Source: an optimization exercise on an open RTL-to-GDS flow (aim: small area, a short achievable clock period and few clock cycles). Production flows keep margins and buffers that such runs may drop.
Function was checked by simulation only, so behaviour that the tests miss may differ from the original.
Not every run is shown, and edits may drop behaviour that the tests do not exercise.

==> design/flow/design.v <==
`default_nettype none
`timescale 1ns / 1ps
module tinymoa_compressor (
    input  [15:0] in,
    output [4:0]  out
);
    assign out = (5'd0 + in[0]) + in[1]  + in[2]  + in[3]
                       + in[4]  + in[5]  + in[6]  + in[7]
                       + in[8]  + in[9]  + in[10] + in[11]
                       + in[12] + in[13] + in[14] + in[15];
endmodule
`default_nettype none
`timescale 1ns / 1ps
module tinymoa_dcim #(
    parameter ARRAY_DIM = 32,  
    parameter ACC_WIDTH = 11   
)(
    input clk,
    input nrst,
    output reg        mmio_ready,
    input             mmio_write,
    input      [31:0] mmio_wdata,
    input             mmio_read,
    output reg [31:0] mmio_rdata,
    input      [5:0]  mmio_addr,
    input      [31:0] mem_rdata,
    output reg [31:0] mem_wdata,
    output reg        mem_write,
    output reg        mem_read,
    output reg [9:0]  mem_addr
);
    reg        cfg_start;
    reg        cfg_reload_weights;
    reg [2:0]  cfg_precision;     
    reg [9:0]  cfg_weight_base;   
    reg [9:0]  cfg_act_base;      
    reg [9:0]  cfg_result_base;   
    reg [5:0]  cfg_array_size;    
    reg [1:0]  status_reg;        
    reg [ARRAY_DIM-1:0] weight_reg [0:ARRAY_DIM-1];
    reg [ACC_WIDTH-1:0] shift_acc  [0:ARRAY_DIM-1];
    reg [ARRAY_DIM-1:0] act_slice;
    reg [15:0] bias_reg;
    wire [4:0] comp_lo_out [0:ARRAY_DIM-1];  
    wire [4:0] comp_hi_out [0:ARRAY_DIM-1];  
    wire [5:0] popcount [0:ARRAY_DIM-1];
    genvar col;
    generate
        for (col = 0; col < ARRAY_DIM; col = col + 1) begin : gen_col
            wire [ARRAY_DIM-1:0] xnor_bits = ~(weight_reg[col] ^ act_slice);
            tinymoa_compressor comp_lo (
                .in  (xnor_bits[15:0]),
                .out (comp_lo_out[col])
            );
            tinymoa_compressor comp_hi (
                .in  (xnor_bits[31:16]),
                .out (comp_hi_out[col])
            );
            assign popcount[col] = {1'b0, comp_lo_out[col]} + {1'b0, comp_hi_out[col]};
        end
    endgenerate
    localparam IDLE         = 3'd0;
    localparam LOAD_WEIGHTS = 3'd1;
    localparam FETCH_ACT    = 3'd2;
    localparam COMPUTE      = 3'd3;
    localparam STORE_RESULT = 3'd4;
    localparam DONE         = 3'd5;
    reg [2:0] state;
    reg [5:0] row_idx;     
    reg [2:0] bit_plane;   
    reg [1:0] fetch_wait;  
    always @(posedge clk or negedge nrst) begin
        if (!nrst) begin
            cfg_start          <= 1'b0;
            cfg_reload_weights <= 1'b1;
            cfg_precision      <= 3'd1;
            cfg_weight_base    <= 10'h180;
            cfg_act_base       <= 10'h1A0;
            cfg_result_base    <= 10'h1B0;
            cfg_array_size     <= ARRAY_DIM[5:0];
            mmio_ready         <= 1'b0;
            mmio_rdata         <= 32'd0;
        end else begin
            mmio_ready <= 1'b0;
            if (mmio_write) begin
                mmio_ready <= 1'b1;
                case (mmio_addr[5:2])
                    4'd0: {cfg_reload_weights, cfg_precision, cfg_start} <= mmio_wdata[4:0];
                    4'd2: cfg_weight_base <= mmio_wdata[9:0];
                    4'd3: cfg_act_base    <= mmio_wdata[9:0];
                    4'd4: cfg_result_base <= mmio_wdata[9:0];
                    4'd5: cfg_array_size  <= mmio_wdata[5:0];
                    default: ;
                endcase
            end
            if (mmio_read) begin
                mmio_ready <= 1'b1;
                case (mmio_addr[5:2])
                    4'd0: mmio_rdata <= {27'd0, cfg_reload_weights, cfg_precision, cfg_start};
                    4'd1: mmio_rdata <= status_reg;
                    4'd2: mmio_rdata <= {22'd0, cfg_weight_base};
                    4'd3: mmio_rdata <= {22'd0, cfg_act_base};
                    4'd4: mmio_rdata <= {22'd0, cfg_result_base};
                    4'd5: mmio_rdata <= {26'd0, cfg_array_size};
                    default: mmio_rdata <= 32'd0;
                endcase
            end
            if (state != IDLE) cfg_start <= 1'b0;
        end
    end
    wire signed [16:0] store_signed =
        {2'b0, shift_acc[row_idx], 1'b0} - {1'b0, bias_reg};
    wire [31:0] store_word =
        {{15{store_signed[16]}}, store_signed};
    integer i;
    always @(posedge clk or negedge nrst) begin
        if (!nrst) begin
            state      <= IDLE;
            status_reg <= 2'b0;
            row_idx    <= 6'b0;
            bit_plane  <= 3'b0;
            bias_reg   <= 16'b0;
            fetch_wait <= 2'b0;
            mem_write   <= 1'b0;
            mem_read   <= 1'b0;
            mem_addr  <= 10'b0;
            mem_wdata <= 32'b0;
            act_slice  <= {ARRAY_DIM{1'b0}};
            for (i = 0; i < ARRAY_DIM; i = i + 1) begin
                weight_reg[i] <= {ARRAY_DIM{1'b0}};
                shift_acc[i]  <= {ACC_WIDTH{1'b0}};
            end
        end else begin
            mem_write <= 1'b0;
            mem_read <= 1'b0;
            case (state)
                IDLE: begin
                    if (cfg_start) begin
                        status_reg <= 2'b01;  
                        for (i = 0; i < ARRAY_DIM; i = i + 1)
                            shift_acc[i] <= {ACC_WIDTH{1'b0}};
                        bias_reg <= cfg_array_size * ((16'd1 << cfg_precision) - 16'd1);
                        bit_plane <= cfg_precision - 3'd1;
                        row_idx   <= 6'd0;
                        state <= cfg_reload_weights ? LOAD_WEIGHTS : FETCH_ACT;
                    end
                end
                LOAD_WEIGHTS: begin
                    if (row_idx > 6'd1) begin
                        for (i = 0; i < ARRAY_DIM; i = i + 1)
                            weight_reg[i][row_idx - 6'd2] <= mem_rdata[i];
                    end
                    if (row_idx < cfg_array_size) begin
                        mem_read  <= 1'b1;
                        mem_addr <= cfg_weight_base + {4'd0, row_idx};
                        row_idx   <= row_idx + 6'd1;
                    end else if (row_idx == cfg_array_size) begin
                        row_idx <= row_idx + 6'd1;
                    end else begin
                        row_idx <= 6'd0;
                        state   <= FETCH_ACT;
                    end
                end
                FETCH_ACT: begin
                    case (fetch_wait)
                        2'd0: begin
                            mem_read   <= 1'b1;
                            mem_addr  <= cfg_act_base + {7'd0, bit_plane};
                            fetch_wait <= 2'd1;
                        end
                        2'd1: begin
                            fetch_wait <= 2'd2;
                        end
                        2'd2: begin
                            fetch_wait <= 2'd0;
                            act_slice  <= mem_rdata[ARRAY_DIM-1:0];
                            state      <= COMPUTE;
                        end
                        default: fetch_wait <= 2'd0;
                    endcase
                end
                COMPUTE: begin
                    for (i = 0; i < ARRAY_DIM; i = i + 1)
                        shift_acc[i] <= (shift_acc[i] << 1) + {{(ACC_WIDTH-6){1'b0}}, popcount[i]};
                    if (bit_plane > 3'd0) begin
                        bit_plane <= bit_plane - 3'd1;
                        state     <= FETCH_ACT;
                    end else begin
                        row_idx <= 6'd0;
                        state   <= STORE_RESULT;
                    end
                end
                STORE_RESULT: begin
                    if (row_idx < cfg_array_size) begin
                        mem_wdata <= store_word;
                        mem_addr  <= cfg_result_base + {4'd0, row_idx};
                        mem_write   <= 1'b1;
                        row_idx    <= row_idx + 6'd1;
                    end else begin
                        state <= DONE;
                    end
                end
                DONE: begin
                    status_reg <= 2'b10;  
                    state      <= IDLE;
                end
                default: state <= IDLE;
            endcase
        end
    end
endmodule
==> design/flow/run.sh <==
#!/bin/bash
# synth_recipe.tcl (not shown) runs the flow's synth.tcl, then flattens the netlist and writes it again
# the make line also repeats each setting of config.mk as NAME=value (left out here)
make -C /OpenROAD-flow-scripts/flow DESIGN_CONFIG=/design/flow/config.mk WORK_HOME=/design/flow/orfs CLKGATE_MAP_FILE= SYNTH_SCRIPT=/design/flow/synth_recipe.tcl finish
==> design/flow/config.mk <==
export PLATFORM = sky130hd
export DESIGN_NAME = tinymoa_dcim
export DESIGN_NICKNAME = tinymoa_dcim
export VERILOG_FILES = /design/flow/design.v
export SDC_FILE = /design/flow/constraint.sdc
export NUM_CORES = 4
export LEC_CHECK = 0
export CAP_MARGIN = 20
export CORE_MARGIN = 2
export CORE_UTILIZATION = 40
export SLEW_MARGIN = 20
==> design/flow/constraint.sdc <==
create_clock -name core_clock -period 7.5 [get_ports {clk}]
set_input_delay 1.5000 -clock core_clock [delete_from_list [all_inputs] [get_ports {clk}]]
set_output_delay 1.5000 -clock core_clock [all_outputs]
set_load 0.01 [all_outputs]
**Run 1: signal routing as the flow saved it**

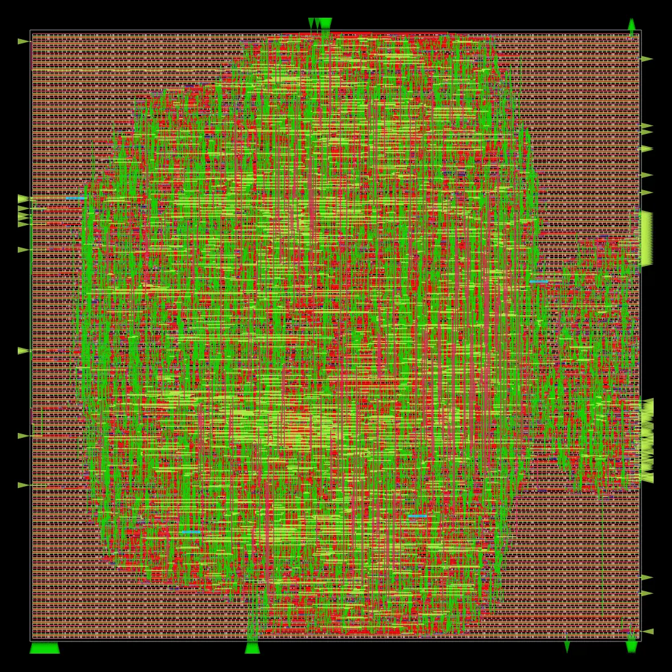
Via Count: 77,700
top routing layer in use: met5
WL met2: 164 mm
met1 WL: 161 mm
met3 WL: 32.5 mm

**Run 1: signal wires by layer**

Scale bar: 200 microns.
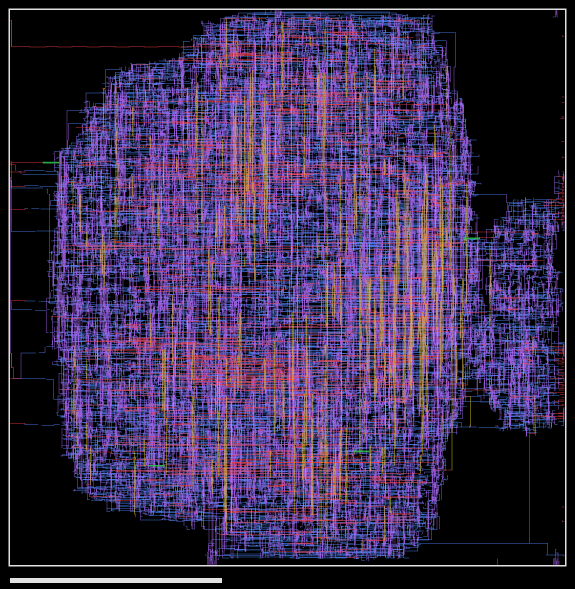
Key: yellow = met4 [wire length 18,600 microns]; green = met5 [wire length 55.2 microns]; red = met3 [wire length 32.5 mm]; blue = met1 [wire length 161 mm]; purple = met2 [wire length 164 mm]

==> results.json, run 1 <==
{
  "status": "complete, no violations",
  "mostFrequentLayoutCells": "dfrtp_1, inv_1, xnor2_1, fa_1, a32o_1",
  "fin_skew_ns": 0.0662,
  "syn2layout_area_growth_pct": 10.8,
  "dp_hpwl_mm": 263,
  "worstMarginPinSlew_ns": 1.16,
  "clock-sinks": 1521,
  "fin_crit_sh_pct": 95.7,
  "clk_pin_slew_worst_paths_ns": 0.06,
  "reg2reg_slack_ns": 0.32,
  "setup_viol": 0,
  "grt_usage_pct": 27.4,
  "cp-end-kind": "register",
  "ys_top_cells_by_count": "dfrtp_1, inv_1, xnor2_1",
  "path_class": "register to register",
  "grt_busiest_layer": "met2",
  "largest_reg_flops": 1024,
  "die_w_microns": 523,
  "nets": 11300,
  "worst_ep_arrival_time_ns": 7.95,
  "maxCapViolCount": 0,
  "yosysTopAreaCellShare_pct": 35.1,
  "place_congestion": 0.997,
  "drive_above_1_share_pct": 9.59,
  "cts_tree": "done",
  "synth_edf_count": 0,
  "clk_latency_ns": 0.89,
  "drc": 0,
  "reg2reg_depth": 24,
  "worst_hold_path_type": "register to register",
  "initial_core_util_pct": 40.2,
  "use_met2_pct": 41.2,
  "port_buffers": 104,
  "viasPerCell": 5.78,
  "synth_most_common_cell": "dfrtp_1",
  "synth_top_area_cell": "dfrtp_1",
  "setup_tns_ns": 0,
  "grt_pass1_wl_mm": 549,
  "cts_resized": 0,
  "met3_usage_pct": 6.02,
  "htreeDepth": 4,
  "met1_usage_pct": 37.9,
  "endpoint": "shift_acc[18][9]$_DFFE_PN0P_",
  "hold_start": "mem_wdata[9]$_DFFE_PN0P_",
  "path_cells": "buf_4, buf_4, xnor2_1, ha_1, inv_1, fa_1, fa_1, fa_1, inv_1, fa_1, fa_1, fa_1, inv_1, fa_1, inv_1, ha_1, inv_1, fa_1, nor2b_1, o21ai_0, a21boi_0, o2111ai_1, xor2_1, o21ai_0",
  "clock.fmax_mhz": 139,
  "postCtsHoldBufs": 0,
  "dieArea_sq_um": 273000,
  "cts_setup_buffers": 0,
  "clockBufferDepth": 4,
  "synth_top_flop_cell": "dfrtp_1",
  "slew_headroom_pct": 22.8,
  "synth_warnings": 5,
  "cpMostUsedCell": "fa_1",
  "final_common_cell": "dfrtp_1",
  "yosysSeqAreaShare_pct": 35.4,
  "pre_cts_slack_ns": 0.364,
  "grt_pass1_vias": 79300,
  "io_pins": 151,
  "routed_wl_mm": 377,
  "crit_family": "adder cells",
  "wl_per_cell_microns": 28.0,
  "synthTopCellsByArea": "dfrtp_1, fa_1, xnor2_1, ha_1, a32o_1",
  "synth_area_sq_um": 108000,
  "ant_nets": 0
}
Testbench counts for the RTL of run 1, summed over its fixed seeds: cycles 20,856.
**Run 1: placement by cell class**

Scale bar: 200 microns.
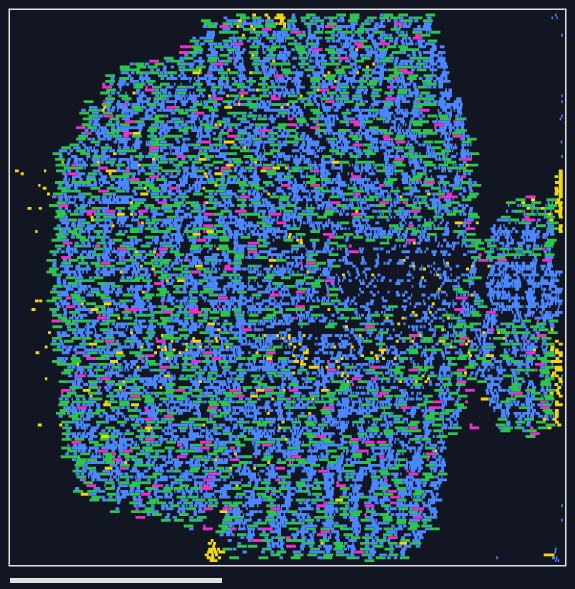
Key: blue = all other logic [cells 7,666]; magenta = clock drivers and dummy loads [cells 334]; yellow = other buffers and delay cells [cells 384]; green = flip-flops [cells 1,521]

**Run 1: nets reached from selected ports**

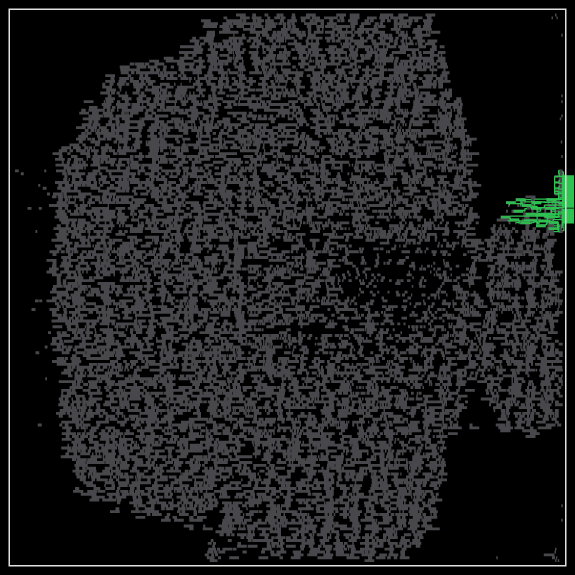
Key: green = mem_wdata [bits 32, direction output, edge east, end cells 17, wire 690 microns]

[run 1: stage by stage]
stage	instance area (sq um)	hold slack, ns	util (%)	instances
2_1_floorplan	108000	0.442	-	9907
3_3_place_gp	113000	0.459	42.2	13100
5_1_grt	119000	0.502	44.5	13500
4_1_cts	119000	0.483	44.5	13500
3_5_place_dp	113000	0.470	42.2	13100
6_report	119000	0.477	44.5	13500
[run 1: final cells by class]
class	count	area, sq um
Antenna cell	2	5.00
Clock inverter	68	766
Multi-Input combinational cell	6350	61900
Sequential cell	1521	38200
Tap cell	3552	4440
Clock buffer	266	5450
Timing Repair Buffer	384	3630
Fill cell	24900	149000
Inverter	1316	4940
[run 1: worst reg2reg max path: cells and delay by family (launching register included)]
family,cells,cell delay (ns)
adders and majority gates,10,4.19
AOI/OAI and AO/OA,4,1.02
buffers and inverters,7,1.05
xor gates and xnor gates,2,0.31
and+or+nand+nor,1,0.11
DFF,1,0.43
[run 1: kinds of logic after synthesis]
logic type	Yosys count	share of synthesized area [%]
compound gates	2032	14.4
mux	412	4.30
buf+inv	2036	7.44
fa+ha+maj	1418	22.4
flops	1521	35.4
xor+xnor	1416	11.5
other cells	2	0.00697
simple gates	1038	4.52
==> run 2: a larger rewrite; changed files in full <==
==> design/flow/design.v <==
`default_nettype none
module dcim_colsum (
    input  wire [127:0] x,
    output wire [9:0]   s,
    output wire [9:0]   c
);
    wire s1 = x[0] ^ x[1] ^ x[2];
    wire k2 = (x[0] & x[1]) | (x[0] & x[2]) | (x[1] & x[2]);
    wire s3 = x[3] ^ x[4] ^ x[5];
    wire k4 = (x[3] & x[4]) | (x[3] & x[5]) | (x[4] & x[5]);
    wire s5 = x[32] ^ x[33] ^ x[34];
    wire k6 = (x[32] & x[33]) | (x[32] & x[34]) | (x[33] & x[34]);
    wire s7 = x[35] ^ x[36] ^ x[37];
    wire k8 = (x[35] & x[36]) | (x[35] & x[37]) | (x[36] & x[37]);
    wire s9 = x[38] ^ x[39] ^ x[40];
    wire k10 = (x[38] & x[39]) | (x[38] & x[40]) | (x[39] & x[40]);
    wire s11 = x[64] ^ x[65] ^ x[66];
    wire k12 = (x[64] & x[65]) | (x[64] & x[66]) | (x[65] & x[66]);
    wire s13 = x[67] ^ x[68] ^ x[69];
    wire k14 = (x[67] & x[68]) | (x[67] & x[69]) | (x[68] & x[69]);
    wire s15 = x[70] ^ x[71] ^ x[72];
    wire k16 = (x[70] & x[71]) | (x[70] & x[72]) | (x[71] & x[72]);
    wire s17 = x[73] ^ x[74];
    wire k18 = x[73] & x[74];
    wire s19 = x[96] ^ x[97] ^ x[98];
    wire k20 = (x[96] & x[97]) | (x[96] & x[98]) | (x[97] & x[98]);
    wire s21 = x[99] ^ x[100] ^ x[101];
    wire k22 = (x[99] & x[100]) | (x[99] & x[101]) | (x[100] & x[101]);
    wire s23 = x[102] ^ x[103] ^ x[104];
    wire k24 = (x[102] & x[103]) | (x[102] & x[104]) | (x[103] & x[104]);
    wire s25 = x[105] ^ x[106] ^ x[107];
    wire k26 = (x[105] & x[106]) | (x[105] & x[107]) | (x[106] & x[107]);
    wire s27 = x[6] ^ x[7] ^ x[8];
    wire k28 = (x[6] & x[7]) | (x[6] & x[8]) | (x[7] & x[8]);
    wire s29 = x[9] ^ x[10] ^ x[11];
    wire k30 = (x[9] & x[10]) | (x[9] & x[11]) | (x[10] & x[11]);
    wire s31 = x[12] ^ x[13] ^ x[14];
    wire k32 = (x[12] & x[13]) | (x[12] & x[14]) | (x[13] & x[14]);
    wire s33 = x[15] ^ x[16] ^ x[17];
    wire k34 = (x[15] & x[16]) | (x[15] & x[17]) | (x[16] & x[17]);
    wire s35 = x[18] ^ x[19];
    wire k36 = x[18] & x[19];
    wire s37 = x[41] ^ x[42] ^ x[43];
    wire k38 = (x[41] & x[42]) | (x[41] & x[43]) | (x[42] & x[43]);
    wire s39 = x[44] ^ x[45] ^ x[46];
    wire k40 = (x[44] & x[45]) | (x[44] & x[46]) | (x[45] & x[46]);
    wire s41 = x[47] ^ x[48] ^ x[49];
    wire k42 = (x[47] & x[48]) | (x[47] & x[49]) | (x[48] & x[49]);
    wire s43 = x[50] ^ x[51] ^ x[52];
    wire k44 = (x[50] & x[51]) | (x[50] & x[52]) | (x[51] & x[52]);
    wire s45 = x[53] ^ x[54] ^ x[55];
    wire k46 = (x[53] & x[54]) | (x[53] & x[55]) | (x[54] & x[55]);
    wire s47 = x[56] ^ x[57] ^ x[58];
    wire k48 = (x[56] & x[57]) | (x[56] & x[58]) | (x[57] & x[58]);
    wire s49 = x[59] ^ x[60] ^ x[61];
    wire k50 = (x[59] & x[60]) | (x[59] & x[61]) | (x[60] & x[61]);
    wire s51 = x[75] ^ x[76] ^ x[77];
    wire k52 = (x[75] & x[76]) | (x[75] & x[77]) | (x[76] & x[77]);
    wire s53 = x[78] ^ x[79] ^ x[80];
    wire k54 = (x[78] & x[79]) | (x[78] & x[80]) | (x[79] & x[80]);
    wire s55 = x[81] ^ x[82] ^ x[83];
    wire k56 = (x[81] & x[82]) | (x[81] & x[83]) | (x[82] & x[83]);
    wire s57 = x[84] ^ x[85] ^ x[86];
    wire k58 = (x[84] & x[85]) | (x[84] & x[86]) | (x[85] & x[86]);
    wire s59 = x[87] ^ x[88] ^ x[89];
    wire k60 = (x[87] & x[88]) | (x[87] & x[89]) | (x[88] & x[89]);
    wire s61 = x[90] ^ x[91] ^ x[92];
    wire k62 = (x[90] & x[91]) | (x[90] & x[92]) | (x[91] & x[92]);
    wire s63 = x[93] ^ x[94] ^ x[95];
    wire k64 = (x[93] & x[94]) | (x[93] & x[95]) | (x[94] & x[95]);
    wire s65 = s11 ^ s13 ^ s15;
    wire k66 = (s11 & s13) | (s11 & s15) | (s13 & s15);
    wire s67 = x[108] ^ x[109] ^ x[110];
    wire k68 = (x[108] & x[109]) | (x[108] & x[110]) | (x[109] & x[110]);
    wire s69 = x[111] ^ x[112] ^ x[113];
    wire k70 = (x[111] & x[112]) | (x[111] & x[113]) | (x[112] & x[113]);
    wire s71 = x[114] ^ x[115] ^ x[116];
    wire k72 = (x[114] & x[115]) | (x[114] & x[116]) | (x[115] & x[116]);
    wire s73 = x[117] ^ x[118] ^ x[119];
    wire k74 = (x[117] & x[118]) | (x[117] & x[119]) | (x[118] & x[119]);
    wire s75 = x[120] ^ x[121] ^ x[122];
    wire k76 = (x[120] & x[121]) | (x[120] & x[122]) | (x[121] & x[122]);
    wire s77 = x[123] ^ x[124] ^ x[125];
    wire k78 = (x[123] & x[124]) | (x[123] & x[125]) | (x[124] & x[125]);
    wire s79 = x[126] ^ x[127] ^ s19;
    wire k80 = (x[126] & x[127]) | (x[126] & s19) | (x[127] & s19);
    wire s81 = s21 ^ s23 ^ s25;
    wire k82 = (s21 & s23) | (s21 & s25) | (s23 & s25);
    wire s83 = k12 ^ k14;
    wire k84 = k12 & k14;
    wire s85 = x[20] ^ x[21] ^ x[22];
    wire k86 = (x[20] & x[21]) | (x[20] & x[22]) | (x[21] & x[22]);
    wire s87 = x[23] ^ x[24] ^ x[25];
    wire k88 = (x[23] & x[24]) | (x[23] & x[25]) | (x[24] & x[25]);
    wire s89 = x[26] ^ x[27] ^ x[28];
    wire k90 = (x[26] & x[27]) | (x[26] & x[28]) | (x[27] & x[28]);
    wire s91 = x[62] ^ x[63] ^ s5;
    wire k92 = (x[62] & x[63]) | (x[62] & s5) | (x[63] & s5);
    wire s93 = s7 ^ s9 ^ k2;
    wire k94 = (s7 & s9) | (s7 & k2) | (s9 & k2);
    wire s95 = k4 ^ s37 ^ s39;
    wire k96 = (k4 & s37) | (k4 & s39) | (s37 & s39);
    wire s97 = s41 ^ s43 ^ s45;
    wire k98 = (s41 & s43) | (s41 & s45) | (s43 & s45);
    wire s99 = s47 ^ s49;
    wire k100 = s47 & s49;
    wire s101 = s17 ^ k6 ^ k8;
    wire k102 = (s17 & k6) | (s17 & k8) | (k6 & k8);
    wire s103 = k10 ^ s51 ^ s53;
    wire k104 = (k10 & s51) | (k10 & s53) | (s51 & s53);
    wire s105 = s55 ^ s57 ^ s59;
    wire k106 = (s55 & s57) | (s55 & s59) | (s57 & s59);
    wire s107 = s61 ^ s63 ^ s65;
    wire k108 = (s61 & s63) | (s61 & s65) | (s63 & s65);
    wire s109 = k38 ^ k40 ^ k42;
    wire k110 = (k38 & k40) | (k38 & k42) | (k40 & k42);
    wire s111 = k44 ^ k46;
    wire k112 = k44 & k46;
    wire s113 = k16 ^ k18 ^ s67;
    wire k114 = (k16 & k18) | (k16 & s67) | (k18 & s67);
    wire s115 = s69 ^ s71 ^ s73;
    wire k116 = (s69 & s71) | (s69 & s73) | (s71 & s73);
    wire s117 = s75 ^ s77 ^ s79;
    wire k118 = (s75 & s77) | (s75 & s79) | (s77 & s79);
    wire s119 = s81 ^ s83 ^ k52;
    wire k120 = (s81 & s83) | (s81 & k52) | (s83 & k52);
    wire s121 = k54 ^ k56 ^ k58;
    wire k122 = (k54 & k56) | (k54 & k58) | (k56 & k58);
    wire s123 = k60 ^ k62 ^ k64;
    wire k124 = (k60 & k62) | (k60 & k64) | (k62 & k64);
    wire s125 = k20 ^ k22 ^ k24;
    wire k126 = (k20 & k22) | (k20 & k24) | (k22 & k24);
    wire s127 = k26 ^ k68 ^ k70;
    wire k128 = (k26 & k68) | (k26 & k70) | (k68 & k70);
    wire s129 = k72 ^ k74 ^ k76;
    wire k130 = (k72 & k74) | (k72 & k76) | (k74 & k76);
    wire s131 = x[29] ^ x[30] ^ x[31];
    wire k132 = (x[29] & x[30]) | (x[29] & x[31]) | (x[30] & x[31]);
    wire s133 = s1 ^ s3 ^ s27;
    wire k134 = (s1 & s3) | (s1 & s27) | (s3 & s27);
    wire s135 = k28 ^ k30 ^ k32;
    wire k136 = (k28 & k30) | (k28 & k32) | (k30 & k32);
    wire s137 = k34 ^ k36 ^ s91;
    wire k138 = (k34 & k36) | (k34 & s91) | (k36 & s91);
    wire s139 = s93 ^ s95 ^ s97;
    wire k140 = (s93 & s95) | (s93 & s97) | (s95 & s97);
    wire s141 = k48 ^ k50 ^ s101;
    wire k142 = (k48 & k50) | (k48 & s101) | (k50 & s101);
    wire s143 = s103 ^ s105 ^ s107;
    wire k144 = (s103 & s105) | (s103 & s107) | (s105 & s107);
    wire s145 = s109 ^ s111 ^ k92;
    wire k146 = (s109 & s111) | (s109 & k92) | (s111 & k92);
    wire s147 = k94 ^ k96;
    wire k148 = k94 & k96;
    wire s149 = k66 ^ s113 ^ s115;
    wire k150 = (k66 & s113) | (k66 & s115) | (s113 & s115);
    wire s151 = s117 ^ s119 ^ s121;
    wire k152 = (s117 & s119) | (s117 & s121) | (s119 & s121);
    wire s153 = s123 ^ k102 ^ k104;
    wire k154 = (s123 & k102) | (s123 & k104) | (k102 & k104);
    wire s155 = k106 ^ k108 ^ k110;
    wire k156 = (k106 & k108) | (k106 & k110) | (k108 & k110);
    wire s157 = k78 ^ k80 ^ k82;
    wire k158 = (k78 & k80) | (k78 & k82) | (k80 & k82);
    wire s159 = k84 ^ s125 ^ s127;
    wire k160 = (k84 & s125) | (k84 & s127) | (s125 & s127);
    wire s161 = s129 ^ k114 ^ k116;
    wire k162 = (s129 & k114) | (s129 & k116) | (k114 & k116);
    wire s163 = k118 ^ k120 ^ k122;
    wire k164 = (k118 & k120) | (k118 & k122) | (k120 & k122);
    wire s165 = s29 ^ s31 ^ s33;
    wire k166 = (s29 & s31) | (s29 & s33) | (s31 & s33);
    wire s167 = s35 ^ s85;
    wire k168 = s35 & s85;
    wire s169 = s99 ^ k86 ^ k88;
    wire k170 = (s99 & k86) | (s99 & k88) | (k86 & k88);
    wire s171 = k90 ^ s135 ^ s137;
    wire k172 = (k90 & s135) | (k90 & s137) | (s135 & s137);
    wire s173 = s139 ^ k132;
    wire k174 = s139 & k132;
    wire s175 = k98 ^ k100 ^ s141;
    wire k176 = (k98 & k100) | (k98 & s141) | (k100 & s141);
    wire s177 = s143 ^ s145 ^ s147;
    wire k178 = (s143 & s145) | (s143 & s147) | (s145 & s147);
    wire s179 = k136 ^ k138 ^ k140;
    wire k180 = (k136 & k138) | (k136 & k140) | (k138 & k140);
    wire s181 = k112 ^ s149 ^ s151;
    wire k182 = (k112 & s149) | (k112 & s151) | (s149 & s151);
    wire s183 = s153 ^ s155 ^ k142;
    wire k184 = (s153 & s155) | (s153 & k142) | (s155 & k142);
    wire s185 = k144 ^ k146 ^ k148;
    wire k186 = (k144 & k146) | (k144 & k148) | (k146 & k148);
    wire s187 = k124 ^ s157 ^ s159;
    wire k188 = (k124 & s157) | (k124 & s159) | (s157 & s159);
    wire s189 = s161 ^ s163 ^ k150;
    wire k190 = (s161 & s163) | (s161 & k150) | (s163 & k150);
    wire s191 = k152 ^ k154 ^ k156;
    wire k192 = (k152 & k154) | (k152 & k156) | (k154 & k156);
    wire s193 = k126 ^ k128 ^ k130;
    wire k194 = (k126 & k128) | (k126 & k130) | (k128 & k130);
    wire s195 = k158 ^ k160 ^ k162;
    wire k196 = (k158 & k160) | (k158 & k162) | (k160 & k162);
    wire s197 = s87 ^ s89 ^ s131;
    wire k198 = (s87 & s89) | (s87 & s131) | (s89 & s131);
    wire s199 = k134 ^ s169 ^ s171;
    wire k200 = (k134 & s169) | (k134 & s171) | (s169 & s171);
    wire s201 = s173 ^ k166;
    wire k202 = s173 & k166;
    wire s203 = s175 ^ s177 ^ s179;
    wire k204 = (s175 & s177) | (s175 & s179) | (s177 & s179);
    wire s205 = k170 ^ k172 ^ k174;
    wire k206 = (k170 & k172) | (k170 & k174) | (k172 & k174);
    wire s207 = s181 ^ s183 ^ s185;
    wire k208 = (s181 & s183) | (s181 & s185) | (s183 & s185);
    wire s209 = k176 ^ k178 ^ k180;
    wire k210 = (k176 & k178) | (k176 & k180) | (k178 & k180);
    wire s211 = s187 ^ s189 ^ s191;
    wire k212 = (s187 & s189) | (s187 & s191) | (s189 & s191);
    wire s213 = k182 ^ k184 ^ k186;
    wire k214 = (k182 & k184) | (k182 & k186) | (k184 & k186);
    wire s215 = k164 ^ s193 ^ s195;
    wire k216 = (k164 & s193) | (k164 & s195) | (s193 & s195);
    wire s217 = k188 ^ k190 ^ k192;
    wire k218 = (k188 & k190) | (k188 & k192) | (k190 & k192);
    wire s219 = s133 ^ s165;
    wire k220 = s133 & s165;
    wire s221 = k168 ^ s199 ^ s201;
    wire k222 = (k168 & s199) | (k168 & s201) | (s199 & s201);
    wire s223 = s203 ^ s205 ^ k200;
    wire k224 = (s203 & s205) | (s203 & k200) | (s205 & k200);
    wire s225 = s207 ^ s209 ^ k204;
    wire k226 = (s207 & s209) | (s207 & k204) | (s209 & k204);
    wire s227 = s211 ^ s213 ^ k208;
    wire k228 = (s211 & s213) | (s211 & k208) | (s213 & k208);
    wire s229 = s215 ^ s217 ^ k212;
    wire k230 = (s215 & s217) | (s215 & k212) | (s217 & k212);
    wire s231 = k194 ^ k196 ^ k216;
    wire k232 = (k194 & k196) | (k194 & k216) | (k196 & k216);
    wire s233 = s167 ^ s197;
    wire k234 = s167 & s197;
    wire s235 = k198 ^ s221 ^ k220;
    wire k236 = (k198 & s221) | (k198 & k220) | (s221 & k220);
    wire s237 = k202 ^ s223 ^ k222;
    wire k238 = (k202 & s223) | (k202 & k222) | (s223 & k222);
    wire s239 = k206 ^ s225 ^ k224;
    wire k240 = (k206 & s225) | (k206 & k224) | (s225 & k224);
    wire s241 = k210 ^ s227 ^ k226;
    wire k242 = (k210 & s227) | (k210 & k226) | (s227 & k226);
    wire s243 = k214 ^ s229 ^ k228;
    wire k244 = (k214 & s229) | (k214 & k228) | (s229 & k228);
    wire s245 = k218 ^ s231 ^ k230;
    wire k246 = (k218 & s231) | (k218 & k230) | (s231 & k230);
    assign s = {1'b0, 1'b0, k232, s245, s243, s241, s239, s237, s235, s219};
    assign c = {1'b0, 1'b0, k246, k244, k242, k240, k238, k236, k234, s233};
endmodule
`default_nettype none
`timescale 1ns / 1ps
module tinymoa_dcim (
    input clk,
    input nrst,
    output reg        mmio_ready,
    input             mmio_write,
    input      [31:0] mmio_wdata,
    input             mmio_read,
    output     [31:0] mmio_rdata,
    input      [5:0]  mmio_addr,
    input      [31:0] mem_rdata,
    output     [31:0] mem_wdata,
    output reg        mem_write,
    output reg        mem_read,
    output reg [9:0]  mem_addr
);
    reg        cfg_reload;
    reg [2:0]  cfg_prec;
    reg [9:0]  cfg_wbase;
    reg [9:0]  cfg_abase;
    reg [9:0]  cfg_rbase;
    reg [5:0]  cfg_n;
    reg        busy;
    reg        done;
    reg [9:0]  rdata_q;           
    assign mmio_rdata = {22'd0, rdata_q};
    wire [3:0] reg_idx = mmio_addr[5:2];
    wire       start   = mmio_write && (reg_idx == 4'd0) && mmio_wdata[0] && !busy;
    always @(posedge clk or negedge nrst) begin
        if (!nrst) begin
            cfg_reload <= 1'b1;
            cfg_prec   <= 3'd1;
            cfg_wbase  <= 10'h180;
            cfg_abase  <= 10'h1A0;
            cfg_rbase  <= 10'h1B0;
            cfg_n      <= 6'd32;
            mmio_ready <= 1'b0;
        end else begin
            mmio_ready <= mmio_write | mmio_read;
            if (mmio_write) begin
                case (reg_idx)
                    4'd0: {cfg_reload, cfg_prec} <= mmio_wdata[4:1];
                    4'd2: cfg_wbase <= mmio_wdata[9:0];
                    4'd3: cfg_abase <= mmio_wdata[9:0];
                    4'd4: cfg_rbase <= mmio_wdata[9:0];
                    4'd5: cfg_n     <= mmio_wdata[5:0];
                    default: ;
                endcase
            end
        end
    end
    always @(posedge clk) begin
        case (reg_idx)
            4'd0: rdata_q <= {5'd0, cfg_reload, cfg_prec, 1'b0};
            4'd1: rdata_q <= {8'd0, done, busy};
            4'd2: rdata_q <= cfg_wbase;
            4'd3: rdata_q <= cfg_abase;
            4'd4: rdata_q <= cfg_rbase;
            4'd5: rdata_q <= {4'd0, cfg_n};
            default: rdata_q <= 10'd0;
        endcase
    end
    reg [4:0] ph;
    always @(posedge clk or negedge nrst) begin
        if (!nrst) ph <= 5'd0;
        else       ph <= ph + 5'd1;
    end
    wire [4:0]  rs = ph + 5'd1;
    wire [31:0] rot0 = rs[0] ? {mem_rdata[30:0], mem_rdata[31]}    : mem_rdata;
    wire [31:0] rot1 = rs[1] ? {rot0[29:0], rot0[31:30]}            : rot0;
    wire [31:0] rot2 = rs[2] ? {rot1[27:0], rot1[31:28]}            : rot1;
    wire [31:0] rot3 = rs[3] ? {rot2[23:0], rot2[31:24]}            : rot2;
    wire [31:0] rot  = rs[4] ? {rot3[15:0], rot3[31:16]}            : rot3;
    reg [3:0] tag0, tag1;
    wire      ld_row  = tag1[3] &  tag1[2] & tag1[0];
    wire      ld_act  = tag1[3] & ~tag1[2];
    reg [31:0] T [0:31];
    reg [31:0] A [0:3];
    reg [31:0] V;
    genvar gx, gp;
    generate
        for (gx = 1; gx < 32; gx = gx + 1) begin : g_torus
            always @(posedge clk)
                T[gx] <= {T[gx-1][30:0], T[gx-1][31]};
        end
        for (gp = 0; gp < 4; gp = gp + 1) begin : g_act
            always @(posedge clk)
                A[gp] <= (ld_act && tag1[1:0] == gp) ? rot : {A[gp][30:0], A[gp][31]};
        end
    endgenerate
    always @(posedge clk)
        T[0] <= ld_row ? rot : {T[31][30:0], T[31][31]};
    always @(posedge clk or negedge nrst) begin
        if (!nrst) V <= 32'd0;
        else       V <= {V[30:0], V[31] | ld_row};
    end
    reg  [3:0]   plane_en;
    wire [127:0] xb;
    genvar gj;
    generate
        for (gj = 0; gj < 32; gj = gj + 1) begin : g_x
            wire w = T[gj][0] & V[gj];
            assign xb[gj]      = plane_en[0] & ~(w ^ A[0][gj]);
            assign xb[32 + gj] = plane_en[1] & ~(w ^ A[1][gj]);
            assign xb[64 + gj] = plane_en[2] & ~(w ^ A[2][gj]);
            assign xb[96 + gj] = plane_en[3] & ~(w ^ A[3][gj]);
        end
    endgenerate
    wire [9:0] tree_s, tree_c;
    dcim_colsum u_sum (.x(xb), .s(tree_s), .c(tree_c));
    localparam S_IDLE  = 2'd0;
    localparam S_ISSUE = 2'd1;
    localparam S_WAIT  = 2'd2;
    localparam S_COMP  = 2'd3;
    reg [1:0] state;
    reg [5:0] cnt;
    wire [5:0] k_last   = {cfg_reload, 2'b00, cfg_prec} - 6'd1;
    wire       item_act = (cnt < {3'd0, cfg_prec});
    wire [4:0] row_r    = 5'd0 - (ph + 5'd3);      
    wire       row_ld   = ({1'b0, row_r} < cfg_n);
    reg        s1_v, s1_last;
    reg [4:0]  s1_col;
    reg [9:0]  s1_s, s1_c;
    reg        s2_last;
    reg [10:0] wdata_q;
    reg [8:0]  bias;
    assign mem_wdata = {{21{wdata_q[10]}}, wdata_q};
    always @(posedge clk)
        bias <= ({3'd0, cfg_n} << cfg_prec) - {3'd0, cfg_n};
    always @(posedge clk or negedge nrst) begin
        if (!nrst) begin
            state    <= S_IDLE;
            cnt      <= 6'd0;
            busy     <= 1'b0;
            done     <= 1'b0;
            mem_read <= 1'b0;
            mem_write <= 1'b0;
            tag0     <= 4'd0;
            tag1     <= 4'd0;
            s1_v     <= 1'b0;
            s1_last  <= 1'b0;
            s2_last  <= 1'b0;
            plane_en <= 4'd0;
        end else begin
            mem_read  <= 1'b0;
            mem_write <= 1'b0;
            tag0      <= 4'd0;
            tag1      <= tag0;
            s1_v      <= 1'b0;
            s1_last   <= 1'b0;
            s2_last   <= s1_last;
            case (state)
                S_IDLE: begin
                    if (start) begin
                        busy     <= 1'b1;
                        done     <= 1'b0;
                        plane_en <= {mmio_wdata[3:1] > 3'd3, mmio_wdata[3:1] > 3'd2,
                                     mmio_wdata[3:1] > 3'd1, mmio_wdata[3:1] > 3'd0};
                        mem_read <= 1'b1;
                        tag0     <= 4'b1000;
                        cnt      <= 6'd1;
                        state    <= (mmio_wdata[3:1] == 3'd1 && !mmio_wdata[4]) ? S_WAIT : S_ISSUE;
                        if (mmio_wdata[3:1] == 3'd1 && !mmio_wdata[4]) cnt <= 6'd0;
                    end
                end
                S_ISSUE: begin
                    if (item_act) begin
                        mem_read <= 1'b1;
                        tag0     <= {2'b10, cnt[1:0]};
                    end else begin
                        mem_read <= row_ld;
                        tag0     <= {3'b110, row_ld};
                    end
                    if (cnt == k_last) begin
                        cnt   <= 6'd0;
                        state <= S_WAIT;
                    end else begin
                        cnt <= cnt + 6'd1;
                    end
                end
                S_WAIT: begin
                    cnt <= cnt + 6'd1;
                    if (cnt[0]) begin
                        cnt   <= 6'd0;
                        state <= S_COMP;
                    end
                end
                S_COMP: begin
                    s1_v <= 1'b1;
                    cnt  <= cnt + 6'd1;
                    if (cnt[4:0] == 5'd31) begin
                        s1_last <= 1'b1;
                        cnt     <= 6'd0;
                        state   <= S_IDLE;
                    end
                end
            endcase
            mem_write <= s1_v && ({1'b0, s1_col} < cfg_n);
            if (s1_last) begin
                busy <= 1'b0;
                done <= 1'b1;
            end
        end
    end
    always @(posedge clk) begin
        if (s1_v)
            mem_addr <= cfg_rbase + {5'd0, s1_col};
        else if (state == S_ISSUE)
            mem_addr <= item_act ? cfg_abase + {7'd0, cnt[2:0]} : cfg_wbase + {5'd0, row_r};
        else
            mem_addr <= cfg_abase;
        s1_col  <= 5'd0 - ph;
        s1_s    <= tree_s;
        s1_c    <= tree_c;
        wdata_q <= {s1_s, 1'b0} + {s1_c, 1'b0} - {2'd0, bias};
    end
endmodule
**Run 2: signal wires by layer**

Scale bar: 100 microns.
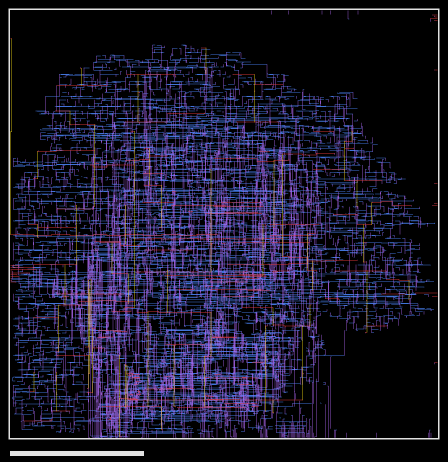
Key: blue = met1 [wire length 35.7 mm]; red = met3 [wire length 3,070 microns]; purple = met2 [wire length 31.2 mm]; yellow = met4 [wire length 1,950 microns]

**Run 2: placement by cell class**

Scale bar: 100 microns.
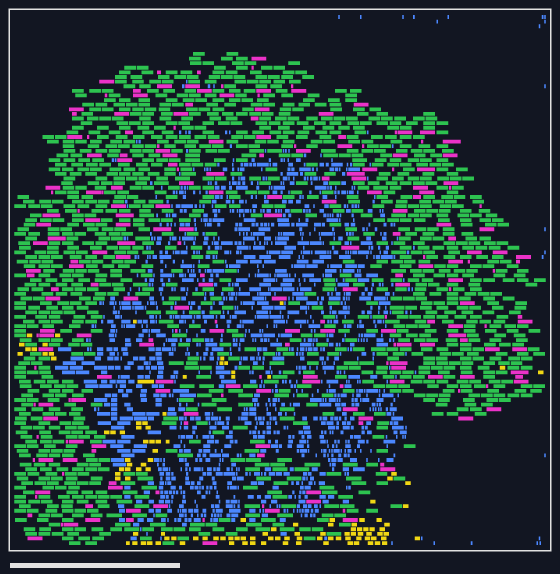
Key: blue = all other logic [cells 1,567]; yellow = other buffers and delay cells [cells 117]; magenta = clock drivers and dummy loads [cells 223]; green = flip-flops [cells 1,317]

**Run 2: nets reached from selected ports**

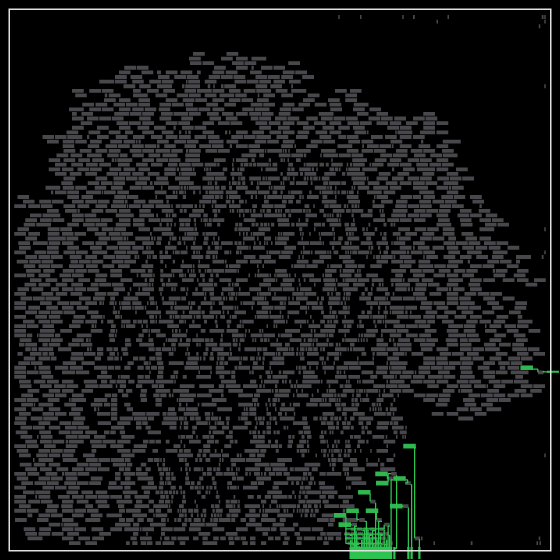
Key: green = mem_wdata [bits 32, direction output, edge 31 south, 1 east, end cells 11, wire 617 microns]

==> results.json, run 2 <==
{
  "status": "complete, no violations",
  "final_max_slew_viol_count": 0,
  "setup_viol": 0,
  "grt_pass1_wl_mm": 113,
  "placed_area_sq_um": 41700,
  "fin_skew_ns": 0.0614,
  "postCtsHoldBufs": 0,
  "n_antenna_cell": 4,
  "multi_input_area_share_pct": 24.7,
  "io_pins": 151,
  "drc": 0,
  "yosysTopAreaCellShare_pct": 61.5,
  "cts_tree": "done",
  "synth_area_sq_um": 39500,
  "largest_reg_flops": 1024,
  "cts_resized": 0,
  "seq_cells": 1317,
  "fin_crit_sh_pct": 77.7,
  "synth_top_flop_cell": "dfxtp_1",
  "seq_area_sq_um": 26900,
  "path_class": "register to register",
  "tap-cell-count": 1287,
  "setup_tns_ns": 0,
  "nNonClkInverters": 190,
  "ant_nets": 0,
  "grt_pass1_vias": 19700,
  "layout.cells.non_filler": 4515,
  "clk_latency_ns": 0.71,
  "final_common_cell": "dfxtp_1",
  "clock.fmax_mhz": 172,
  "reg2reg_depth": 14,
  "num-multi-input-gates": 1377,
  "clkbuf_count": 162,
  "drt_first_pass_iters": 6,
  "dominant-cell-class": "registers",
  "clock-sinks": 1317,
  "cts_setup_buffers": 0,
  "reg2reg_slack_ns": 1.67,
  "cp.required_ns": 8.03,
  "synthTopCellsByArea": "dfxtp_1, fa_1, dfrtp_1, xor2_1, mux2_2",
  "multiInputGateArea_sq_um": 11400,
  "clockBufferDepth": 3,
  "cp-end-kind": "register",
  "rsz0062_at_grt": "no",
  "hold_end": "T[3][28]$_DFF_P_",
  "synth_seq_cells": 1317,
  "syn2layout_area_growth_pct": 16.2,
  "fin_area_sq_um": 45900,
  "initial_core_util_pct": 40.3,
  "dp_hpwl_mm": 50.8,
  "grt_usage_pct": 14.4,
  "worst_ep_arrival_time_ns": 6.35,
  "worst_hold_path_type": "register to register",
  "slew_headroom_pct": 31.9,
  "synth_edf_count": 0,
  "seq_share_pct": 58.6,
  "area_share_clock_buf_inv_pct": 9.04,
  "htreeDepth": 3,
  "wl_per_cell_microns": 15.9,
  "placed_cells": 4287,
  "buffer_area_share_pct": 2.52,
  "worstMarginPinSlew_ns": 1.02,
  "fin_util_pct": 46.8,
  "holdWs_ns": 0.288,
  "yosysSeqAreaShare_pct": 68.1,
  "synth_top_area_cell": "dfxtp_1",
  "endpoint": "s1_s[3]$_DFF_P_",
  "clk_pin_slew_worst_paths_ns": 0.06,
  "die_w_microns": 318,
  "synth_most_common_cell": "dfxtp_1",
  "viasPerCell": 4.43,
  "nets": 3384,
  "dieArea_sq_um": 101000,
  "place_congestion": 0.861,
  "mostFrequentLayoutCells": "dfxtp_1, nand2_1, inv_1, nor2_1, xor2_1",
  "pre_cts_slack_ns": 1.71,
  "hold_start": "T[2][27]$_DFF_P_",
  "drive_above_1_share_pct": 12.3,
  "maxCapViolCount": 0,
  "vias": 20000,
  "buffers_excl_clock": 117,
  "synth_warnings": 3,
  "ys_top_cells_by_count": "dfxtp_1, nand2_1, inv_1",
  "n_fill_cell": 8727,
  "routed_wl_mm": 71.9
}
Testbench counts for the RTL of run 2, summed over its fixed seeds: cycles 17,601.
## run 2: cells by family (layout without fill, tap and decap cells)
family | after synthesis | count (layout) | share of synthesized area (%)
compound gates | 347 | 347 | 5.60
xor+xnor | 165 | 165 | 3.66
other cells | 1 | 26 | 0.00949
fa+ha+maj | 189 | 189 | 8.36
mux | 144 | 144 | 4.95
buf+inv | 322 | 530 | 3.59
simple gates | 510 | 510 | 5.75
flops | 1317 | 1317 | 68.1
## run 2: worst max-delay path, stage by stage (launching register included)
cell,delay (ns)
dfrtp_1,1.01
nand2_1,0.18
fa_1,0.59
inv_1,0.06
fa_1,0.53
fa_1,0.56
inv_1,0.06
fa_1,0.49
inv_1,0.05
fa_1,0.47
inv_1,0.05
fa_1,0.51
fa_1,0.55
inv_1,0.06
fa_1,0.46
## run 2: metal layers
layer  vias to the layer above  wire [microns]  global-route usage [%]
met1                      9679           35700                    20.9
met2                       335           31200                    21.7
met5                         -               0                       0
li1                       9846               -                       -
met3                       128            3070                    2.50
met4                         0            1950                    5.12
--- run 3 (changed files replaced; the others as in run 2) ---
==> design/flow/design.v <==
`default_nettype none
module dcim_colsum (
    input  wire         clk,
    input  wire [127:0] x,
    input  wire [10:0]  nb,
    output wire [10:0]  res
);
    reg p1_0;
    reg p1_1;
    reg p1_2;
    reg p1_3;
    reg p1_4;
    reg p1_5;
    reg p1_6;
    reg p1_7;
    reg p1_8;
    reg p1_9;
    reg p1_10;
    reg p1_11;
    reg p1_12;
    reg p1_13;
    reg p1_14;
    reg p1_15;
    reg p1_16;
    reg p1_17;
    reg p1_18;
    reg p1_19;
    reg p1_20;
    reg p1_21;
    reg p1_22;
    reg p1_23;
    reg p1_24;
    reg p1_25;
    reg p1_26;
    reg p1_27;
    reg p1_28;
    reg p1_29;
    reg p1_30;
    reg p1_31;
    reg p1_32;
    reg p1_33;
    reg p1_34;
    reg p1_35;
    reg p1_36;
    reg p1_37;
    reg p1_38;
    reg p1_39;
    reg p1_40;
    reg p1_41;
    reg p1_42;
    reg p1_43;
    reg p1_44;
    reg p1_45;
    reg p1_46;
    reg p1_47;
    reg p1_48;
    reg p2_49;
    reg p2_50;
    reg p2_51;
    reg p2_52;
    reg p2_53;
    reg p2_54;
    reg p2_55;
    reg p2_56;
    reg p2_57;
    reg p2_58;
    reg p2_59;
    reg p2_60;
    reg p2_61;
    reg p2_62;
    reg p2_63;
    reg p2_64;
    reg p2_65;
    reg p2_66;
    wire s1 = x[0] ^ x[1] ^ x[2];
    wire k2 = (x[0] & x[1]) | (x[0] & x[2]) | (x[1] & x[2]);
    wire s3 = x[3] ^ x[4] ^ x[5];
    wire k4 = (x[3] & x[4]) | (x[3] & x[5]) | (x[4] & x[5]);
    wire s5 = x[6] ^ x[7] ^ x[8];
    wire k6 = (x[6] & x[7]) | (x[6] & x[8]) | (x[7] & x[8]);
    wire s7 = x[9] ^ x[10] ^ x[11];
    wire k8 = (x[9] & x[10]) | (x[9] & x[11]) | (x[10] & x[11]);
    wire s9 = x[12] ^ x[13] ^ x[14];
    wire k10 = (x[12] & x[13]) | (x[12] & x[14]) | (x[13] & x[14]);
    wire s11 = x[15] ^ x[16] ^ x[17];
    wire k12 = (x[15] & x[16]) | (x[15] & x[17]) | (x[16] & x[17]);
    wire s13 = x[18] ^ x[19] ^ x[20];
    wire k14 = (x[18] & x[19]) | (x[18] & x[20]) | (x[19] & x[20]);
    wire s15 = x[21] ^ x[22] ^ x[23];
    wire k16 = (x[21] & x[22]) | (x[21] & x[23]) | (x[22] & x[23]);
    wire s17 = x[24] ^ x[25] ^ x[26];
    wire k18 = (x[24] & x[25]) | (x[24] & x[26]) | (x[25] & x[26]);
    wire s19 = x[27] ^ x[28] ^ x[29];
    wire k20 = (x[27] & x[28]) | (x[27] & x[29]) | (x[28] & x[29]);
    wire s21 = x[30] ^ x[31] ^ nb[1];
    wire k22 = (x[30] & x[31]) | (x[30] & nb[1]) | (x[31] & nb[1]);
    wire s23 = x[32] ^ x[33] ^ x[34];
    wire k24 = (x[32] & x[33]) | (x[32] & x[34]) | (x[33] & x[34]);
    wire s25 = x[35] ^ x[36] ^ x[37];
    wire k26 = (x[35] & x[36]) | (x[35] & x[37]) | (x[36] & x[37]);
    wire s27 = x[38] ^ x[39] ^ x[40];
    wire k28 = (x[38] & x[39]) | (x[38] & x[40]) | (x[39] & x[40]);
    wire s29 = x[41] ^ x[42] ^ x[43];
    wire k30 = (x[41] & x[42]) | (x[41] & x[43]) | (x[42] & x[43]);
    wire s31 = x[44] ^ x[45] ^ x[46];
    wire k32 = (x[44] & x[45]) | (x[44] & x[46]) | (x[45] & x[46]);
    wire s33 = x[47] ^ x[48] ^ x[49];
    wire k34 = (x[47] & x[48]) | (x[47] & x[49]) | (x[48] & x[49]);
    wire s35 = x[50] ^ x[51] ^ x[52];
    wire k36 = (x[50] & x[51]) | (x[50] & x[52]) | (x[51] & x[52]);
    wire s37 = x[53] ^ x[54] ^ x[55];
    wire k38 = (x[53] & x[54]) | (x[53] & x[55]) | (x[54] & x[55]);
    wire s39 = x[56] ^ x[57] ^ x[58];
    wire k40 = (x[56] & x[57]) | (x[56] & x[58]) | (x[57] & x[58]);
    wire s41 = x[59] ^ x[60] ^ x[61];
    wire k42 = (x[59] & x[60]) | (x[59] & x[61]) | (x[60] & x[61]);
    wire s43 = x[62] ^ x[63] ^ nb[2];
    wire k44 = (x[62] & x[63]) | (x[62] & nb[2]) | (x[63] & nb[2]);
    wire s45 = x[64] ^ x[65] ^ x[66];
    wire k46 = (x[64] & x[65]) | (x[64] & x[66]) | (x[65] & x[66]);
    wire s47 = x[67] ^ x[68] ^ x[69];
    wire k48 = (x[67] & x[68]) | (x[67] & x[69]) | (x[68] & x[69]);
    wire s49 = x[70] ^ x[71] ^ x[72];
    wire k50 = (x[70] & x[71]) | (x[70] & x[72]) | (x[71] & x[72]);
    wire s51 = x[73] ^ x[74] ^ x[75];
    wire k52 = (x[73] & x[74]) | (x[73] & x[75]) | (x[74] & x[75]);
    wire s53 = x[76] ^ x[77] ^ x[78];
    wire k54 = (x[76] & x[77]) | (x[76] & x[78]) | (x[77] & x[78]);
    wire s55 = x[79] ^ x[80] ^ x[81];
    wire k56 = (x[79] & x[80]) | (x[79] & x[81]) | (x[80] & x[81]);
    wire s57 = x[82] ^ x[83] ^ x[84];
    wire k58 = (x[82] & x[83]) | (x[82] & x[84]) | (x[83] & x[84]);
    wire s59 = x[85] ^ x[86] ^ x[87];
    wire k60 = (x[85] & x[86]) | (x[85] & x[87]) | (x[86] & x[87]);
    wire s61 = x[88] ^ x[89] ^ x[90];
    wire k62 = (x[88] & x[89]) | (x[88] & x[90]) | (x[89] & x[90]);
    wire s63 = x[91] ^ x[92] ^ x[93];
    wire k64 = (x[91] & x[92]) | (x[91] & x[93]) | (x[92] & x[93]);
    wire s65 = x[94] ^ x[95] ^ nb[3];
    wire k66 = (x[94] & x[95]) | (x[94] & nb[3]) | (x[95] & nb[3]);
    wire s67 = x[96] ^ x[97] ^ x[98];
    wire k68 = (x[96] & x[97]) | (x[96] & x[98]) | (x[97] & x[98]);
    wire s69 = x[99] ^ x[100] ^ x[101];
    wire k70 = (x[99] & x[100]) | (x[99] & x[101]) | (x[100] & x[101]);
    wire s71 = x[102] ^ x[103] ^ x[104];
    wire k72 = (x[102] & x[103]) | (x[102] & x[104]) | (x[103] & x[104]);
    wire s73 = x[105] ^ x[106] ^ x[107];
    wire k74 = (x[105] & x[106]) | (x[105] & x[107]) | (x[106] & x[107]);
    wire s75 = x[108] ^ x[109] ^ x[110];
    wire k76 = (x[108] & x[109]) | (x[108] & x[110]) | (x[109] & x[110]);
    wire s77 = x[111] ^ x[112] ^ x[113];
    wire k78 = (x[111] & x[112]) | (x[111] & x[113]) | (x[112] & x[113]);
    wire s79 = x[114] ^ x[115] ^ x[116];
    wire k80 = (x[114] & x[115]) | (x[114] & x[116]) | (x[115] & x[116]);
    wire s81 = x[117] ^ x[118] ^ x[119];
    wire k82 = (x[117] & x[118]) | (x[117] & x[119]) | (x[118] & x[119]);
    wire s83 = x[120] ^ x[121] ^ x[122];
    wire k84 = (x[120] & x[121]) | (x[120] & x[122]) | (x[121] & x[122]);
    wire s85 = x[123] ^ x[124] ^ x[125];
    wire k86 = (x[123] & x[124]) | (x[123] & x[125]) | (x[124] & x[125]);
    wire s87 = x[126] ^ x[127] ^ nb[4];
    wire k88 = (x[126] & x[127]) | (x[126] & nb[4]) | (x[127] & nb[4]);
    wire s89 = s1 ^ s3 ^ s5;
    wire k90 = (s1 & s3) | (s1 & s5) | (s3 & s5);
    wire s91 = s7 ^ s9 ^ s11;
    wire k92 = (s7 & s9) | (s7 & s11) | (s9 & s11);
    wire s93 = s13 ^ s15 ^ s17;
    wire k94 = (s13 & s15) | (s13 & s17) | (s15 & s17);
    wire s95 = k2 ^ k4 ^ k6;
    wire k96 = (k2 & k4) | (k2 & k6) | (k4 & k6);
    wire s97 = k8 ^ k10 ^ k12;
    wire k98 = (k8 & k10) | (k8 & k12) | (k10 & k12);
    wire s99 = k14 ^ k16 ^ k18;
    wire k100 = (k14 & k16) | (k14 & k18) | (k16 & k18);
    wire s101 = k20 ^ k22 ^ s23;
    wire k102 = (k20 & k22) | (k20 & s23) | (k22 & s23);
    wire s103 = s25 ^ s27 ^ s29;
    wire k104 = (s25 & s27) | (s25 & s29) | (s27 & s29);
    wire s105 = s31 ^ s33 ^ s35;
    wire k106 = (s31 & s33) | (s31 & s35) | (s33 & s35);
    wire s107 = s37 ^ s39 ^ s41;
    wire k108 = (s37 & s39) | (s37 & s41) | (s39 & s41);
    wire s109 = k24 ^ k26 ^ k28;
    wire k110 = (k24 & k26) | (k24 & k28) | (k26 & k28);
    wire s111 = k30 ^ k32 ^ k34;
    wire k112 = (k30 & k32) | (k30 & k34) | (k32 & k34);
    wire s113 = k36 ^ k38 ^ k40;
    wire k114 = (k36 & k38) | (k36 & k40) | (k38 & k40);
    wire s115 = k42 ^ k44 ^ s45;
    wire k116 = (k42 & k44) | (k42 & s45) | (k44 & s45);
    wire s117 = s47 ^ s49 ^ s51;
    wire k118 = (s47 & s49) | (s47 & s51) | (s49 & s51);
    wire s119 = s53 ^ s55 ^ s57;
    wire k120 = (s53 & s55) | (s53 & s57) | (s55 & s57);
    wire s121 = s59 ^ s61 ^ s63;
    wire k122 = (s59 & s61) | (s59 & s63) | (s61 & s63);
    wire s123 = k46 ^ k48 ^ k50;
    wire k124 = (k46 & k48) | (k46 & k50) | (k48 & k50);
    wire s125 = k52 ^ k54 ^ k56;
    wire k126 = (k52 & k54) | (k52 & k56) | (k54 & k56);
    wire s127 = k58 ^ k60 ^ k62;
    wire k128 = (k58 & k60) | (k58 & k62) | (k60 & k62);
    wire s129 = k64 ^ k66 ^ s67;
    wire k130 = (k64 & k66) | (k64 & s67) | (k66 & s67);
    wire s131 = s69 ^ s71 ^ s73;
    wire k132 = (s69 & s71) | (s69 & s73) | (s71 & s73);
    wire s133 = s75 ^ s77 ^ s79;
    wire k134 = (s75 & s77) | (s75 & s79) | (s77 & s79);
    wire s135 = s81 ^ s83 ^ s85;
    wire k136 = (s81 & s83) | (s81 & s85) | (s83 & s85);
    wire s137 = k68 ^ k70 ^ k72;
    wire k138 = (k68 & k70) | (k68 & k72) | (k70 & k72);
    wire s139 = k74 ^ k76 ^ k78;
    wire k140 = (k74 & k76) | (k74 & k78) | (k76 & k78);
    wire s141 = k80 ^ k82 ^ k84;
    wire k142 = (k80 & k82) | (k80 & k84) | (k82 & k84);
    wire s143 = k86 ^ k88 ^ nb[5];
    wire k144 = (k86 & k88) | (k86 & nb[5]) | (k88 & nb[5]);
    wire s145 = s89 ^ s91 ^ s93;
    wire k146 = (s89 & s91) | (s89 & s93) | (s91 & s93);
    wire s147 = k90 ^ k92 ^ k94;
    wire k148 = (k90 & k92) | (k90 & k94) | (k92 & k94);
    wire s149 = s95 ^ s97 ^ s99;
    wire k150 = (s95 & s97) | (s95 & s99) | (s97 & s99);
    wire s151 = s101 ^ s103 ^ s105;
    wire k152 = (s101 & s103) | (s101 & s105) | (s103 & s105);
    wire s153 = k96 ^ k98 ^ k100;
    wire k154 = (k96 & k98) | (k96 & k100) | (k98 & k100);
    wire s155 = k102 ^ k104 ^ k106;
    wire k156 = (k102 & k104) | (k102 & k106) | (k104 & k106);
    wire s157 = k108 ^ s109 ^ s111;
    wire k158 = (k108 & s109) | (k108 & s111) | (s109 & s111);
    wire s159 = s113 ^ s115 ^ s117;
    wire k160 = (s113 & s115) | (s113 & s117) | (s115 & s117);
    wire s161 = s119 ^ s121 ^ s65;
    wire k162 = (s119 & s121) | (s119 & s65) | (s121 & s65);
    wire s163 = k110 ^ k112 ^ k114;
    wire k164 = (k110 & k112) | (k110 & k114) | (k112 & k114);
    wire s165 = k116 ^ k118 ^ k120;
    wire k166 = (k116 & k118) | (k116 & k120) | (k118 & k120);
    wire s167 = k122 ^ s123 ^ s125;
    wire k168 = (k122 & s123) | (k122 & s125) | (s123 & s125);
    wire s169 = s127 ^ s129 ^ s131;
    wire k170 = (s127 & s129) | (s127 & s131) | (s129 & s131);
    wire s171 = s133 ^ s135 ^ s87;
    wire k172 = (s133 & s135) | (s133 & s87) | (s135 & s87);
    wire s173 = k124 ^ k126 ^ k128;
    wire k174 = (k124 & k126) | (k124 & k128) | (k126 & k128);
    wire s175 = k130 ^ k132 ^ k134;
    wire k176 = (k130 & k132) | (k130 & k134) | (k132 & k134);
    wire s177 = k136 ^ s137 ^ s139;
    wire k178 = (k136 & s137) | (k136 & s139) | (s137 & s139);
    wire s179 = k138 ^ k140 ^ k142;
    wire k180 = (k138 & k140) | (k138 & k142) | (k140 & k142);
    wire s181 = p1_1 ^ p1_2 ^ p1_3;
    wire k182 = (p1_1 & p1_2) | (p1_1 & p1_3) | (p1_2 & p1_3);
    wire s183 = p1_4 ^ p1_5 ^ p1_6;
    wire k184 = (p1_4 & p1_5) | (p1_4 & p1_6) | (p1_5 & p1_6);
    wire s185 = p1_7 ^ p1_8 ^ p1_9;
    wire k186 = (p1_7 & p1_8) | (p1_7 & p1_9) | (p1_8 & p1_9);
    wire s187 = p1_10 ^ p1_11 ^ p1_12;
    wire k188 = (p1_10 & p1_11) | (p1_10 & p1_12) | (p1_11 & p1_12);
    wire s189 = p1_13 ^ p1_14 ^ p1_15;
    wire k190 = (p1_13 & p1_14) | (p1_13 & p1_15) | (p1_14 & p1_15);
    wire s191 = p1_18 ^ p1_19 ^ p1_20;
    wire k192 = (p1_18 & p1_19) | (p1_18 & p1_20) | (p1_19 & p1_20);
    wire s193 = p1_21 ^ p1_22 ^ p1_23;
    wire k194 = (p1_21 & p1_22) | (p1_21 & p1_23) | (p1_22 & p1_23);
    wire s195 = p1_24 ^ p1_25 ^ p1_26;
    wire k196 = (p1_24 & p1_25) | (p1_24 & p1_26) | (p1_25 & p1_26);
    wire s197 = p1_28 ^ p1_29 ^ p1_30;
    wire k198 = (p1_28 & p1_29) | (p1_28 & p1_30) | (p1_29 & p1_30);
    wire s199 = p1_31 ^ p1_32 ^ p1_33;
    wire k200 = (p1_31 & p1_32) | (p1_31 & p1_33) | (p1_32 & p1_33);
    wire s201 = p1_34 ^ p1_35 ^ p1_36;
    wire k202 = (p1_34 & p1_35) | (p1_34 & p1_36) | (p1_35 & p1_36);
    wire s203 = p1_38 ^ p1_39 ^ p1_40;
    wire k204 = (p1_38 & p1_39) | (p1_38 & p1_40) | (p1_39 & p1_40);
    wire s205 = p1_41 ^ p1_42 ^ p1_43;
    wire k206 = (p1_41 & p1_42) | (p1_41 & p1_43) | (p1_42 & p1_43);
    wire s207 = k182 ^ s183 ^ s185;
    wire k208 = (k182 & s183) | (k182 & s185) | (s183 & s185);
    wire s209 = k184 ^ k186 ^ s187;
    wire k210 = (k184 & k186) | (k184 & s187) | (k186 & s187);
    wire s211 = s189 ^ p1_16 ^ p1_17;
    wire k212 = (s189 & p1_16) | (s189 & p1_17) | (p1_16 & p1_17);
    wire s213 = k188 ^ k190 ^ s191;
    wire k214 = (k188 & k190) | (k188 & s191) | (k190 & s191);
    wire s215 = s193 ^ s195 ^ p1_27;
    wire k216 = (s193 & s195) | (s193 & p1_27) | (s195 & p1_27);
    wire s217 = k192 ^ k194 ^ k196;
    wire k218 = (k192 & k194) | (k192 & k196) | (k194 & k196);
    wire s219 = s197 ^ s199 ^ s201;
    wire k220 = (s197 & s199) | (s197 & s201) | (s199 & s201);
    wire s221 = k198 ^ k200 ^ k202;
    wire k222 = (k198 & k200) | (k198 & k202) | (k200 & k202);
    wire s223 = k204 ^ k206 ^ p1_44;
    wire k224 = (k204 & k206) | (k204 & p1_44) | (k206 & p1_44);
    wire s225 = k208 ^ s209 ^ s211;
    wire k226 = (k208 & s209) | (k208 & s211) | (s209 & s211);
    wire s227 = k210 ^ k212 ^ s213;
    wire k228 = (k210 & k212) | (k210 & s213) | (k212 & s213);
    wire s229 = k214 ^ k216 ^ s217;
    wire k230 = (k214 & k216) | (k214 & s217) | (k216 & s217);
    wire s231 = k218 ^ k220 ^ s221;
    wire k232 = (k218 & k220) | (k218 & s221) | (k220 & s221);
    wire s233 = k222 ^ s223 ^ p1_45;
    wire k234 = (k222 & s223) | (k222 & p1_45) | (s223 & p1_45);
    wire s235 = k226 ^ s227 ^ s215;
    wire k236 = (k226 & s227) | (k226 & s215) | (s227 & s215);
    wire s237 = k228 ^ s229 ^ s219;
    wire k238 = (k228 & s229) | (k228 & s219) | (s229 & s219);
    wire s239 = k230 ^ s231 ^ s203;
    wire k240 = (k230 & s231) | (k230 & s203) | (s231 & s203);
    wire s241 = k234 ^ k224 ^ p1_46;
    wire k242 = (k234 & k224) | (k234 & p1_46) | (k224 & p1_46);
    wire s243 = p2_54 ^ p2_55 ^ p2_56;
    wire k244 = (p2_54 & p2_55) | (p2_54 & p2_56) | (p2_55 & p2_56);
    wire s245 = p2_57 ^ p2_58 ^ p2_59;
    wire k246 = (p2_57 & p2_58) | (p2_57 & p2_59) | (p2_58 & p2_59);
    wire s247 = p2_60 ^ p2_61 ^ p2_62;
    wire k248 = (p2_60 & p2_61) | (p2_60 & p2_62) | (p2_61 & p2_62);
    always @(posedge clk) begin
        p1_0 <= nb[0];
        p1_1 <= s145;
        p1_2 <= s19;
        p1_3 <= s21;
        p1_4 <= k146;
        p1_5 <= s147;
        p1_6 <= s149;
        p1_7 <= s151;
        p1_8 <= s107;
        p1_9 <= s43;
        p1_10 <= k148;
        p1_11 <= k150;
        p1_12 <= k152;
        p1_13 <= s153;
        p1_14 <= s155;
        p1_15 <= s157;
        p1_16 <= s159;
        p1_17 <= s161;
        p1_18 <= k154;
        p1_19 <= k156;
        p1_20 <= k158;
        p1_21 <= k160;
        p1_22 <= k162;
        p1_23 <= s163;
        p1_24 <= s165;
        p1_25 <= s167;
        p1_26 <= s169;
        p1_27 <= s171;
        p1_28 <= k164;
        p1_29 <= k166;
        p1_30 <= k168;
        p1_31 <= k170;
        p1_32 <= k172;
        p1_33 <= s173;
        p1_34 <= s175;
        p1_35 <= s177;
        p1_36 <= s141;
        p1_37 <= s143;
        p1_38 <= k174;
        p1_39 <= k176;
        p1_40 <= k178;
        p1_41 <= s179;
        p1_42 <= k144;
        p1_43 <= nb[6];
        p1_44 <= k180;
        p1_45 <= nb[7];
        p1_46 <= nb[8];
        p1_47 <= nb[9];
        p1_48 <= nb[10];
        p2_49 <= p1_0;
        p2_50 <= s181;
        p2_51 <= s207;
        p2_52 <= s225;
        p2_53 <= s235;
        p2_54 <= k236;
        p2_55 <= s237;
        p2_56 <= p1_37;
        p2_57 <= k238;
        p2_58 <= s239;
        p2_59 <= s205;
        p2_60 <= k240;
        p2_61 <= k232;
        p2_62 <= s233;
        p2_63 <= s241;
        p2_64 <= k242;
        p2_65 <= p1_47;
        p2_66 <= p1_48;
    end
    wire [10:0] row0 = {p2_66, p2_64, k248, k246, k244, s243, p2_53, p2_52, p2_51, p2_50, p2_49};
    wire [10:0] row1 = {1'b0, p2_65, p2_63, s247, s245, 1'b0, 1'b0, 1'b0, 1'b0, 1'b0, 1'b0};
    assign res = row0 + row1;
endmodule
`default_nettype none
`timescale 1ns / 1ps
module tinymoa_dcim (
    input clk,
    input nrst,
    output reg        mmio_ready,
    input             mmio_write,
    input      [31:0] mmio_wdata,
    input             mmio_read,
    output     [31:0] mmio_rdata,
    input      [5:0]  mmio_addr,
    input      [31:0] mem_rdata,
    output     [31:0] mem_wdata,
    output reg        mem_write,
    output reg        mem_read,
    output reg [9:0]  mem_addr
);
    reg        cfg_reload;
    reg [2:0]  cfg_prec;
    reg [9:0]  cfg_wbase;
    reg [9:0]  cfg_abase;
    reg [9:0]  cfg_rbase;
    reg [5:0]  cfg_n;
    reg        busy;
    reg        done;
    reg [9:0]  rdata_q;           
    assign mmio_rdata = {22'd0, rdata_q};
    wire [3:0] reg_idx = mmio_addr[5:2];
    wire       start   = mmio_write && (reg_idx == 4'd0) && mmio_wdata[0] && !busy;
    always @(posedge clk or negedge nrst) begin
        if (!nrst) begin
            cfg_reload <= 1'b1;
            cfg_prec   <= 3'd1;
            cfg_wbase  <= 10'h180;
            cfg_abase  <= 10'h1A0;
            cfg_rbase  <= 10'h1B0;
            cfg_n      <= 6'd32;
            mmio_ready <= 1'b0;
        end else begin
            mmio_ready <= mmio_write | mmio_read;
            if (mmio_write) begin
                case (reg_idx)
                    4'd0: {cfg_reload, cfg_prec} <= mmio_wdata[4:1];
                    4'd2: cfg_wbase <= mmio_wdata[9:0];
                    4'd3: cfg_abase <= mmio_wdata[9:0];
                    4'd4: cfg_rbase <= mmio_wdata[9:0];
                    4'd5: cfg_n     <= mmio_wdata[5:0];
                    default: ;
                endcase
            end
        end
    end
    always @(posedge clk) begin
        case (reg_idx)
            4'd0: rdata_q <= {5'd0, cfg_reload, cfg_prec, 1'b0};
            4'd1: rdata_q <= {8'd0, done, busy};
            4'd2: rdata_q <= cfg_wbase;
            4'd3: rdata_q <= cfg_abase;
            4'd4: rdata_q <= cfg_rbase;
            4'd5: rdata_q <= {4'd0, cfg_n};
            default: rdata_q <= 10'd0;
        endcase
    end
    reg [4:0] rs, nph, rr;
    always @(posedge clk or negedge nrst) begin
        if (!nrst) begin
            rs  <= 5'd1;
            nph <= 5'd0;
            rr  <= 5'd29;
        end else begin
            rs  <= rs + 5'd1;
            nph <= nph - 5'd1;
            rr  <= rr - 5'd1;
        end
    end
    wire [31:0] rot0 = rs[0] ? {mem_rdata[30:0], mem_rdata[31]} : mem_rdata;
    wire [31:0] rot1 = rs[1] ? {rot0[29:0], rot0[31:30]}         : rot0;
    wire [31:0] rot2 = rs[2] ? {rot1[27:0], rot1[31:28]}         : rot1;
    wire [31:0] rot3 = rs[3] ? {rot2[23:0], rot2[31:24]}         : rot2;
    wire [31:0] rot  = rs[4] ? {rot3[15:0], rot3[31:16]}         : rot3;
    reg [3:0] tag0;
    reg [3:0] ld_act;
    reg       ld_row;
    reg [31:0] T [0:31];
    reg [31:0] A [0:3];
    reg [31:0] V;
    genvar gx, gp;
    generate
        for (gx = 1; gx < 32; gx = gx + 1) begin : g_torus
            always @(posedge clk)
                T[gx] <= {T[gx-1][30:0], T[gx-1][31] & V[gx-1]};
        end
        for (gp = 0; gp < 4; gp = gp + 1) begin : g_act
            always @(posedge clk)
                A[gp] <= ld_act[gp] ? rot : {A[gp][30:0], A[gp][31]};
        end
    endgenerate
    always @(posedge clk)
        T[0] <= ld_row ? rot : {T[31][30:0], T[31][31] & V[31]};
    always @(posedge clk or negedge nrst) begin
        if (!nrst) V <= 32'd0;
        else       V <= {V[30:0], V[31] | ld_row};
    end
    reg  [3:0]   plane_en;
    reg  [10:0]  nb;             
    wire [127:0] xb;
    genvar gj;
    generate
        for (gj = 0; gj < 32; gj = gj + 1) begin : g_x
            wire w = T[gj][0];
            assign xb[gj]      = plane_en[0] & ~(w ^ A[0][gj]);
            assign xb[32 + gj] = plane_en[1] & ~(w ^ A[1][gj]);
            assign xb[64 + gj] = plane_en[2] & ~(w ^ A[2][gj]);
            assign xb[96 + gj] = plane_en[3] & ~(w ^ A[3][gj]);
        end
    endgenerate
    wire [10:0] res;
    dcim_colsum u_sum (.clk(clk), .x(xb), .nb(nb), .res(res));
    reg [10:0] wdata_q;
    assign mem_wdata = {{21{wdata_q[10]}}, wdata_q};
    always @(posedge clk)
        nb <= {5'd0, cfg_n} - ({5'd0, cfg_n} << cfg_prec);
    localparam S_IDLE = 3'd0;
    localparam S_ACT  = 3'd1;
    localparam S_ROW  = 3'd2;
    localparam S_WAIT = 3'd3;
    localparam S_COMP = 3'd4;
    reg [2:0] state;
    reg [4:0] cnt;
    reg [1:0] pm1;               
    reg       rl;                
    reg       va, vb;            
    reg       la, lb;            
    reg [4:0] ca, cb;            
    wire [1:0] st_p   = mmio_wdata[2:1] - 2'd1;
    wire       row_ld = ({1'b0, rr} < cfg_n);
    always @(posedge clk or negedge nrst) begin
        if (!nrst) begin
            state     <= S_IDLE;
            cnt       <= 5'd0;
            busy      <= 1'b0;
            done      <= 1'b0;
            mem_read  <= 1'b0;
            mem_write <= 1'b0;
            tag0      <= 4'd0;
            ld_act    <= 4'd0;
            ld_row    <= 1'b0;
            va        <= 1'b0;
            vb        <= 1'b0;
            la        <= 1'b0;
            lb        <= 1'b0;
            plane_en  <= 4'd0;
            pm1       <= 2'd0;
            rl        <= 1'b0;
        end else begin
            mem_read  <= 1'b0;
            tag0      <= 4'd0;
            ld_act    <= {tag0[3] & ~tag0[2] & (tag0[1:0] == 2'd3),
                          tag0[3] & ~tag0[2] & (tag0[1:0] == 2'd2),
                          tag0[3] & ~tag0[2] & (tag0[1:0] == 2'd1),
                          tag0[3] & ~tag0[2] & (tag0[1:0] == 2'd0)};
            ld_row    <= tag0[3] & tag0[2] & tag0[0];
            va        <= (state == S_COMP);
            la        <= (state == S_COMP) && (cnt == 5'd31);
            vb        <= va;
            lb        <= la;
            mem_write <= vb && ({1'b0, cb} < cfg_n);
            cnt       <= cnt + 5'd1;
            case (state)
                S_IDLE: begin
                    cnt <= 5'd1;
                    if (start) begin
                        busy     <= 1'b1;
                        done     <= 1'b0;
                        plane_en <= {mmio_wdata[3:1] > 3'd3, mmio_wdata[3:1] > 3'd2,
                                     mmio_wdata[3:1] > 3'd1, mmio_wdata[3:1] > 3'd0};
                        pm1      <= st_p;
                        rl       <= mmio_wdata[4];
                        mem_read <= 1'b1;
                        tag0     <= 4'b1000;
                        if (st_p != 2'd0)
                            state <= S_ACT;
                        else if (mmio_wdata[4]) begin
                            state <= S_ROW;
                            cnt   <= 5'd0;
                        end else begin
                            state <= S_WAIT;
                            cnt   <= 5'd0;
                        end
                    end
                end
                S_ACT: begin
                    mem_read <= 1'b1;
                    tag0     <= {2'b10, cnt[1:0]};
                    if (cnt[1:0] == pm1) begin
                        state <= rl ? S_ROW : S_WAIT;
                        cnt   <= 5'd0;
                    end
                end
                S_ROW: begin
                    mem_read <= row_ld;
                    tag0     <= {3'b110, row_ld};
                    if (cnt == 5'd31) state <= S_WAIT;
                end
                S_WAIT: begin
                    if (cnt[0]) begin
                        state <= S_COMP;
                        cnt   <= 5'd0;
                    end
                end
                S_COMP: begin
                    if (cnt == 5'd31) state <= S_IDLE;
                end
                default: state <= S_IDLE;
            endcase
            if (lb) begin
                busy <= 1'b0;
                done <= 1'b1;
            end
        end
    end
    always @(posedge clk) begin
        ca      <= nph;
        cb      <= ca;
        wdata_q <= res;
        if (vb)
            mem_addr <= cfg_rbase + {5'd0, cb};
        else if (state == S_ROW)
            mem_addr <= cfg_wbase + {5'd0, rr};
        else if (state == S_ACT)
            mem_addr <= cfg_abase + {8'd0, cnt[1:0]};
        else
            mem_addr <= cfg_abase;
    end
endmodule
==> design/flow/config.mk <==
export PLATFORM = sky130hd
export DESIGN_NAME = tinymoa_dcim
export DESIGN_NICKNAME = tinymoa_dcim
export VERILOG_FILES = /design/flow/design.v
export SDC_FILE = /design/flow/constraint.sdc
export NUM_CORES = 4
export LEC_CHECK = 0
export ABC_CLOCK_PERIOD_IN_PS = 3000
export CAP_MARGIN = 20
export CORE_MARGIN = 2
export CORE_UTILIZATION = 40
export SETUP_SLACK_MARGIN = 4.5
export SLEW_MARGIN = 20
**Run 3: nets reached from selected ports**

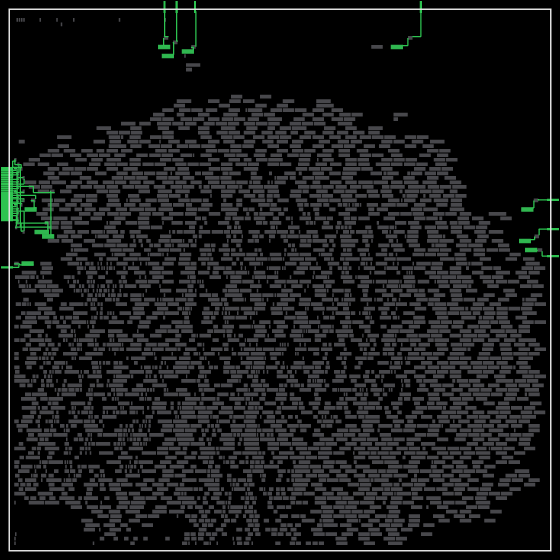
Key: green = mem_wdata [bits 32, direction output, edge 25 west, 4 north, 3 east, end cells 11, wire 544 microns]

**Run 3: logic cells by family**

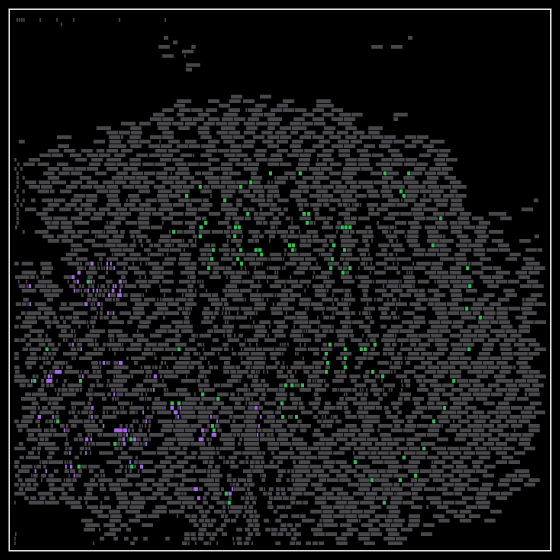
Key: green = AND and OR gates [cells 96, most used and2_1]; purple = NOR gates [cells 82, most used nor2_1]

**Run 3: placement by cell class**

Scale bar: 100 microns.
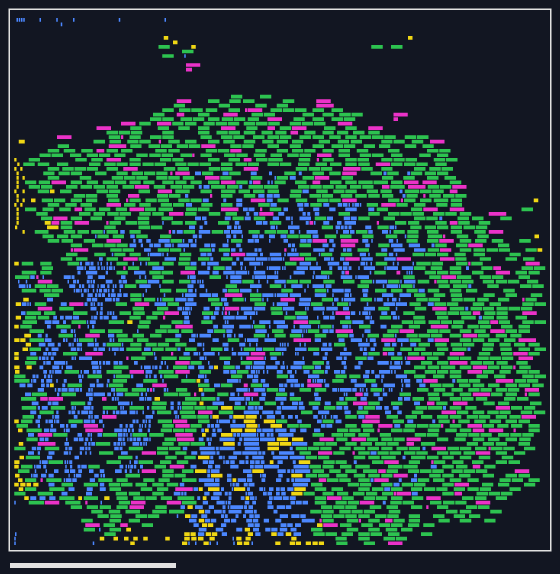
Key: green = flip-flops [cells 1,391]; yellow = other buffers and delay cells [cells 146]; blue = all other logic [cells 1,419]; magenta = clock drivers and dummy loads [cells 241]

==> results.json, run 3 <==
{
  "status": "complete, no violations",
  "area_share_clock_buf_inv_pct": 9.76,
  "path_class": "input port to register",
  "synth_most_common_cell": "dfxtp_1",
  "synth-simple-area-share_pct": 4.09,
  "endpoint": "A[0][0]$_DFF_P_",
  "setup_viol": 0,
  "htreeDepth": 4,
  "nNonClkInverters": 175,
  "reg2reg_slack_ns": 4.70,
  "setup_tns_ns": 0,
  "viasPerCell": 4.48,
  "worst_ep_arrival_time_ns": 3.64,
  "grt_usage_pct": 14.6,
  "synthTopCellsByArea": "dfxtp_1, fa_1, dfrtp_1, mux2_2, xnor2_1",
  "synth_compound_area_share_pct": 5.62,
  "die_w_microns": 326,
  "placed_area_sq_um": 43400,
  "wl_per_cell_microns": 16.6,
  "port_buffers": 104,
  "route.met2.wl_mm": 33.9,
  "clkbuf_count": 181,
  "cpMaxStageDelayCell": "mux4_2",
  "slowest_delay_ns": 0.60,
  "n_fill_cell": 9051,
  "n_antenna_cell": 0,
  "use_met2_pct": 22.3,
  "io_pins": 151,
  "synth_warnings": 4,
  "multi_input_area_share_pct": 24.3,
  "yosysTopAreaCellShare_pct": 61.5,
  "place_congestion": 0.828,
  "drt_first_pass_iters": 6,
  "syn2layout_area_growth_pct": 18.8,
  "final_max_slew_viol_count": 0,
  "hold_start": "T[15][22]$_DFF_P_",
  "clk_pin_slew_worst_paths_ns": 0.06,
  "tap-cell-count": 1368,
  "cp.required_ns": 8.12,
  "grt_pass1_vias": 20600,
  "ant_nets": 0,
  "maxCapViolCount": 0,
  "fin_util_pct": 48.1,
  "dp_hpwl_mm": 50.7,
  "fin_skew_ns": 0.0379,
  "drc": 0,
  "initial_core_util_pct": 40.5,
  "met3_usage_pct": 3.00
}
Testbench counts for the RTL of run 3, summed over its fixed seeds: cycles 17,921.
## run 3: changes by cell type in the layout (fill, tap and decap cells not counted), sizes merged, moves of 31 or more
cell / previous run / this run
a21oi: 153 / 33
o21ai: 106 / 44
xor2: 145 / 17
nand2: 211 / 136
clkbuf: 162 / 193
dfxtp: 1213 / 1271
buf: 14 / 53
clkdlybuf4s50: 103 / 47
mux2: 90 / 209
a221oi: 3 / 43
nor2: 156 / 50
o22ai: 1 / 38
xnor2: 20 / 152
dlygate4sd2: 0 / 33
## run 3: what timing repair did
action | 4_1_cts | 5_1_grt
endpoints found under the setup margin | 233 | 192
cloned | 0 | 0
setup buffers | 13 | 17
pin swaps | 3 | 8
hold buffers | 0 | 0
resized for setup | 127 | 52
## run 3: critical path: cells and delay by family
family	cells	cell delay, ns
buffers and inverters	2	0.61
multiplexers	3	1.25
AO/OA/AOI/OAI	2	0.26
## run 3: kinds of logic (layout without fill, tap and decap cells)
family          count (synthesis)  after routing
flops                        1391           1391
simple gates                  347            347
buf+inv                       345            562
compound gates                288            288
mux                           249            249
fa+ha+maj                     169            169
xor+xnor                      169            169
other cells                     1             22
## Run 4: what changed since run 3
==> design/flow/config.mk (replaced) <==
export PLATFORM = sky130hd
export DESIGN_NAME = tinymoa_dcim
export DESIGN_NICKNAME = tinymoa_dcim
export VERILOG_FILES = /design/flow/design.v
export SDC_FILE = /design/flow/constraint.sdc
export NUM_CORES = 4
export LEC_CHECK = 0
export CAP_MARGIN = 20
export CORE_MARGIN = 2
export CORE_UTILIZATION = 70
export CTS_BUF_LIST = sky130_fd_sc_hd__clkbuf_8
export CTS_CLUSTER_SIZE = 30
export SETUP_SLACK_MARGIN = 4.5
export SLEW_MARGIN = 20
**Run 4: signal wires by layer**

Scale bar: 50 microns.
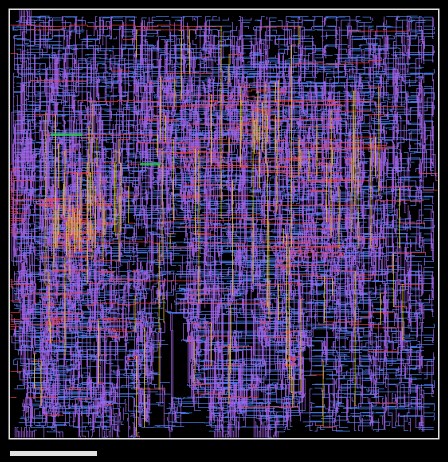
Key: red = met3 [wire length 5,160 microns]; yellow = met4 [wire length 4,180 microns]; green = met5 [wire length 26.7 microns]; purple = met2 [wire length 49.6 mm]; blue = met1 [wire length 37.4 mm]

**Run 4: nets reached from selected ports**

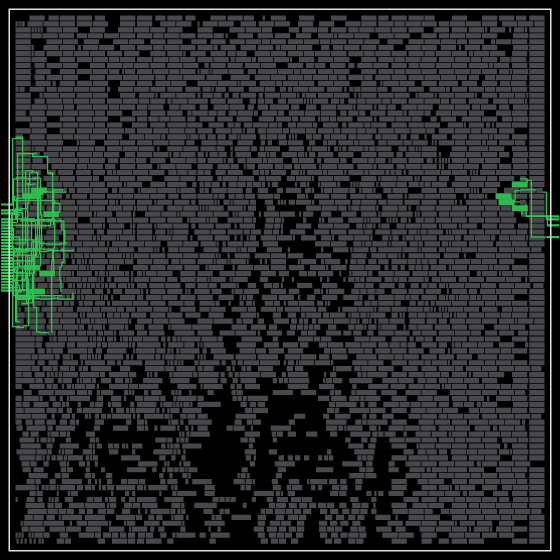
Key: green = mem_wdata [bits 32, direction output, edge 28 west, 4 east, end cells 11, wire 1,470 microns]

**Run 4: placement by cell class**

Scale bar: 50 microns.
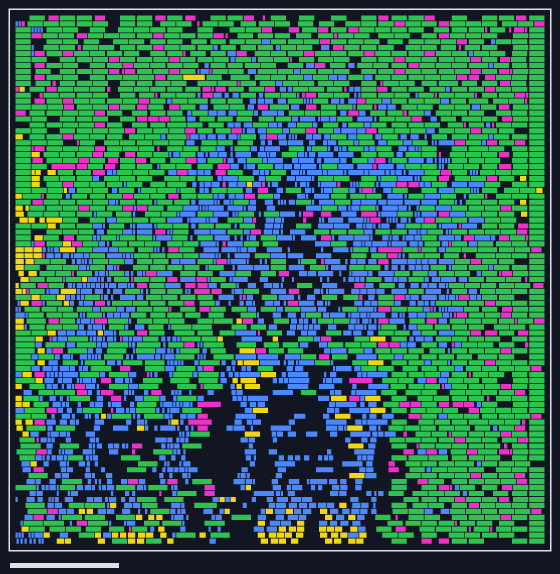
Key: blue = all other logic [cells 1,419]; green = flip-flops [cells 1,391]; magenta = clock drivers and dummy loads [cells 351]; yellow = other buffers and delay cells [cells 150]

==> results.json, run 4 <==
{
  "status": "complete, no violations",
  "cts_buffers": 188,
  "mostFrequentLayoutCells": "dfxtp_1, inv_1, clkbuf_8, mux2_2, xnor2_1",
  "hold_start": "T[14][3]$_DFF_P_",
  "synth_area_sq_um": 41400,
  "grt_pass1_wl_mm": 144,
  "cts_setup_buffers": 22,
  "worstMarginPinSlew_ns": 1.12,
  "dp_hpwl_mm": 57.5,
  "worst_ep_arrival_time_ns": 3.99,
  "cp.required_ns": 8.21,
  "dr_wl_met3_mm": 5.16,
  "path_class": "register to register",
  "syn2layout_area_growth_pct": 15.3,
  "worst_hold_path_type": "register to register",
  "yosysSeqAreaShare_pct": 68.8,
  "port_buffers": 104,
  "clock.fmax_mhz": 305,
  "path_depth": 10,
  "placementRows": 89,
  "placed_area_sq_um": 42700,
  "maxCapViolCount": 0,
  "nets": 3393,
  "htreeDepth": 4,
  "route.met2.wl_mm": 49.6,
  "reg2reg_depth": 10,
  "fin_crit_sh_pct": 43.7,
  "grt_usage_pct": 32.0,
  "wl_per_cell_microns": 23.6,
  "place_congestion": 0.857,
  "endpoint": "nb[10]$_DFF_P_",
  "use_met2_pct": 55.7,
  "synthTopCellsByArea": "dfxtp_1, fa_1, dfrtp_1, mux2_2, xnor2_1",
  "met3_usage_pct": 6.50,
  "fin_area_sq_um": 47700,
  "cpMaxStageDelayCell": "dfrtp_1",
  "fin_skew_ns": 0.0668,
  "reg2reg_slack_ns": 4.22,
  "drt_first_pass_iters": 5,
  "final_max_slew_viol_count": 0,
  "synth_cell_type_count": 66,
  "highest_layer": "met5",
  "cts_tree": "done",
  "setup_tns_ns": 0,
  "cp-end-kind": "register",
  "met1_usage_pct": 37.9,
  "postCtsHoldBufs": 0,
  "drive_above_1_share_pct": 20.2,
  "routed_wl_mm": 96.4,
  "synth_warnings": 4,
  "final_common_cell": "dfxtp_1",
  "clk_latency_ns": 0.86,
  "largest_reg_flops": 1024,
  "wirelength_met1_mm": 37.4,
  "cts_resized": 185,
  "clock-sinks": 1391,
  "drc": 0,
  "ys_top_cells_by_count": "dfxtp_1, mux2_2, inv_1",
  "clockBufferDepth": 3,
  "synth_seq_cells": 1391,
  "initial_core_util_pct": 70.5,
  "vias": 22400,
  "viasPerCell": 5.49,
  "slowest_delay_ns": 0.51,
  "setup_viol": 0,
  "syn_avg_cell_area_sq_um": 14.0,
  "cp_num_buf_inv": 0,
  "hold_end": "T[15][4]$_DFF_P_",
  "ant_nets": 0,
  "slew_headroom_pct": 25.4,
  "overflow": 0,
  "synth_cells": 2959,
  "grt_pass1_vias": 24300,
  "synth_top_area_cell": "dfxtp_1",
  "grt_busiest_layer": "met2",
  "crit_family": "compound AO/OA/AOI/OAI gates",
  "rsz0062_at_grt": "yes",
  "synth_top_flop_cell": "dfxtp_1"
}
[run 4: kinds of logic (layout without fill, tap and decap cells)]
family,count (synthesis),count (layout),synth area share (%)
buf+inv,345,676,3.66
flops,1391,1391,68.8
other cells,1,25,0.00907
xor+xnor,169,169,3.58
compound gates,288,288,5.62
fa+ha+maj,169,169,7.45
simple gates,347,347,4.09
mux,249,249,6.76
[run 4: area by class of cell]
class                      count  area [sq um]  area share, %
clock inverter               111           731           1.53
clock buffer                 240          3300           6.93
inverter                     175           657           1.38
multi-input combinational   1244         11900           24.9
timing repair buffer         150          1640           3.43
sequential                  1391         28500           59.7
antenna                        3          7.51         0.0157
tap                          773           967           2.03
[run 4: stage by stage]
step                instances  setup slack [ns]  hold WS, ns  util (%)
CTS                      4071              4.30        0.292      80.5
finish                   4087              4.22        0.277      81.3
floorplan                2980              4.58        0.310         -
global route             4086              4.29        0.303      81.3
global placement         3697              3.26        0.310      72.7
detailed placement       3697              3.15        0.312      72.7
## Run 5: what changed since run 4
--- a/design/flow/config.mk
+++ b/design/flow/config.mk
@@ -8,7 +8,5 @@
 export CAP_MARGIN = 20
 export CORE_MARGIN = 2
 export CORE_UTILIZATION = 70
-export CTS_BUF_LIST = sky130_fd_sc_hd__clkbuf_8
-export CTS_CLUSTER_SIZE = 30
-export SETUP_SLACK_MARGIN = 4.5
+export SETUP_SLACK_MARGIN = 5.0
 export SLEW_MARGIN = 20
**Run 5: logic cells by family**

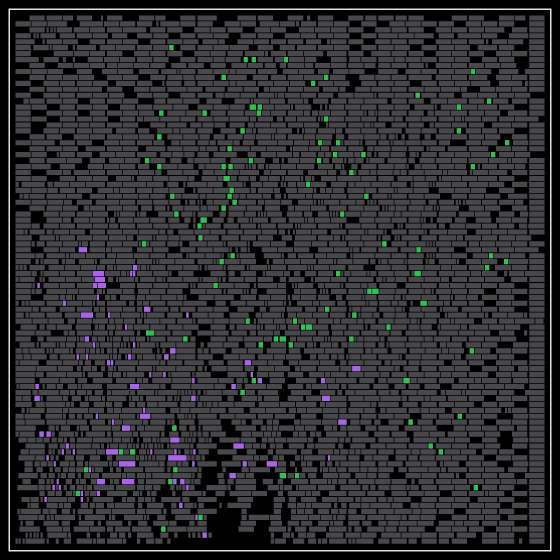
Key: green = AND and OR gates [cells 96, most used and2_1]; purple = NOR gates [cells 82, most used nor2_1]

**Run 5: signal routing as the flow saved it**

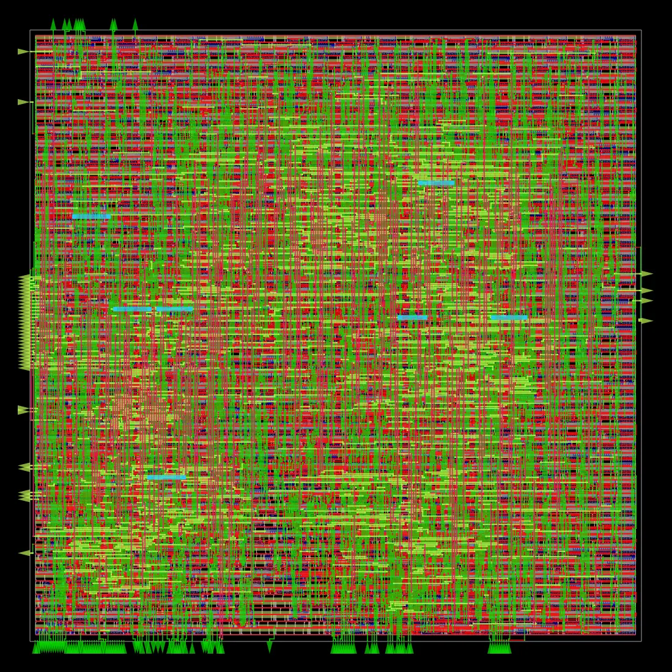
per-cell routed wire length: 31.7 microns
WL met2: 62.1 mm
total track usage: 38.4%
Via Count: 25,100

**Run 5: placement by cell class**

Scale bar: 50 microns.
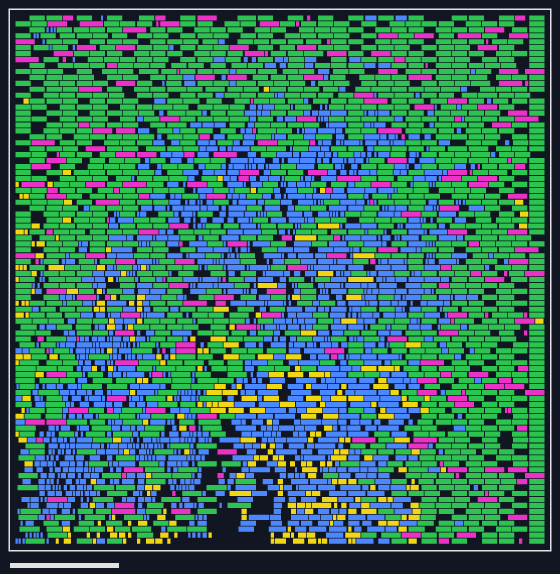
Key: blue = all other logic [cells 1,419]; yellow = other buffers and delay cells [cells 270]; green = flip-flops [cells 1,391]; magenta = clock drivers and dummy loads [cells 220]

==> results.json, run 5 <==
{
  "yosysTopAreaCellShare_pct": 61.5,
  "grt_busiest_layer": "met2",
  "nNonClkInverters": 175,
  "buffers_excl_clock": 270,
  "synth_top_family_by_area": "adder cells",
  "initial_core_util_pct": 70.5,
  "drt_first_pass_iters": 10,
  "grt_pass1_wl_mm": 170,
  "hold_start": "T[29][14]$_DFF_P_",
  "reg2reg_depth": 13,
  "status": "complete, no violations",
  "n_antenna_cell": 9,
  "synth_most_common_cell": "dfxtp_1",
  "seq_share_pct": 55.6,
  "routed_wl_mm": 129,
  "worst_ep_arrival_time_ns": 3.61,
  "seq_area_sq_um": 28600,
  "viasPerCell": 6.14,
  "yosysSeqAreaShare_pct": 68.8,
  "clockBufferDepth": 3,
  "muxShareOfSynthArea_pct": 6.76,
  "dr_wl_met3_mm": 11.6,
  "tap-cell-count": 773,
  "fin_area_sq_um": 51400,
  "synth_edf_count": 0,
  "clk_latency_ns": 0.73,
  "rsz0062_at_grt": "yes",
  "fin_util_pct": 87.6,
  "fin_crit_sh_pct": 39.8,
  "num-multi-input-gates": 1244,
  "met1_usage_pct": 44.2,
  "largest_reg_flops": 1024,
  "clk_pin_slew_worst_paths_ns": 0.09,
  "drc": 0,
  "synth_compound_area_share_pct": 5.62,
  "wirelength_met1_mm": 43.8,
  "worst_slack_ns": 4.51,
  "syn_avg_cell_area_sq_um": 14.0,
  "syn2layout_area_growth_pct": 24.3,
  "fin_skew_ns": 0.0635,
  "multiInputGateArea_sq_um": 14000
}
## run 5: cell count changes in the layout (fill, tap and decap cells not counted), moves of 48 or more
| cell | change |
|---|---|
| mux2_4 | +145 |
| dfxtp_1 | -48 |
| mux2_2 | -144 |
| inv_1 | -101 |
| buf_4 | +74 |
| clkbuf_16 | +118 |
| clkbuf_8 | -216 |
## run 5: worst max path at each step
| stage | startpoint | depth (start not counted) | endpoint | slack (ns) |
|---|---|---|---|---|
| 3_5_place_dp | mem_rdata[17] | 7 | A[1][24]$_DFF_P_ | 3.15 |
| 3_3_place_gp | mem_rdata[17] | 7 | T[0][24]$_DFF_P_ | 3.22 |
| 2_1_floorplan | mem_rdata[27] | 5 | T[0][28]$_DFF_P_ | 4.58 |
| 4_1_cts | wdata_q[10]$_DFF_P_ | 2 | mem_wdata[31] | 4.65 |
| 5_1_grt | cfg_prec[1]$_DFFE_PN0N_ | 14 | nb[10]$_DFF_P_ | 4.54 |
| 6_report | cfg_prec[1]$_DFFE_PN0N_ | 13 | nb[10]$_DFF_P_ | 4.51 |
## run 5: what timing repair did
action                     CTS  global route
buffers inserted           115            32
setup endpoints to repair  369           275
pin swaps                   94            62
hold endpoints to repair     0             0
resized for setup          699           246
cloned                       4             2
## Run 6: what changed since run 5
--- a/design/flow/config.mk
+++ b/design/flow/config.mk
@@ -8,5 +8,7 @@
 export CAP_MARGIN = 20
 export CORE_MARGIN = 2
 export CORE_UTILIZATION = 70
-export SETUP_SLACK_MARGIN = 5.0
+export CTS_CLUSTER_DIAMETER = 200
+export CTS_CLUSTER_SIZE = 28
+export SETUP_SLACK_MARGIN = 4.5
 export SLEW_MARGIN = 20
**Run 6: signal routing as the flow saved it**

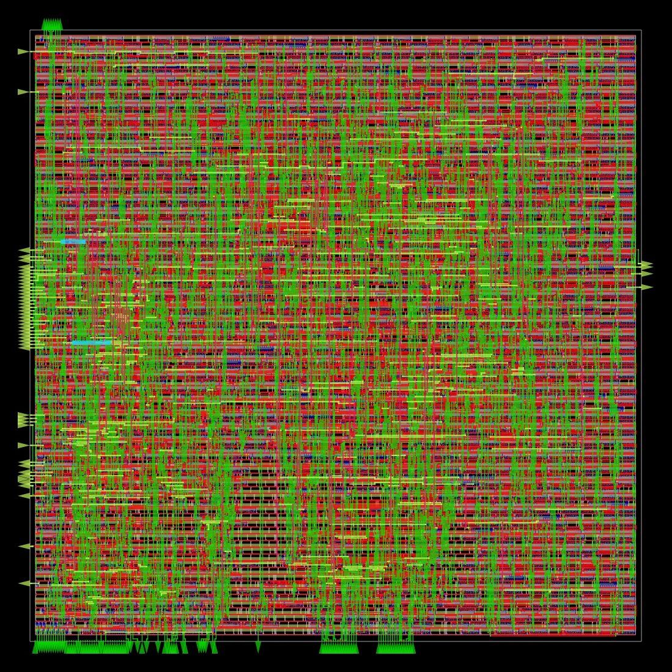
met3 WL: 4.08 mm
Via Count: 21,100
routed wire length: 89.6 mm

**Run 6: signal wires by layer**

Scale bar: 50 microns.
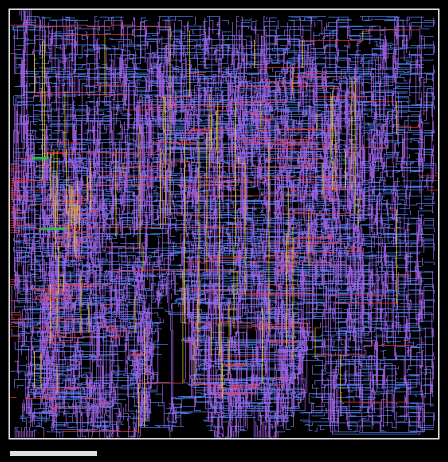
Key: green = met5 [wire length 22.1 microns]; purple = met2 [wire length 46.0 mm]; yellow = met4 [wire length 3,230 microns]; blue = met1 [wire length 36.3 mm]; red = met3 [wire length 4,080 microns]

**Run 6: nets reached from selected ports**

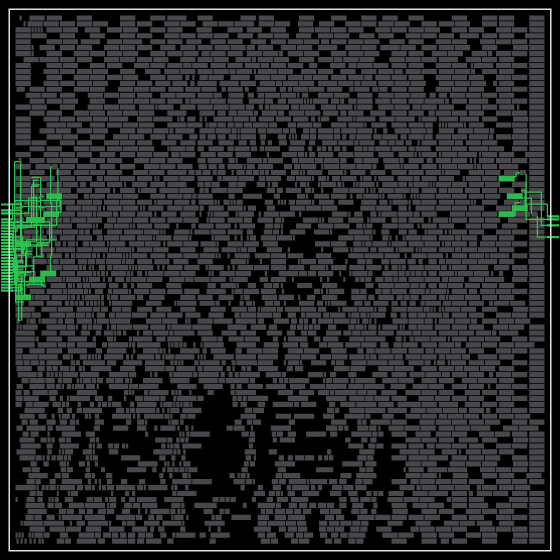
Key: green = mem_wdata [bits 32, direction output, edge 28 west, 4 east, end cells 11, wire 1,020 microns]

==> results.json, run 6 <==
{
  "buffer_area_share_pct": 3.66,
  "fin_util_pct": 77.6,
  "cts_tree": "done",
  "grt_usage_pct": 29.9,
  "path_cells": "clkdlybuf4s50_1, mux2i_4, o2bb2ai_1, a221oi_2, o22ai_1, a221oi_4, buf_12, mux2_2",
  "setup_viol": 0,
  "clkbuf_count": 74,
  "pre_cts_slack_ns": 3.15,
  "synth_most_common_cell": "dfxtp_1",
  "fin_crit_sh_pct": 40.3,
  "placed_cells": 3697,
  "multi_input_area_share_pct": 26.9,
  "n_fill_cell": 3146,
  "cpMaxStageDelayCell": "clkdlybuf4s50_1",
  "syn2layout_area_growth_pct": 10.1,
  "htreeDepth": 2,
  "final_hold_viol_count": 0,
  "yosysSeqAreaShare_pct": 68.8,
  "maxCapViolCount": 0,
  "setup_tns_ns": 0,
  "area_share_clock_buf_inv_pct": 3.38,
  "synth_warnings": 4,
  "final_max_slew_viol_count": 0,
  "crit_family": "compound AO/OA/AOI/OAI gates",
  "muxShareOfSynthArea_pct": 6.76,
  "min_period_ns": 3.02,
  "grt_pass1_wl_mm": 134,
  "n_antenna_cell": 0,
  "synth-xor-area-share_pct": 3.58,
  "slowest_delay_ns": 0.58,
  "wl_per_cell_microns": 23.5,
  "synth-simple-area-share_pct": 4.09,
  "synth_top_area_cell": "dfxtp_1",
  "mostFrequentLayoutCells": "dfxtp_1, mux2_2, inv_1, xnor2_1, nand2_1",
  "final_common_cell": "dfxtp_1",
  "placed_area_sq_um": 42700,
  "drt_first_pass_iters": 6,
  "status": "complete, no violations",
  "drc": 0,
  "dp_hpwl_mm": 57.5,
  "drive_above_1_share_pct": 15.6,
  "clk_latency_ns": 0.69,
  "placementRows": 89,
  "path_class": "input port to register",
  "clockBufferDepth": 3,
  "cts_root_buffer": "clkbuf_16",
  "synth_cells": 2959,
  "worst_ep_arrival_time_ns": 3.64,
  "cp_num_buf_inv": 2,
  "synth_compound_area_share_pct": 5.62,
  "worstMarginPinSlew_ns": 1.19,
  "port_buffers": 104,
  "overflow": 0,
  "synth_cell_type_count": 66,
  "synthTopCellsByArea": "dfxtp_1, fa_1, dfrtp_1, mux2_2, xnor2_1",
  "grt_pass1_vias": 22200,
  "holdWs_ns": 0.295,
  "synth_top_family_by_area": "adder cells",
  "viasPerCell": 5.53,
  "synth_edf_count": 0,
  "clock-sinks": 1391,
  "yosysTopAreaCellShare_pct": 61.5,
  "fin_area_sq_um": 45600,
  "seq_share_pct": 62.5,
  "seq_cells": 1391,
  "ant_nets": 0,
  "cp_max_fo": 5,
  "rsz0062_at_grt": "yes",
  "buffers_excl_clock": 151,
  "syn_avg_cell_area_sq_um": 14.0,
  "num-multi-input-gates": 1244,
  "dieArea_sq_um": 61100,
  "postCtsHoldBufs": 0,
  "cts_buffers": 55,
  "io_pins": 151,
  "cp.required_ns": 8.12,
  "seq_area_sq_um": 28500,
  "tap-cell-count": 773,
  "cp-end-kind": "register",
  "slew_headroom_pct": 20.5,
  "nNonClkInverters": 175,
  "layout.cells.non_filler": 3812,
  "largest_reg_flops": 1024,
  "initial_core_util_pct": 70.5,
  "multiInputGateArea_sq_um": 12200,
  "die_w_microns": 247,
  "synth_fa_ha_area_share_pct": 7.45,
  "clock.fmax_mhz": 331,
  "synth_seq_cells": 1391,
  "place_congestion": 0.857,
  "synth_top_flop_cell": "dfxtp_1",
  "nets": 3261,
  "worst_slack_ns": 4.48,
  "worst_hold_path_type": "register to register",
  "clk_pin_slew_worst_paths_ns": 0.11,
  "dominant-cell-class": "registers",
  "ys_top_cells_by_count": "dfxtp_1, mux2_2, inv_1",
  "synth_area_sq_um": 41400,
  "fin_skew_ns": 0.0483
}
run 6: cell counts after synthesis:
No cell type changed its count.
run 6: worst paths after layout:
path,slack (ns),from,depth (start not counted),to
min in group asynchronous,0.81,nrst,1,V[31]$_DFF_PN0_
hold reg to reg,0.30,T[12][3]$_DFF_P_,0,T[13][4]$_DFF_P_
hold / removal,0.30,T[12][3]$_DFF_P_,0,T[13][4]$_DFF_P_
max in group asynchronous,5.28,nrst,2,rs[1]$_DFF_PN0_
setup reg to reg,4.54,cfg_prec[1]$_DFFE_PN0N_,10,nb[10]$_DFF_P_
setup / recovery,4.48,mem_rdata[31],8,T[0][2]$_DFF_P_
run 6: routing by layer:
layer	GRT usage (%)	part of all wire (%)	up-vias
met5	0	0.025	-
met3	3.94	4.6	190
met2	53.1	51	610
met1	37.3	41	10600
li1	-	-	9634
met4	10.8	3.6	4
run 6: repair_timing:
item	in CTS	in global routing
setup buffers	26	11
setup endpoints to repair	260	199
gates resized for setup	144	91
pin swaps	12	10
## Run 7: what changed since run 6
--- a/design/flow/config.mk
+++ b/design/flow/config.mk
@@ -7,8 +7,6 @@
 export LEC_CHECK = 0
 export CAP_MARGIN = 20
 export CORE_MARGIN = 2
-export CORE_UTILIZATION = 70
-export CTS_CLUSTER_DIAMETER = 200
-export CTS_CLUSTER_SIZE = 28
+export CORE_UTILIZATION = 60
 export SETUP_SLACK_MARGIN = 4.5
 export SLEW_MARGIN = 20
**Run 7: placement by cell class**

Scale bar: 100 microns.
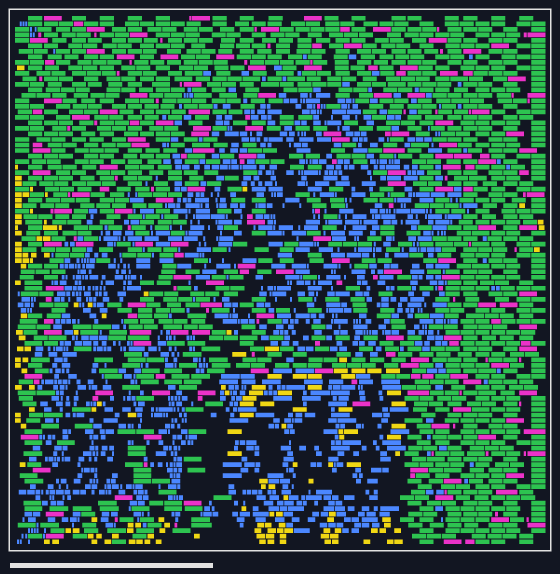
Key: magenta = clock drivers and dummy loads [cells 230]; green = flip-flops [cells 1,391]; yellow = other buffers and delay cells [cells 157]; blue = all other logic [cells 1,419]

**Run 7: signal wires by layer**

Scale bar: 100 microns.
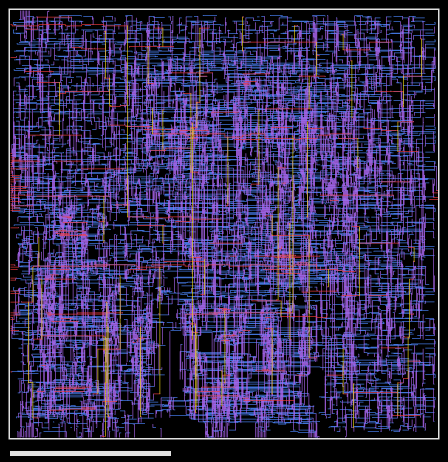
Key: red = met3 [wire length 2,690 microns]; blue = met1 [wire length 38.2 mm]; purple = met2 [wire length 40.6 mm]; yellow = met4 [wire length 2,230 microns]

**Run 7: logic cells by family**

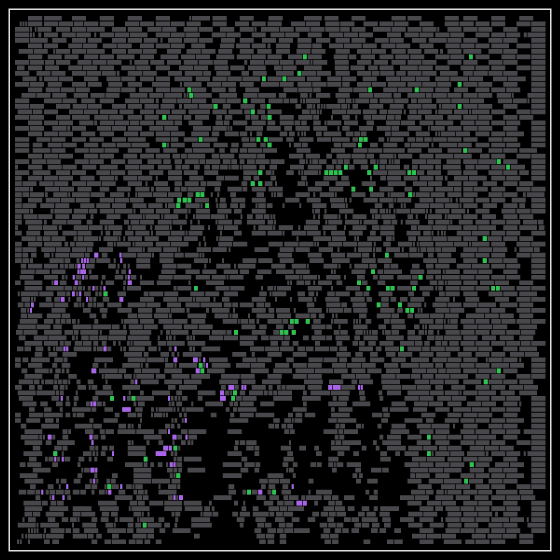
Key: purple = NOR gates [cells 82, most used nor2_1]; green = AND and OR gates [cells 96, most used and2_1]

==> results.json, run 7 <==
{
  "synth_top_flop_cell": "dfxtp_1",
  "slowest_delay_ns": 0.59,
  "cpMaxStageDelayCell": "mux4_2",
  "fin_area_sq_um": 48200,
  "holdPathStages": 0,
  "drt_first_pass_iters": 5,
  "cp.required_ns": 8.06,
  "ys_top_cells_by_count": "dfxtp_1, mux2_2, inv_1",
  "placed_cells": 3806,
  "dominant-cell-class": "registers",
  "crit_family": "multiplexers",
  "cpMostUsedCell": "mux2_2",
  "drive_above_1_share_pct": 18.6,
  "nets": 3333,
  "synth_top_area_cell": "dfxtp_1",
  "synthTopCellsByArea": "dfxtp_1, fa_1, dfrtp_1, mux2_2, xnor2_1",
  "fin_skew_ns": 0.0728,
  "multiInputGateArea_sq_um": 12100,
  "cp-end-kind": "register",
  "cp_max_fo": 5,
  "rsz0062_at_grt": "yes",
  "maxCapViolCount": 0,
  "worst_hold_path_type": "register to register",
  "io_pins": 151,
  "layout.cells.non_filler": 4080,
  "r2r_end": "nb[10]$_DFF_P_",
  "worst_slack_ns": 4.46,
  "yosysSeqAreaShare_pct": 68.8,
  "final_common_cell": "dfxtp_1",
  "holdWs_ns": 0.268,
  "slew_headroom_pct": 35.5,
  "seq_cells": 1391,
  "dieArea_sq_um": 71100,
  "setup_tns_ns": 0,
  "drc": 0,
  "path_class": "input port to register",
  "htreeDepth": 3,
  "clkbuf_count": 176,
  "yosysTopAreaCellShare_pct": 61.5,
  "syn2layout_area_growth_pct": 16.4,
  "clock-sinks": 1391,
  "endpoint": "A[1][0]$_DFF_P_",
  "cts_buffers": 121,
  "mostFrequentLayoutCells": "dfxtp_1, mux2_2, inv_1, xnor2_1, nand2_1",
  "n_antenna_cell": 1,
  "synth_most_common_cell": "dfxtp_1",
  "grt_usage_pct": 24.3,
  "vias": 20900,
  "r2r_start": "cfg_prec[1]$_DFFE_PN0N_",
  "syn_avg_cell_area_sq_um": 14.0,
  "reg2reg_depth": 10,
  "synth_cells": 2959,
  "setup_viol": 0,
  "placed_area_sq_um": 42800,
  "multi_input_area_share_pct": 25.0,
  "path_cells": "clkdlybuf4s50_1, mux2_2, mux4_2, o22ai_4, a221oi_4, buf_12, mux2_2",
  "reg2reg_slack_ns": 4.64,
  "synth_area_sq_um": 41400,
  "grt_pass1_wl_mm": 131,
  "worst_ep_arrival_time_ns": 3.61,
  "placementRows": 96,
  "final_hold_viol_count": 0,
  "place_congestion": 0.865,
  "overflow": 0,
  "die_w_microns": 267,
  "hold_end": "T[17][7]$_DFF_P_",
  "status": "complete, no violations",
  "clock.fmax_mhz": 328,
  "pre_cts_slack_ns": 3.14,
  "synth_warnings": 4,
  "clockBufferDepth": 3,
  "buffers_excl_clock": 157,
  "buffer_area_share_pct": 3.64,
  "cts_root_buffer": "clkbuf_16",
  "wl_per_cell_microns": 20.5,
  "nNonClkInverters": 175,
  "cp_num_buf_inv": 2,
  "ant_nets": 0,
  "largest_reg_flops": 1024,
  "cts_tree": "done",
  "seq_area_sq_um": 28500,
  "port_buffers": 104,
  "clk_pin_slew_worst_paths_ns": 0.07,
  "synth_seq_cells": 1391,
  "fin_util_pct": 70.3,
  "n_fill_cell": 4438,
  "fin_crit_sh_pct": 40.6,
  "routed_wl_mm": 83.7,
  "area_share_clock_buf_inv_pct": 8.51,
  "synth_cell_type_count": 66,
  "viasPerCell": 5.12,
  "path_depth": 7,
  "tap-cell-count": 882,
  "initial_core_util_pct": 60.4,
  "grt_pass1_vias": 22300
}
==> run 7: cells by family (layout without fill, tap and decap cells) <==
kind of cell	Yosys count	in the layout	share of synthesized area (%)
fa+ha+maj	169	169	7.45
other cells	1	23	0.00907
xor+xnor	169	169	3.58
simple gates	347	347	4.09
buf+inv	345	562	3.66
mux	249	249	6.76
compound gates	288	288	5.62
flops	1391	1391	68.8
==> run 7: timing repair <==
item                                    in CTS  in global routing
setup buffers                               27                 16
pin swaps                                    8                 10
gates resized for setup                    113                 76
endpoints found under the setup margin     262                179
hold buffers                                 0                  0
==> run 7: layer usage <==
metal	part of all wire (%)	global-route usage [%]	up-vias	wire, microns
met5	0	0	-	0
met3	3.2	3.40	151	2690
li1	-	-	9853	-
met1	46	33.1	10500	38200
met2	48	40.7	394	40600
met4	2.7	6.92	0	2230
## Run 8: what changed since run 7
--- a/design/flow/design.v
+++ b/design/flow/design.v
@@ -72,6 +72,10 @@
     reg p2_64;
     reg p2_65;
     reg p2_66;
+    reg p2_67;
+    reg p2_68;
+    reg p2_69;
+    reg p2_70;
     wire s1 = x[0] ^ x[1] ^ x[2];
     wire k2 = (x[0] & x[1]) | (x[0] & x[2]) | (x[1] & x[2]);
     wire s3 = x[3] ^ x[4] ^ x[5];
@@ -306,20 +310,20 @@
     wire k232 = (k218 & k220) | (k218 & s221) | (k220 & s221);
     wire s233 = k222 ^ s223 ^ p1_45;
     wire k234 = (k222 & s223) | (k222 & p1_45) | (s223 & p1_45);
-    wire s235 = k226 ^ s227 ^ s215;
-    wire k236 = (k226 & s227) | (k226 & s215) | (s227 & s215);
-    wire s237 = k228 ^ s229 ^ s219;
-    wire k238 = (k228 & s229) | (k228 & s219) | (s229 & s219);
-    wire s239 = k230 ^ s231 ^ s203;
-    wire k240 = (k230 & s231) | (k230 & s203) | (s231 & s203);
-    wire s241 = k234 ^ k224 ^ p1_46;
-    wire k242 = (k234 & k224) | (k234 & p1_46) | (k224 & p1_46);
-    wire s243 = p2_54 ^ p2_55 ^ p2_56;
-    wire k244 = (p2_54 & p2_55) | (p2_54 & p2_56) | (p2_55 & p2_56);
-    wire s245 = p2_57 ^ p2_58 ^ p2_59;
-    wire k246 = (p2_57 & p2_58) | (p2_57 & p2_59) | (p2_58 & p2_59);
-    wire s247 = p2_60 ^ p2_61 ^ p2_62;
-    wire k248 = (p2_60 & p2_61) | (p2_60 & p2_62) | (p2_61 & p2_62);
+    wire s235 = p2_53 ^ p2_54 ^ p2_55;
+    wire k236 = (p2_53 & p2_54) | (p2_53 & p2_55) | (p2_54 & p2_55);
+    wire s237 = p2_56 ^ p2_57 ^ p2_58;
+    wire k238 = (p2_56 & p2_57) | (p2_56 & p2_58) | (p2_57 & p2_58);
+    wire s239 = p2_60 ^ p2_61 ^ p2_62;
+    wire k240 = (p2_60 & p2_61) | (p2_60 & p2_62) | (p2_61 & p2_62);
+    wire s241 = p2_66 ^ p2_67 ^ p2_68;
+    wire k242 = (p2_66 & p2_67) | (p2_66 & p2_68) | (p2_67 & p2_68);
+    wire s243 = k236 ^ s237 ^ p2_59;
+    wire k244 = (k236 & s237) | (k236 & p2_59) | (s237 & p2_59);
+    wire s245 = k238 ^ s239 ^ p2_63;
+    wire k246 = (k238 & s239) | (k238 & p2_63) | (s239 & p2_63);
+    wire s247 = k240 ^ p2_64 ^ p2_65;
+    wire k248 = (k240 & p2_64) | (k240 & p2_65) | (p2_64 & p2_65);
     always @(posedge clk) begin
         p1_0 <= nb[0];
         p1_1 <= s145;
@@ -374,23 +378,27 @@
         p2_50 <= s181;
         p2_51 <= s207;
         p2_52 <= s225;
-        p2_53 <= s235;
-        p2_54 <= k236;
-        p2_55 <= s237;
-        p2_56 <= p1_37;
-        p2_57 <= k238;
-        p2_58 <= s239;
-        p2_59 <= s205;
-        p2_60 <= k240;
-        p2_61 <= k232;
-        p2_62 <= s233;
-        p2_63 <= s241;
-        p2_64 <= k242;
-        p2_65 <= p1_47;
-        p2_66 <= p1_48;
+        p2_53 <= k226;
+        p2_54 <= s227;
+        p2_55 <= s215;
+        p2_56 <= k228;
+        p2_57 <= s229;
+        p2_58 <= s219;
+        p2_59 <= p1_37;
+        p2_60 <= k230;
+        p2_61 <= s231;
+        p2_62 <= s203;
+        p2_63 <= s205;
+        p2_64 <= k232;
+        p2_65 <= s233;
+        p2_66 <= k234;
+        p2_67 <= k224;
+        p2_68 <= p1_46;
+        p2_69 <= p1_47;
+        p2_70 <= p1_48;
     end
-    wire [10:0] row0 = {p2_66, p2_64, k248, k246, k244, s243, p2_53, p2_52, p2_51, p2_50, p2_49};
-    wire [10:0] row1 = {1'b0, p2_65, p2_63, s247, s245, 1'b0, 1'b0, 1'b0, 1'b0, 1'b0, 1'b0};
+    wire [10:0] row0 = {p2_70, k242, k248, k246, k244, s243, s235, p2_52, p2_51, p2_50, p2_49};
+    wire [10:0] row1 = {1'b0, p2_69, s241, s247, s245, 1'b0, 1'b0, 1'b0, 1'b0, 1'b0, 1'b0};
     assign res = row0 + row1;
 endmodule
 `default_nettype none
@@ -513,8 +521,11 @@
     dcim_colsum u_sum (.clk(clk), .x(xb), .nb(nb), .res(res));
     reg [10:0] wdata_q;
     assign mem_wdata = {{21{wdata_q[10]}}, wdata_q};
-    always @(posedge clk)
-        nb <= {5'd0, cfg_n} - ({5'd0, cfg_n} << cfg_prec);
+    reg [10:0] nsh;
+    always @(posedge clk) begin
+        nsh <= {5'd0, cfg_n} << cfg_prec;
+        nb  <= {5'd0, cfg_n} - nsh;
+    end
     localparam S_IDLE = 3'd0;
     localparam S_ACT  = 3'd1;
     localparam S_ROW  = 3'd2;
--- a/design/flow/config.mk
+++ b/design/flow/config.mk
@@ -7,6 +7,8 @@
 export LEC_CHECK = 0
 export CAP_MARGIN = 20
 export CORE_MARGIN = 2
-export CORE_UTILIZATION = 60
+export CORE_UTILIZATION = 70
+export CTS_CLUSTER_DIAMETER = 200
+export CTS_CLUSTER_SIZE = 28
 export SETUP_SLACK_MARGIN = 4.5
 export SLEW_MARGIN = 20
**Run 8: signal wires by layer**

Scale bar: 50 microns.
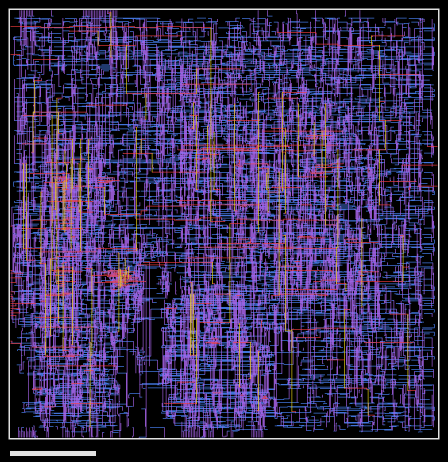
Key: yellow = met4 [wire length 2,830 microns]; blue = met1 [wire length 34.4 mm]; purple = met2 [wire length 42.2 mm]; red = met3 [wire length 3,090 microns]

**Run 8: nets reached from selected ports**

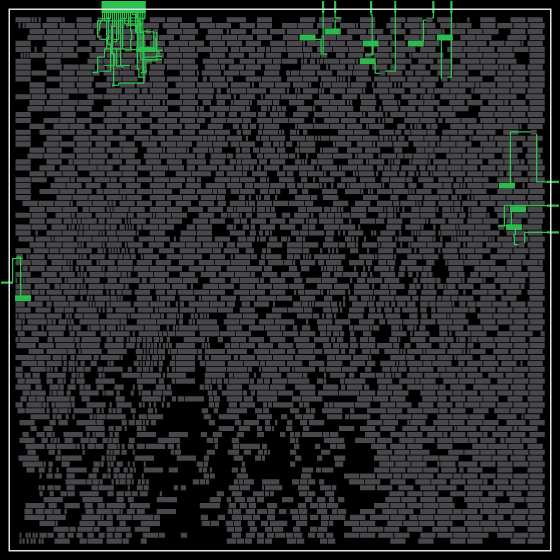
Key: green = mem_wdata [bits 32, direction output, edge 28 north, 3 east, 1 west, end cells 11, wire 988 microns]

**Run 8: placement by cell class**

Scale bar: 50 microns.
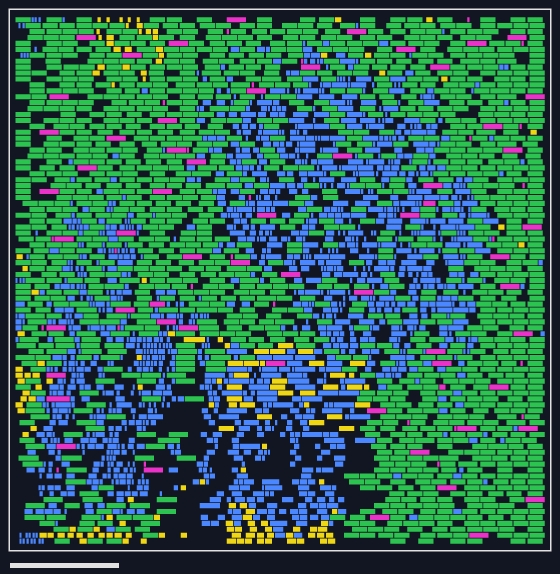
Key: blue = all other logic [cells 1,432]; yellow = other buffers and delay cells [cells 152]; magenta = clock drivers and dummy loads [cells 86]; green = flip-flops [cells 1,406]

==> results.json, run 8 <==
{
  "clk_latency_ns": 0.67,
  "final_max_slew_viol_count": 0,
  "n_antenna_cell": 0,
  "path_cells": "clkdlybuf4s50_1, mux2i_1, a22o_1, a211oi_4, o22ai_1, a221oi_4, buf_12, mux2_2",
  "muxShareOfSynthArea_pct": 6.63,
  "status": "complete, no violations",
  "wirelength_met1_mm": 34.4,
  "wl_per_cell_microns": 21.4,
  "fin_area_sq_um": 45700,
  "grt_pass1_vias": 21700,
  "synth-xor-area-share_pct": 3.64,
  "synth_fa_ha_area_share_pct": 7.40,
  "hold_start": "T[20][9]$_DFF_P_",
  "grt_usage_pct": 27.4,
  "use_met2_pct": 48.7,
  "mostFrequentLayoutCells": "dfxtp_1, mux2_2, inv_1, xnor2_1, nand2_1",
  "syn2layout_area_growth_pct": 9.64,
  "synth_top_family_by_area": "adder cells",
  "fin_crit_sh_pct": 40.9,
  "fin_skew_ns": 0.0347,
  "dr_wl_met3_mm": 3.09,
  "cts_tree": "done",
  "clock.fmax_mhz": 326,
  "ant_nets": 0,
  "yosysTopAreaCellShare_pct": 61.8,
  "reg2reg_depth": 7,
  "r2r_start": "rs[0]$_DFF_PN1_",
  "cpMaxStageDelayCell": "clkdlybuf4s50_1",
  "port_buffers": 104,
  "worst_hold_path_type": "register to register",
  "postCtsHoldBufs": 0,
  "largest_reg_flops": 1024,
  "holdPathStages": 0,
  "synth_compound_area_share_pct": 5.35,
  "grt_busiest_layer": "met2",
  "slowest_delay_ns": 0.54,
  "synth_top_area_cell": "dfxtp_1",
  "final_hold_viol_count": 0,
  "cts_root_buffer": "clkbuf_16",
  "clockBufferDepth": 3,
  "cts_resized": 99,
  "path_depth": 8,
  "route.met2.wl_mm": 42.2,
  "cts_buffers": 56,
  "final_common_cell": "dfxtp_1",
  "cts_setup_buffers": 32,
  "fin_util_pct": 77.5,
  "vias": 20700,
  "synth-simple-area-share_pct": 4.13,
  "highest_layer": "met4",
  "met3_usage_pct": 2.97,
  "drc": 0,
  "placed_cells": 3722,
  "worst_ep_arrival_time_ns": 3.67
}
Testbench counts for the RTL of run 8, summed over its fixed seeds: cycles 17,921.
==> run 8: cell types whose count changed in the layout (fill, tap and decap cells not counted), sizes merged, moves of 8 or more <==
cell      delta
inv         +15
nand2b       -8
dfxtp       +15
nor3        +13
clkinvlp    -10
clkbuf      -90
clkinv      -36
==> run 8: layout make-up <==
type / instances / area [sq um]
fill: 3304 / 13300
multi-input combinational: 1241 / 12000
timing repair buffer: 152 / 1650
tap: 773 / 967
clock inverter: 4 / 75.1
sequential: 1406 / 28800
clock buffer: 82 / 1500
inverter: 191 / 717
==> run 8: worst max path at each step <==
stage / startpoint / end / slack (ns)
final: mem_rdata[8] / A[0][22]$_DFF_P_ / 4.43
after global routing: mem_rdata[17] / T[0][16]$_DFF_P_ / 4.40
after CTS: mem_rdata[3] / A[2][25]$_DFF_P_ / 4.35
after detailed placement: mem_rdata[10] / T[0][25]$_DFF_P_ / 3.28
after global placement: mem_rdata[10] / T[0][25]$_DFF_P_ / 3.25
after floorplan: mmio_addr[3] / cfg_rbase[6]$_DFFE_PN0P_ / 4.52

==> layout pictures side by side <==
Logic cells by family.
picture 1
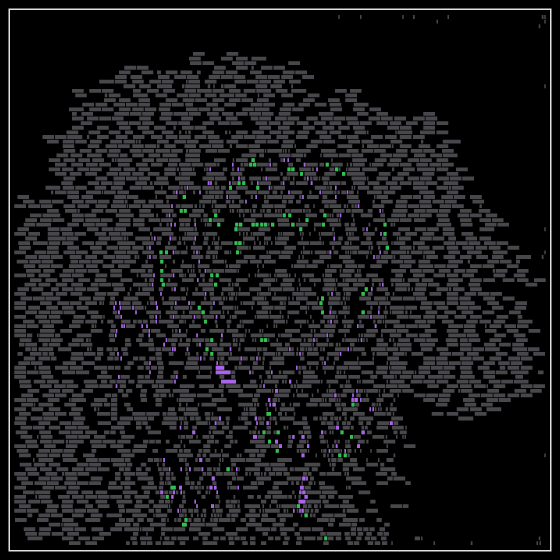
picture 2
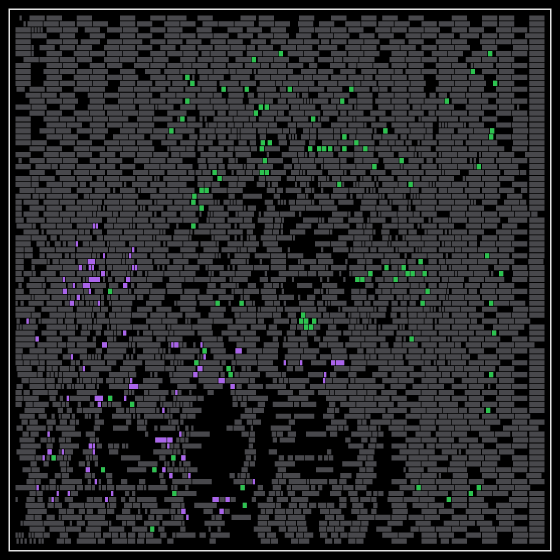
picture 3
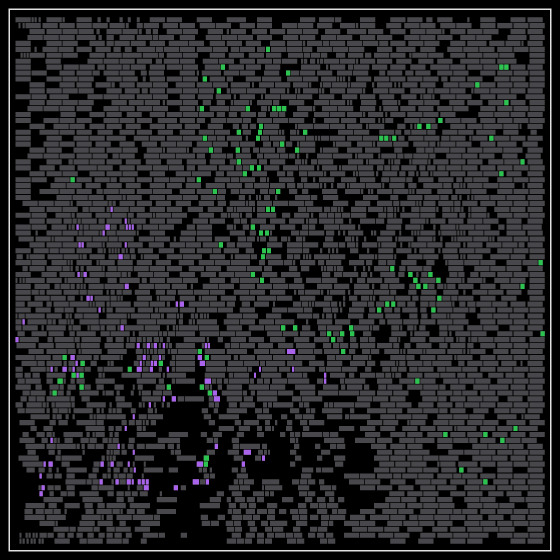
- picture 2 = run 6
- picture 1 = run 2
- picture 3 = run 8
The one with the most cells is picture 1.

Key to picture 3:
Key: purple = NOR gates [cells 87, most used nor2_1]; green = AND and OR gates [cells 98, most used and2_1]


==> gallery <==
Signal routing as the flow saved it.
(a)
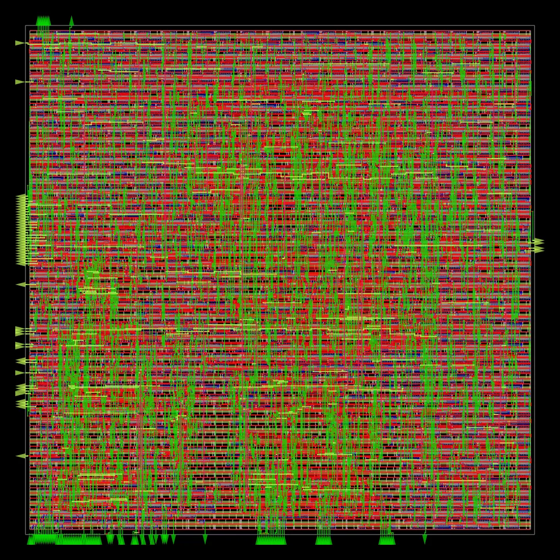
(b)
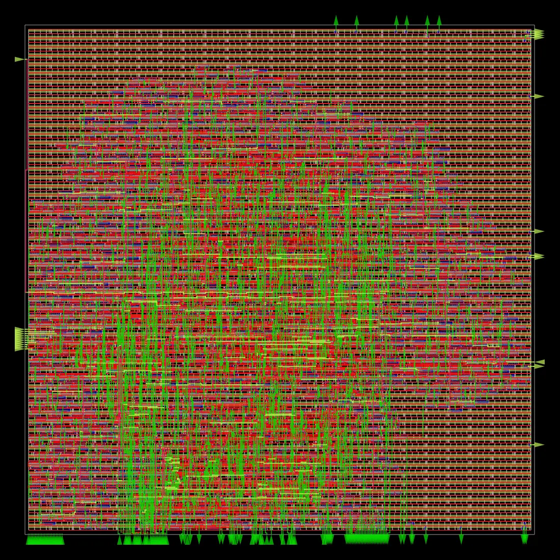
(c)
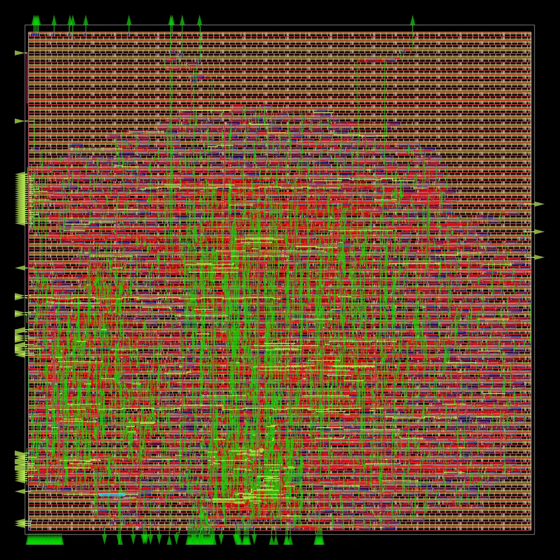
Run 3 is (c).
Run 7 is (a).
Run 2 is (b).
The one with the most wire per cell is (a).
The one with the highest track usage is (a).

==> re-timing with driven ports <==
In the flow no input, the clock included, has a driving cell. The finished layouts below were timed again as built, in two steps. Step 1: set_driving_cell puts a clkbuf_16 on clk and a buf_2 on each other input, an assumption about the parent block. Step 2 also shifts input and output timing later by t, the mid clock arrival at the registers, as if the neighbouring blocks saw the same clock. Three values: no drivers, after step 1, after step 2; two values: the first two.
run	shift t [ns]	setup slack, ns	worst slew at a driven data input, ns
run 1	0.960	0.324 / 0.324 / 0.324	0.12
run 2	0.744	1.675 / 1.675 / 1.675	0.08
run 3	0.803	4.478 / 4.525 / 3.722	0.08
run 4	0.887	4.220 / 4.220 / 3.664	0.07
run 5	0.774	4.512 / 4.512 / 4.069	0.08
run 6	0.729	4.476 / 4.490 / 3.775	0.07
run 7	0.736	4.456 / 4.484 / 3.755	0.08
run 8	0.715	4.429 / 4.472 / 3.757	0.08
After both steps setup and hold are still met in every run listed. The setup slack of run 3, which loses most, moves by +0.047 ns with the drivers and by -0.756 ns with both steps.
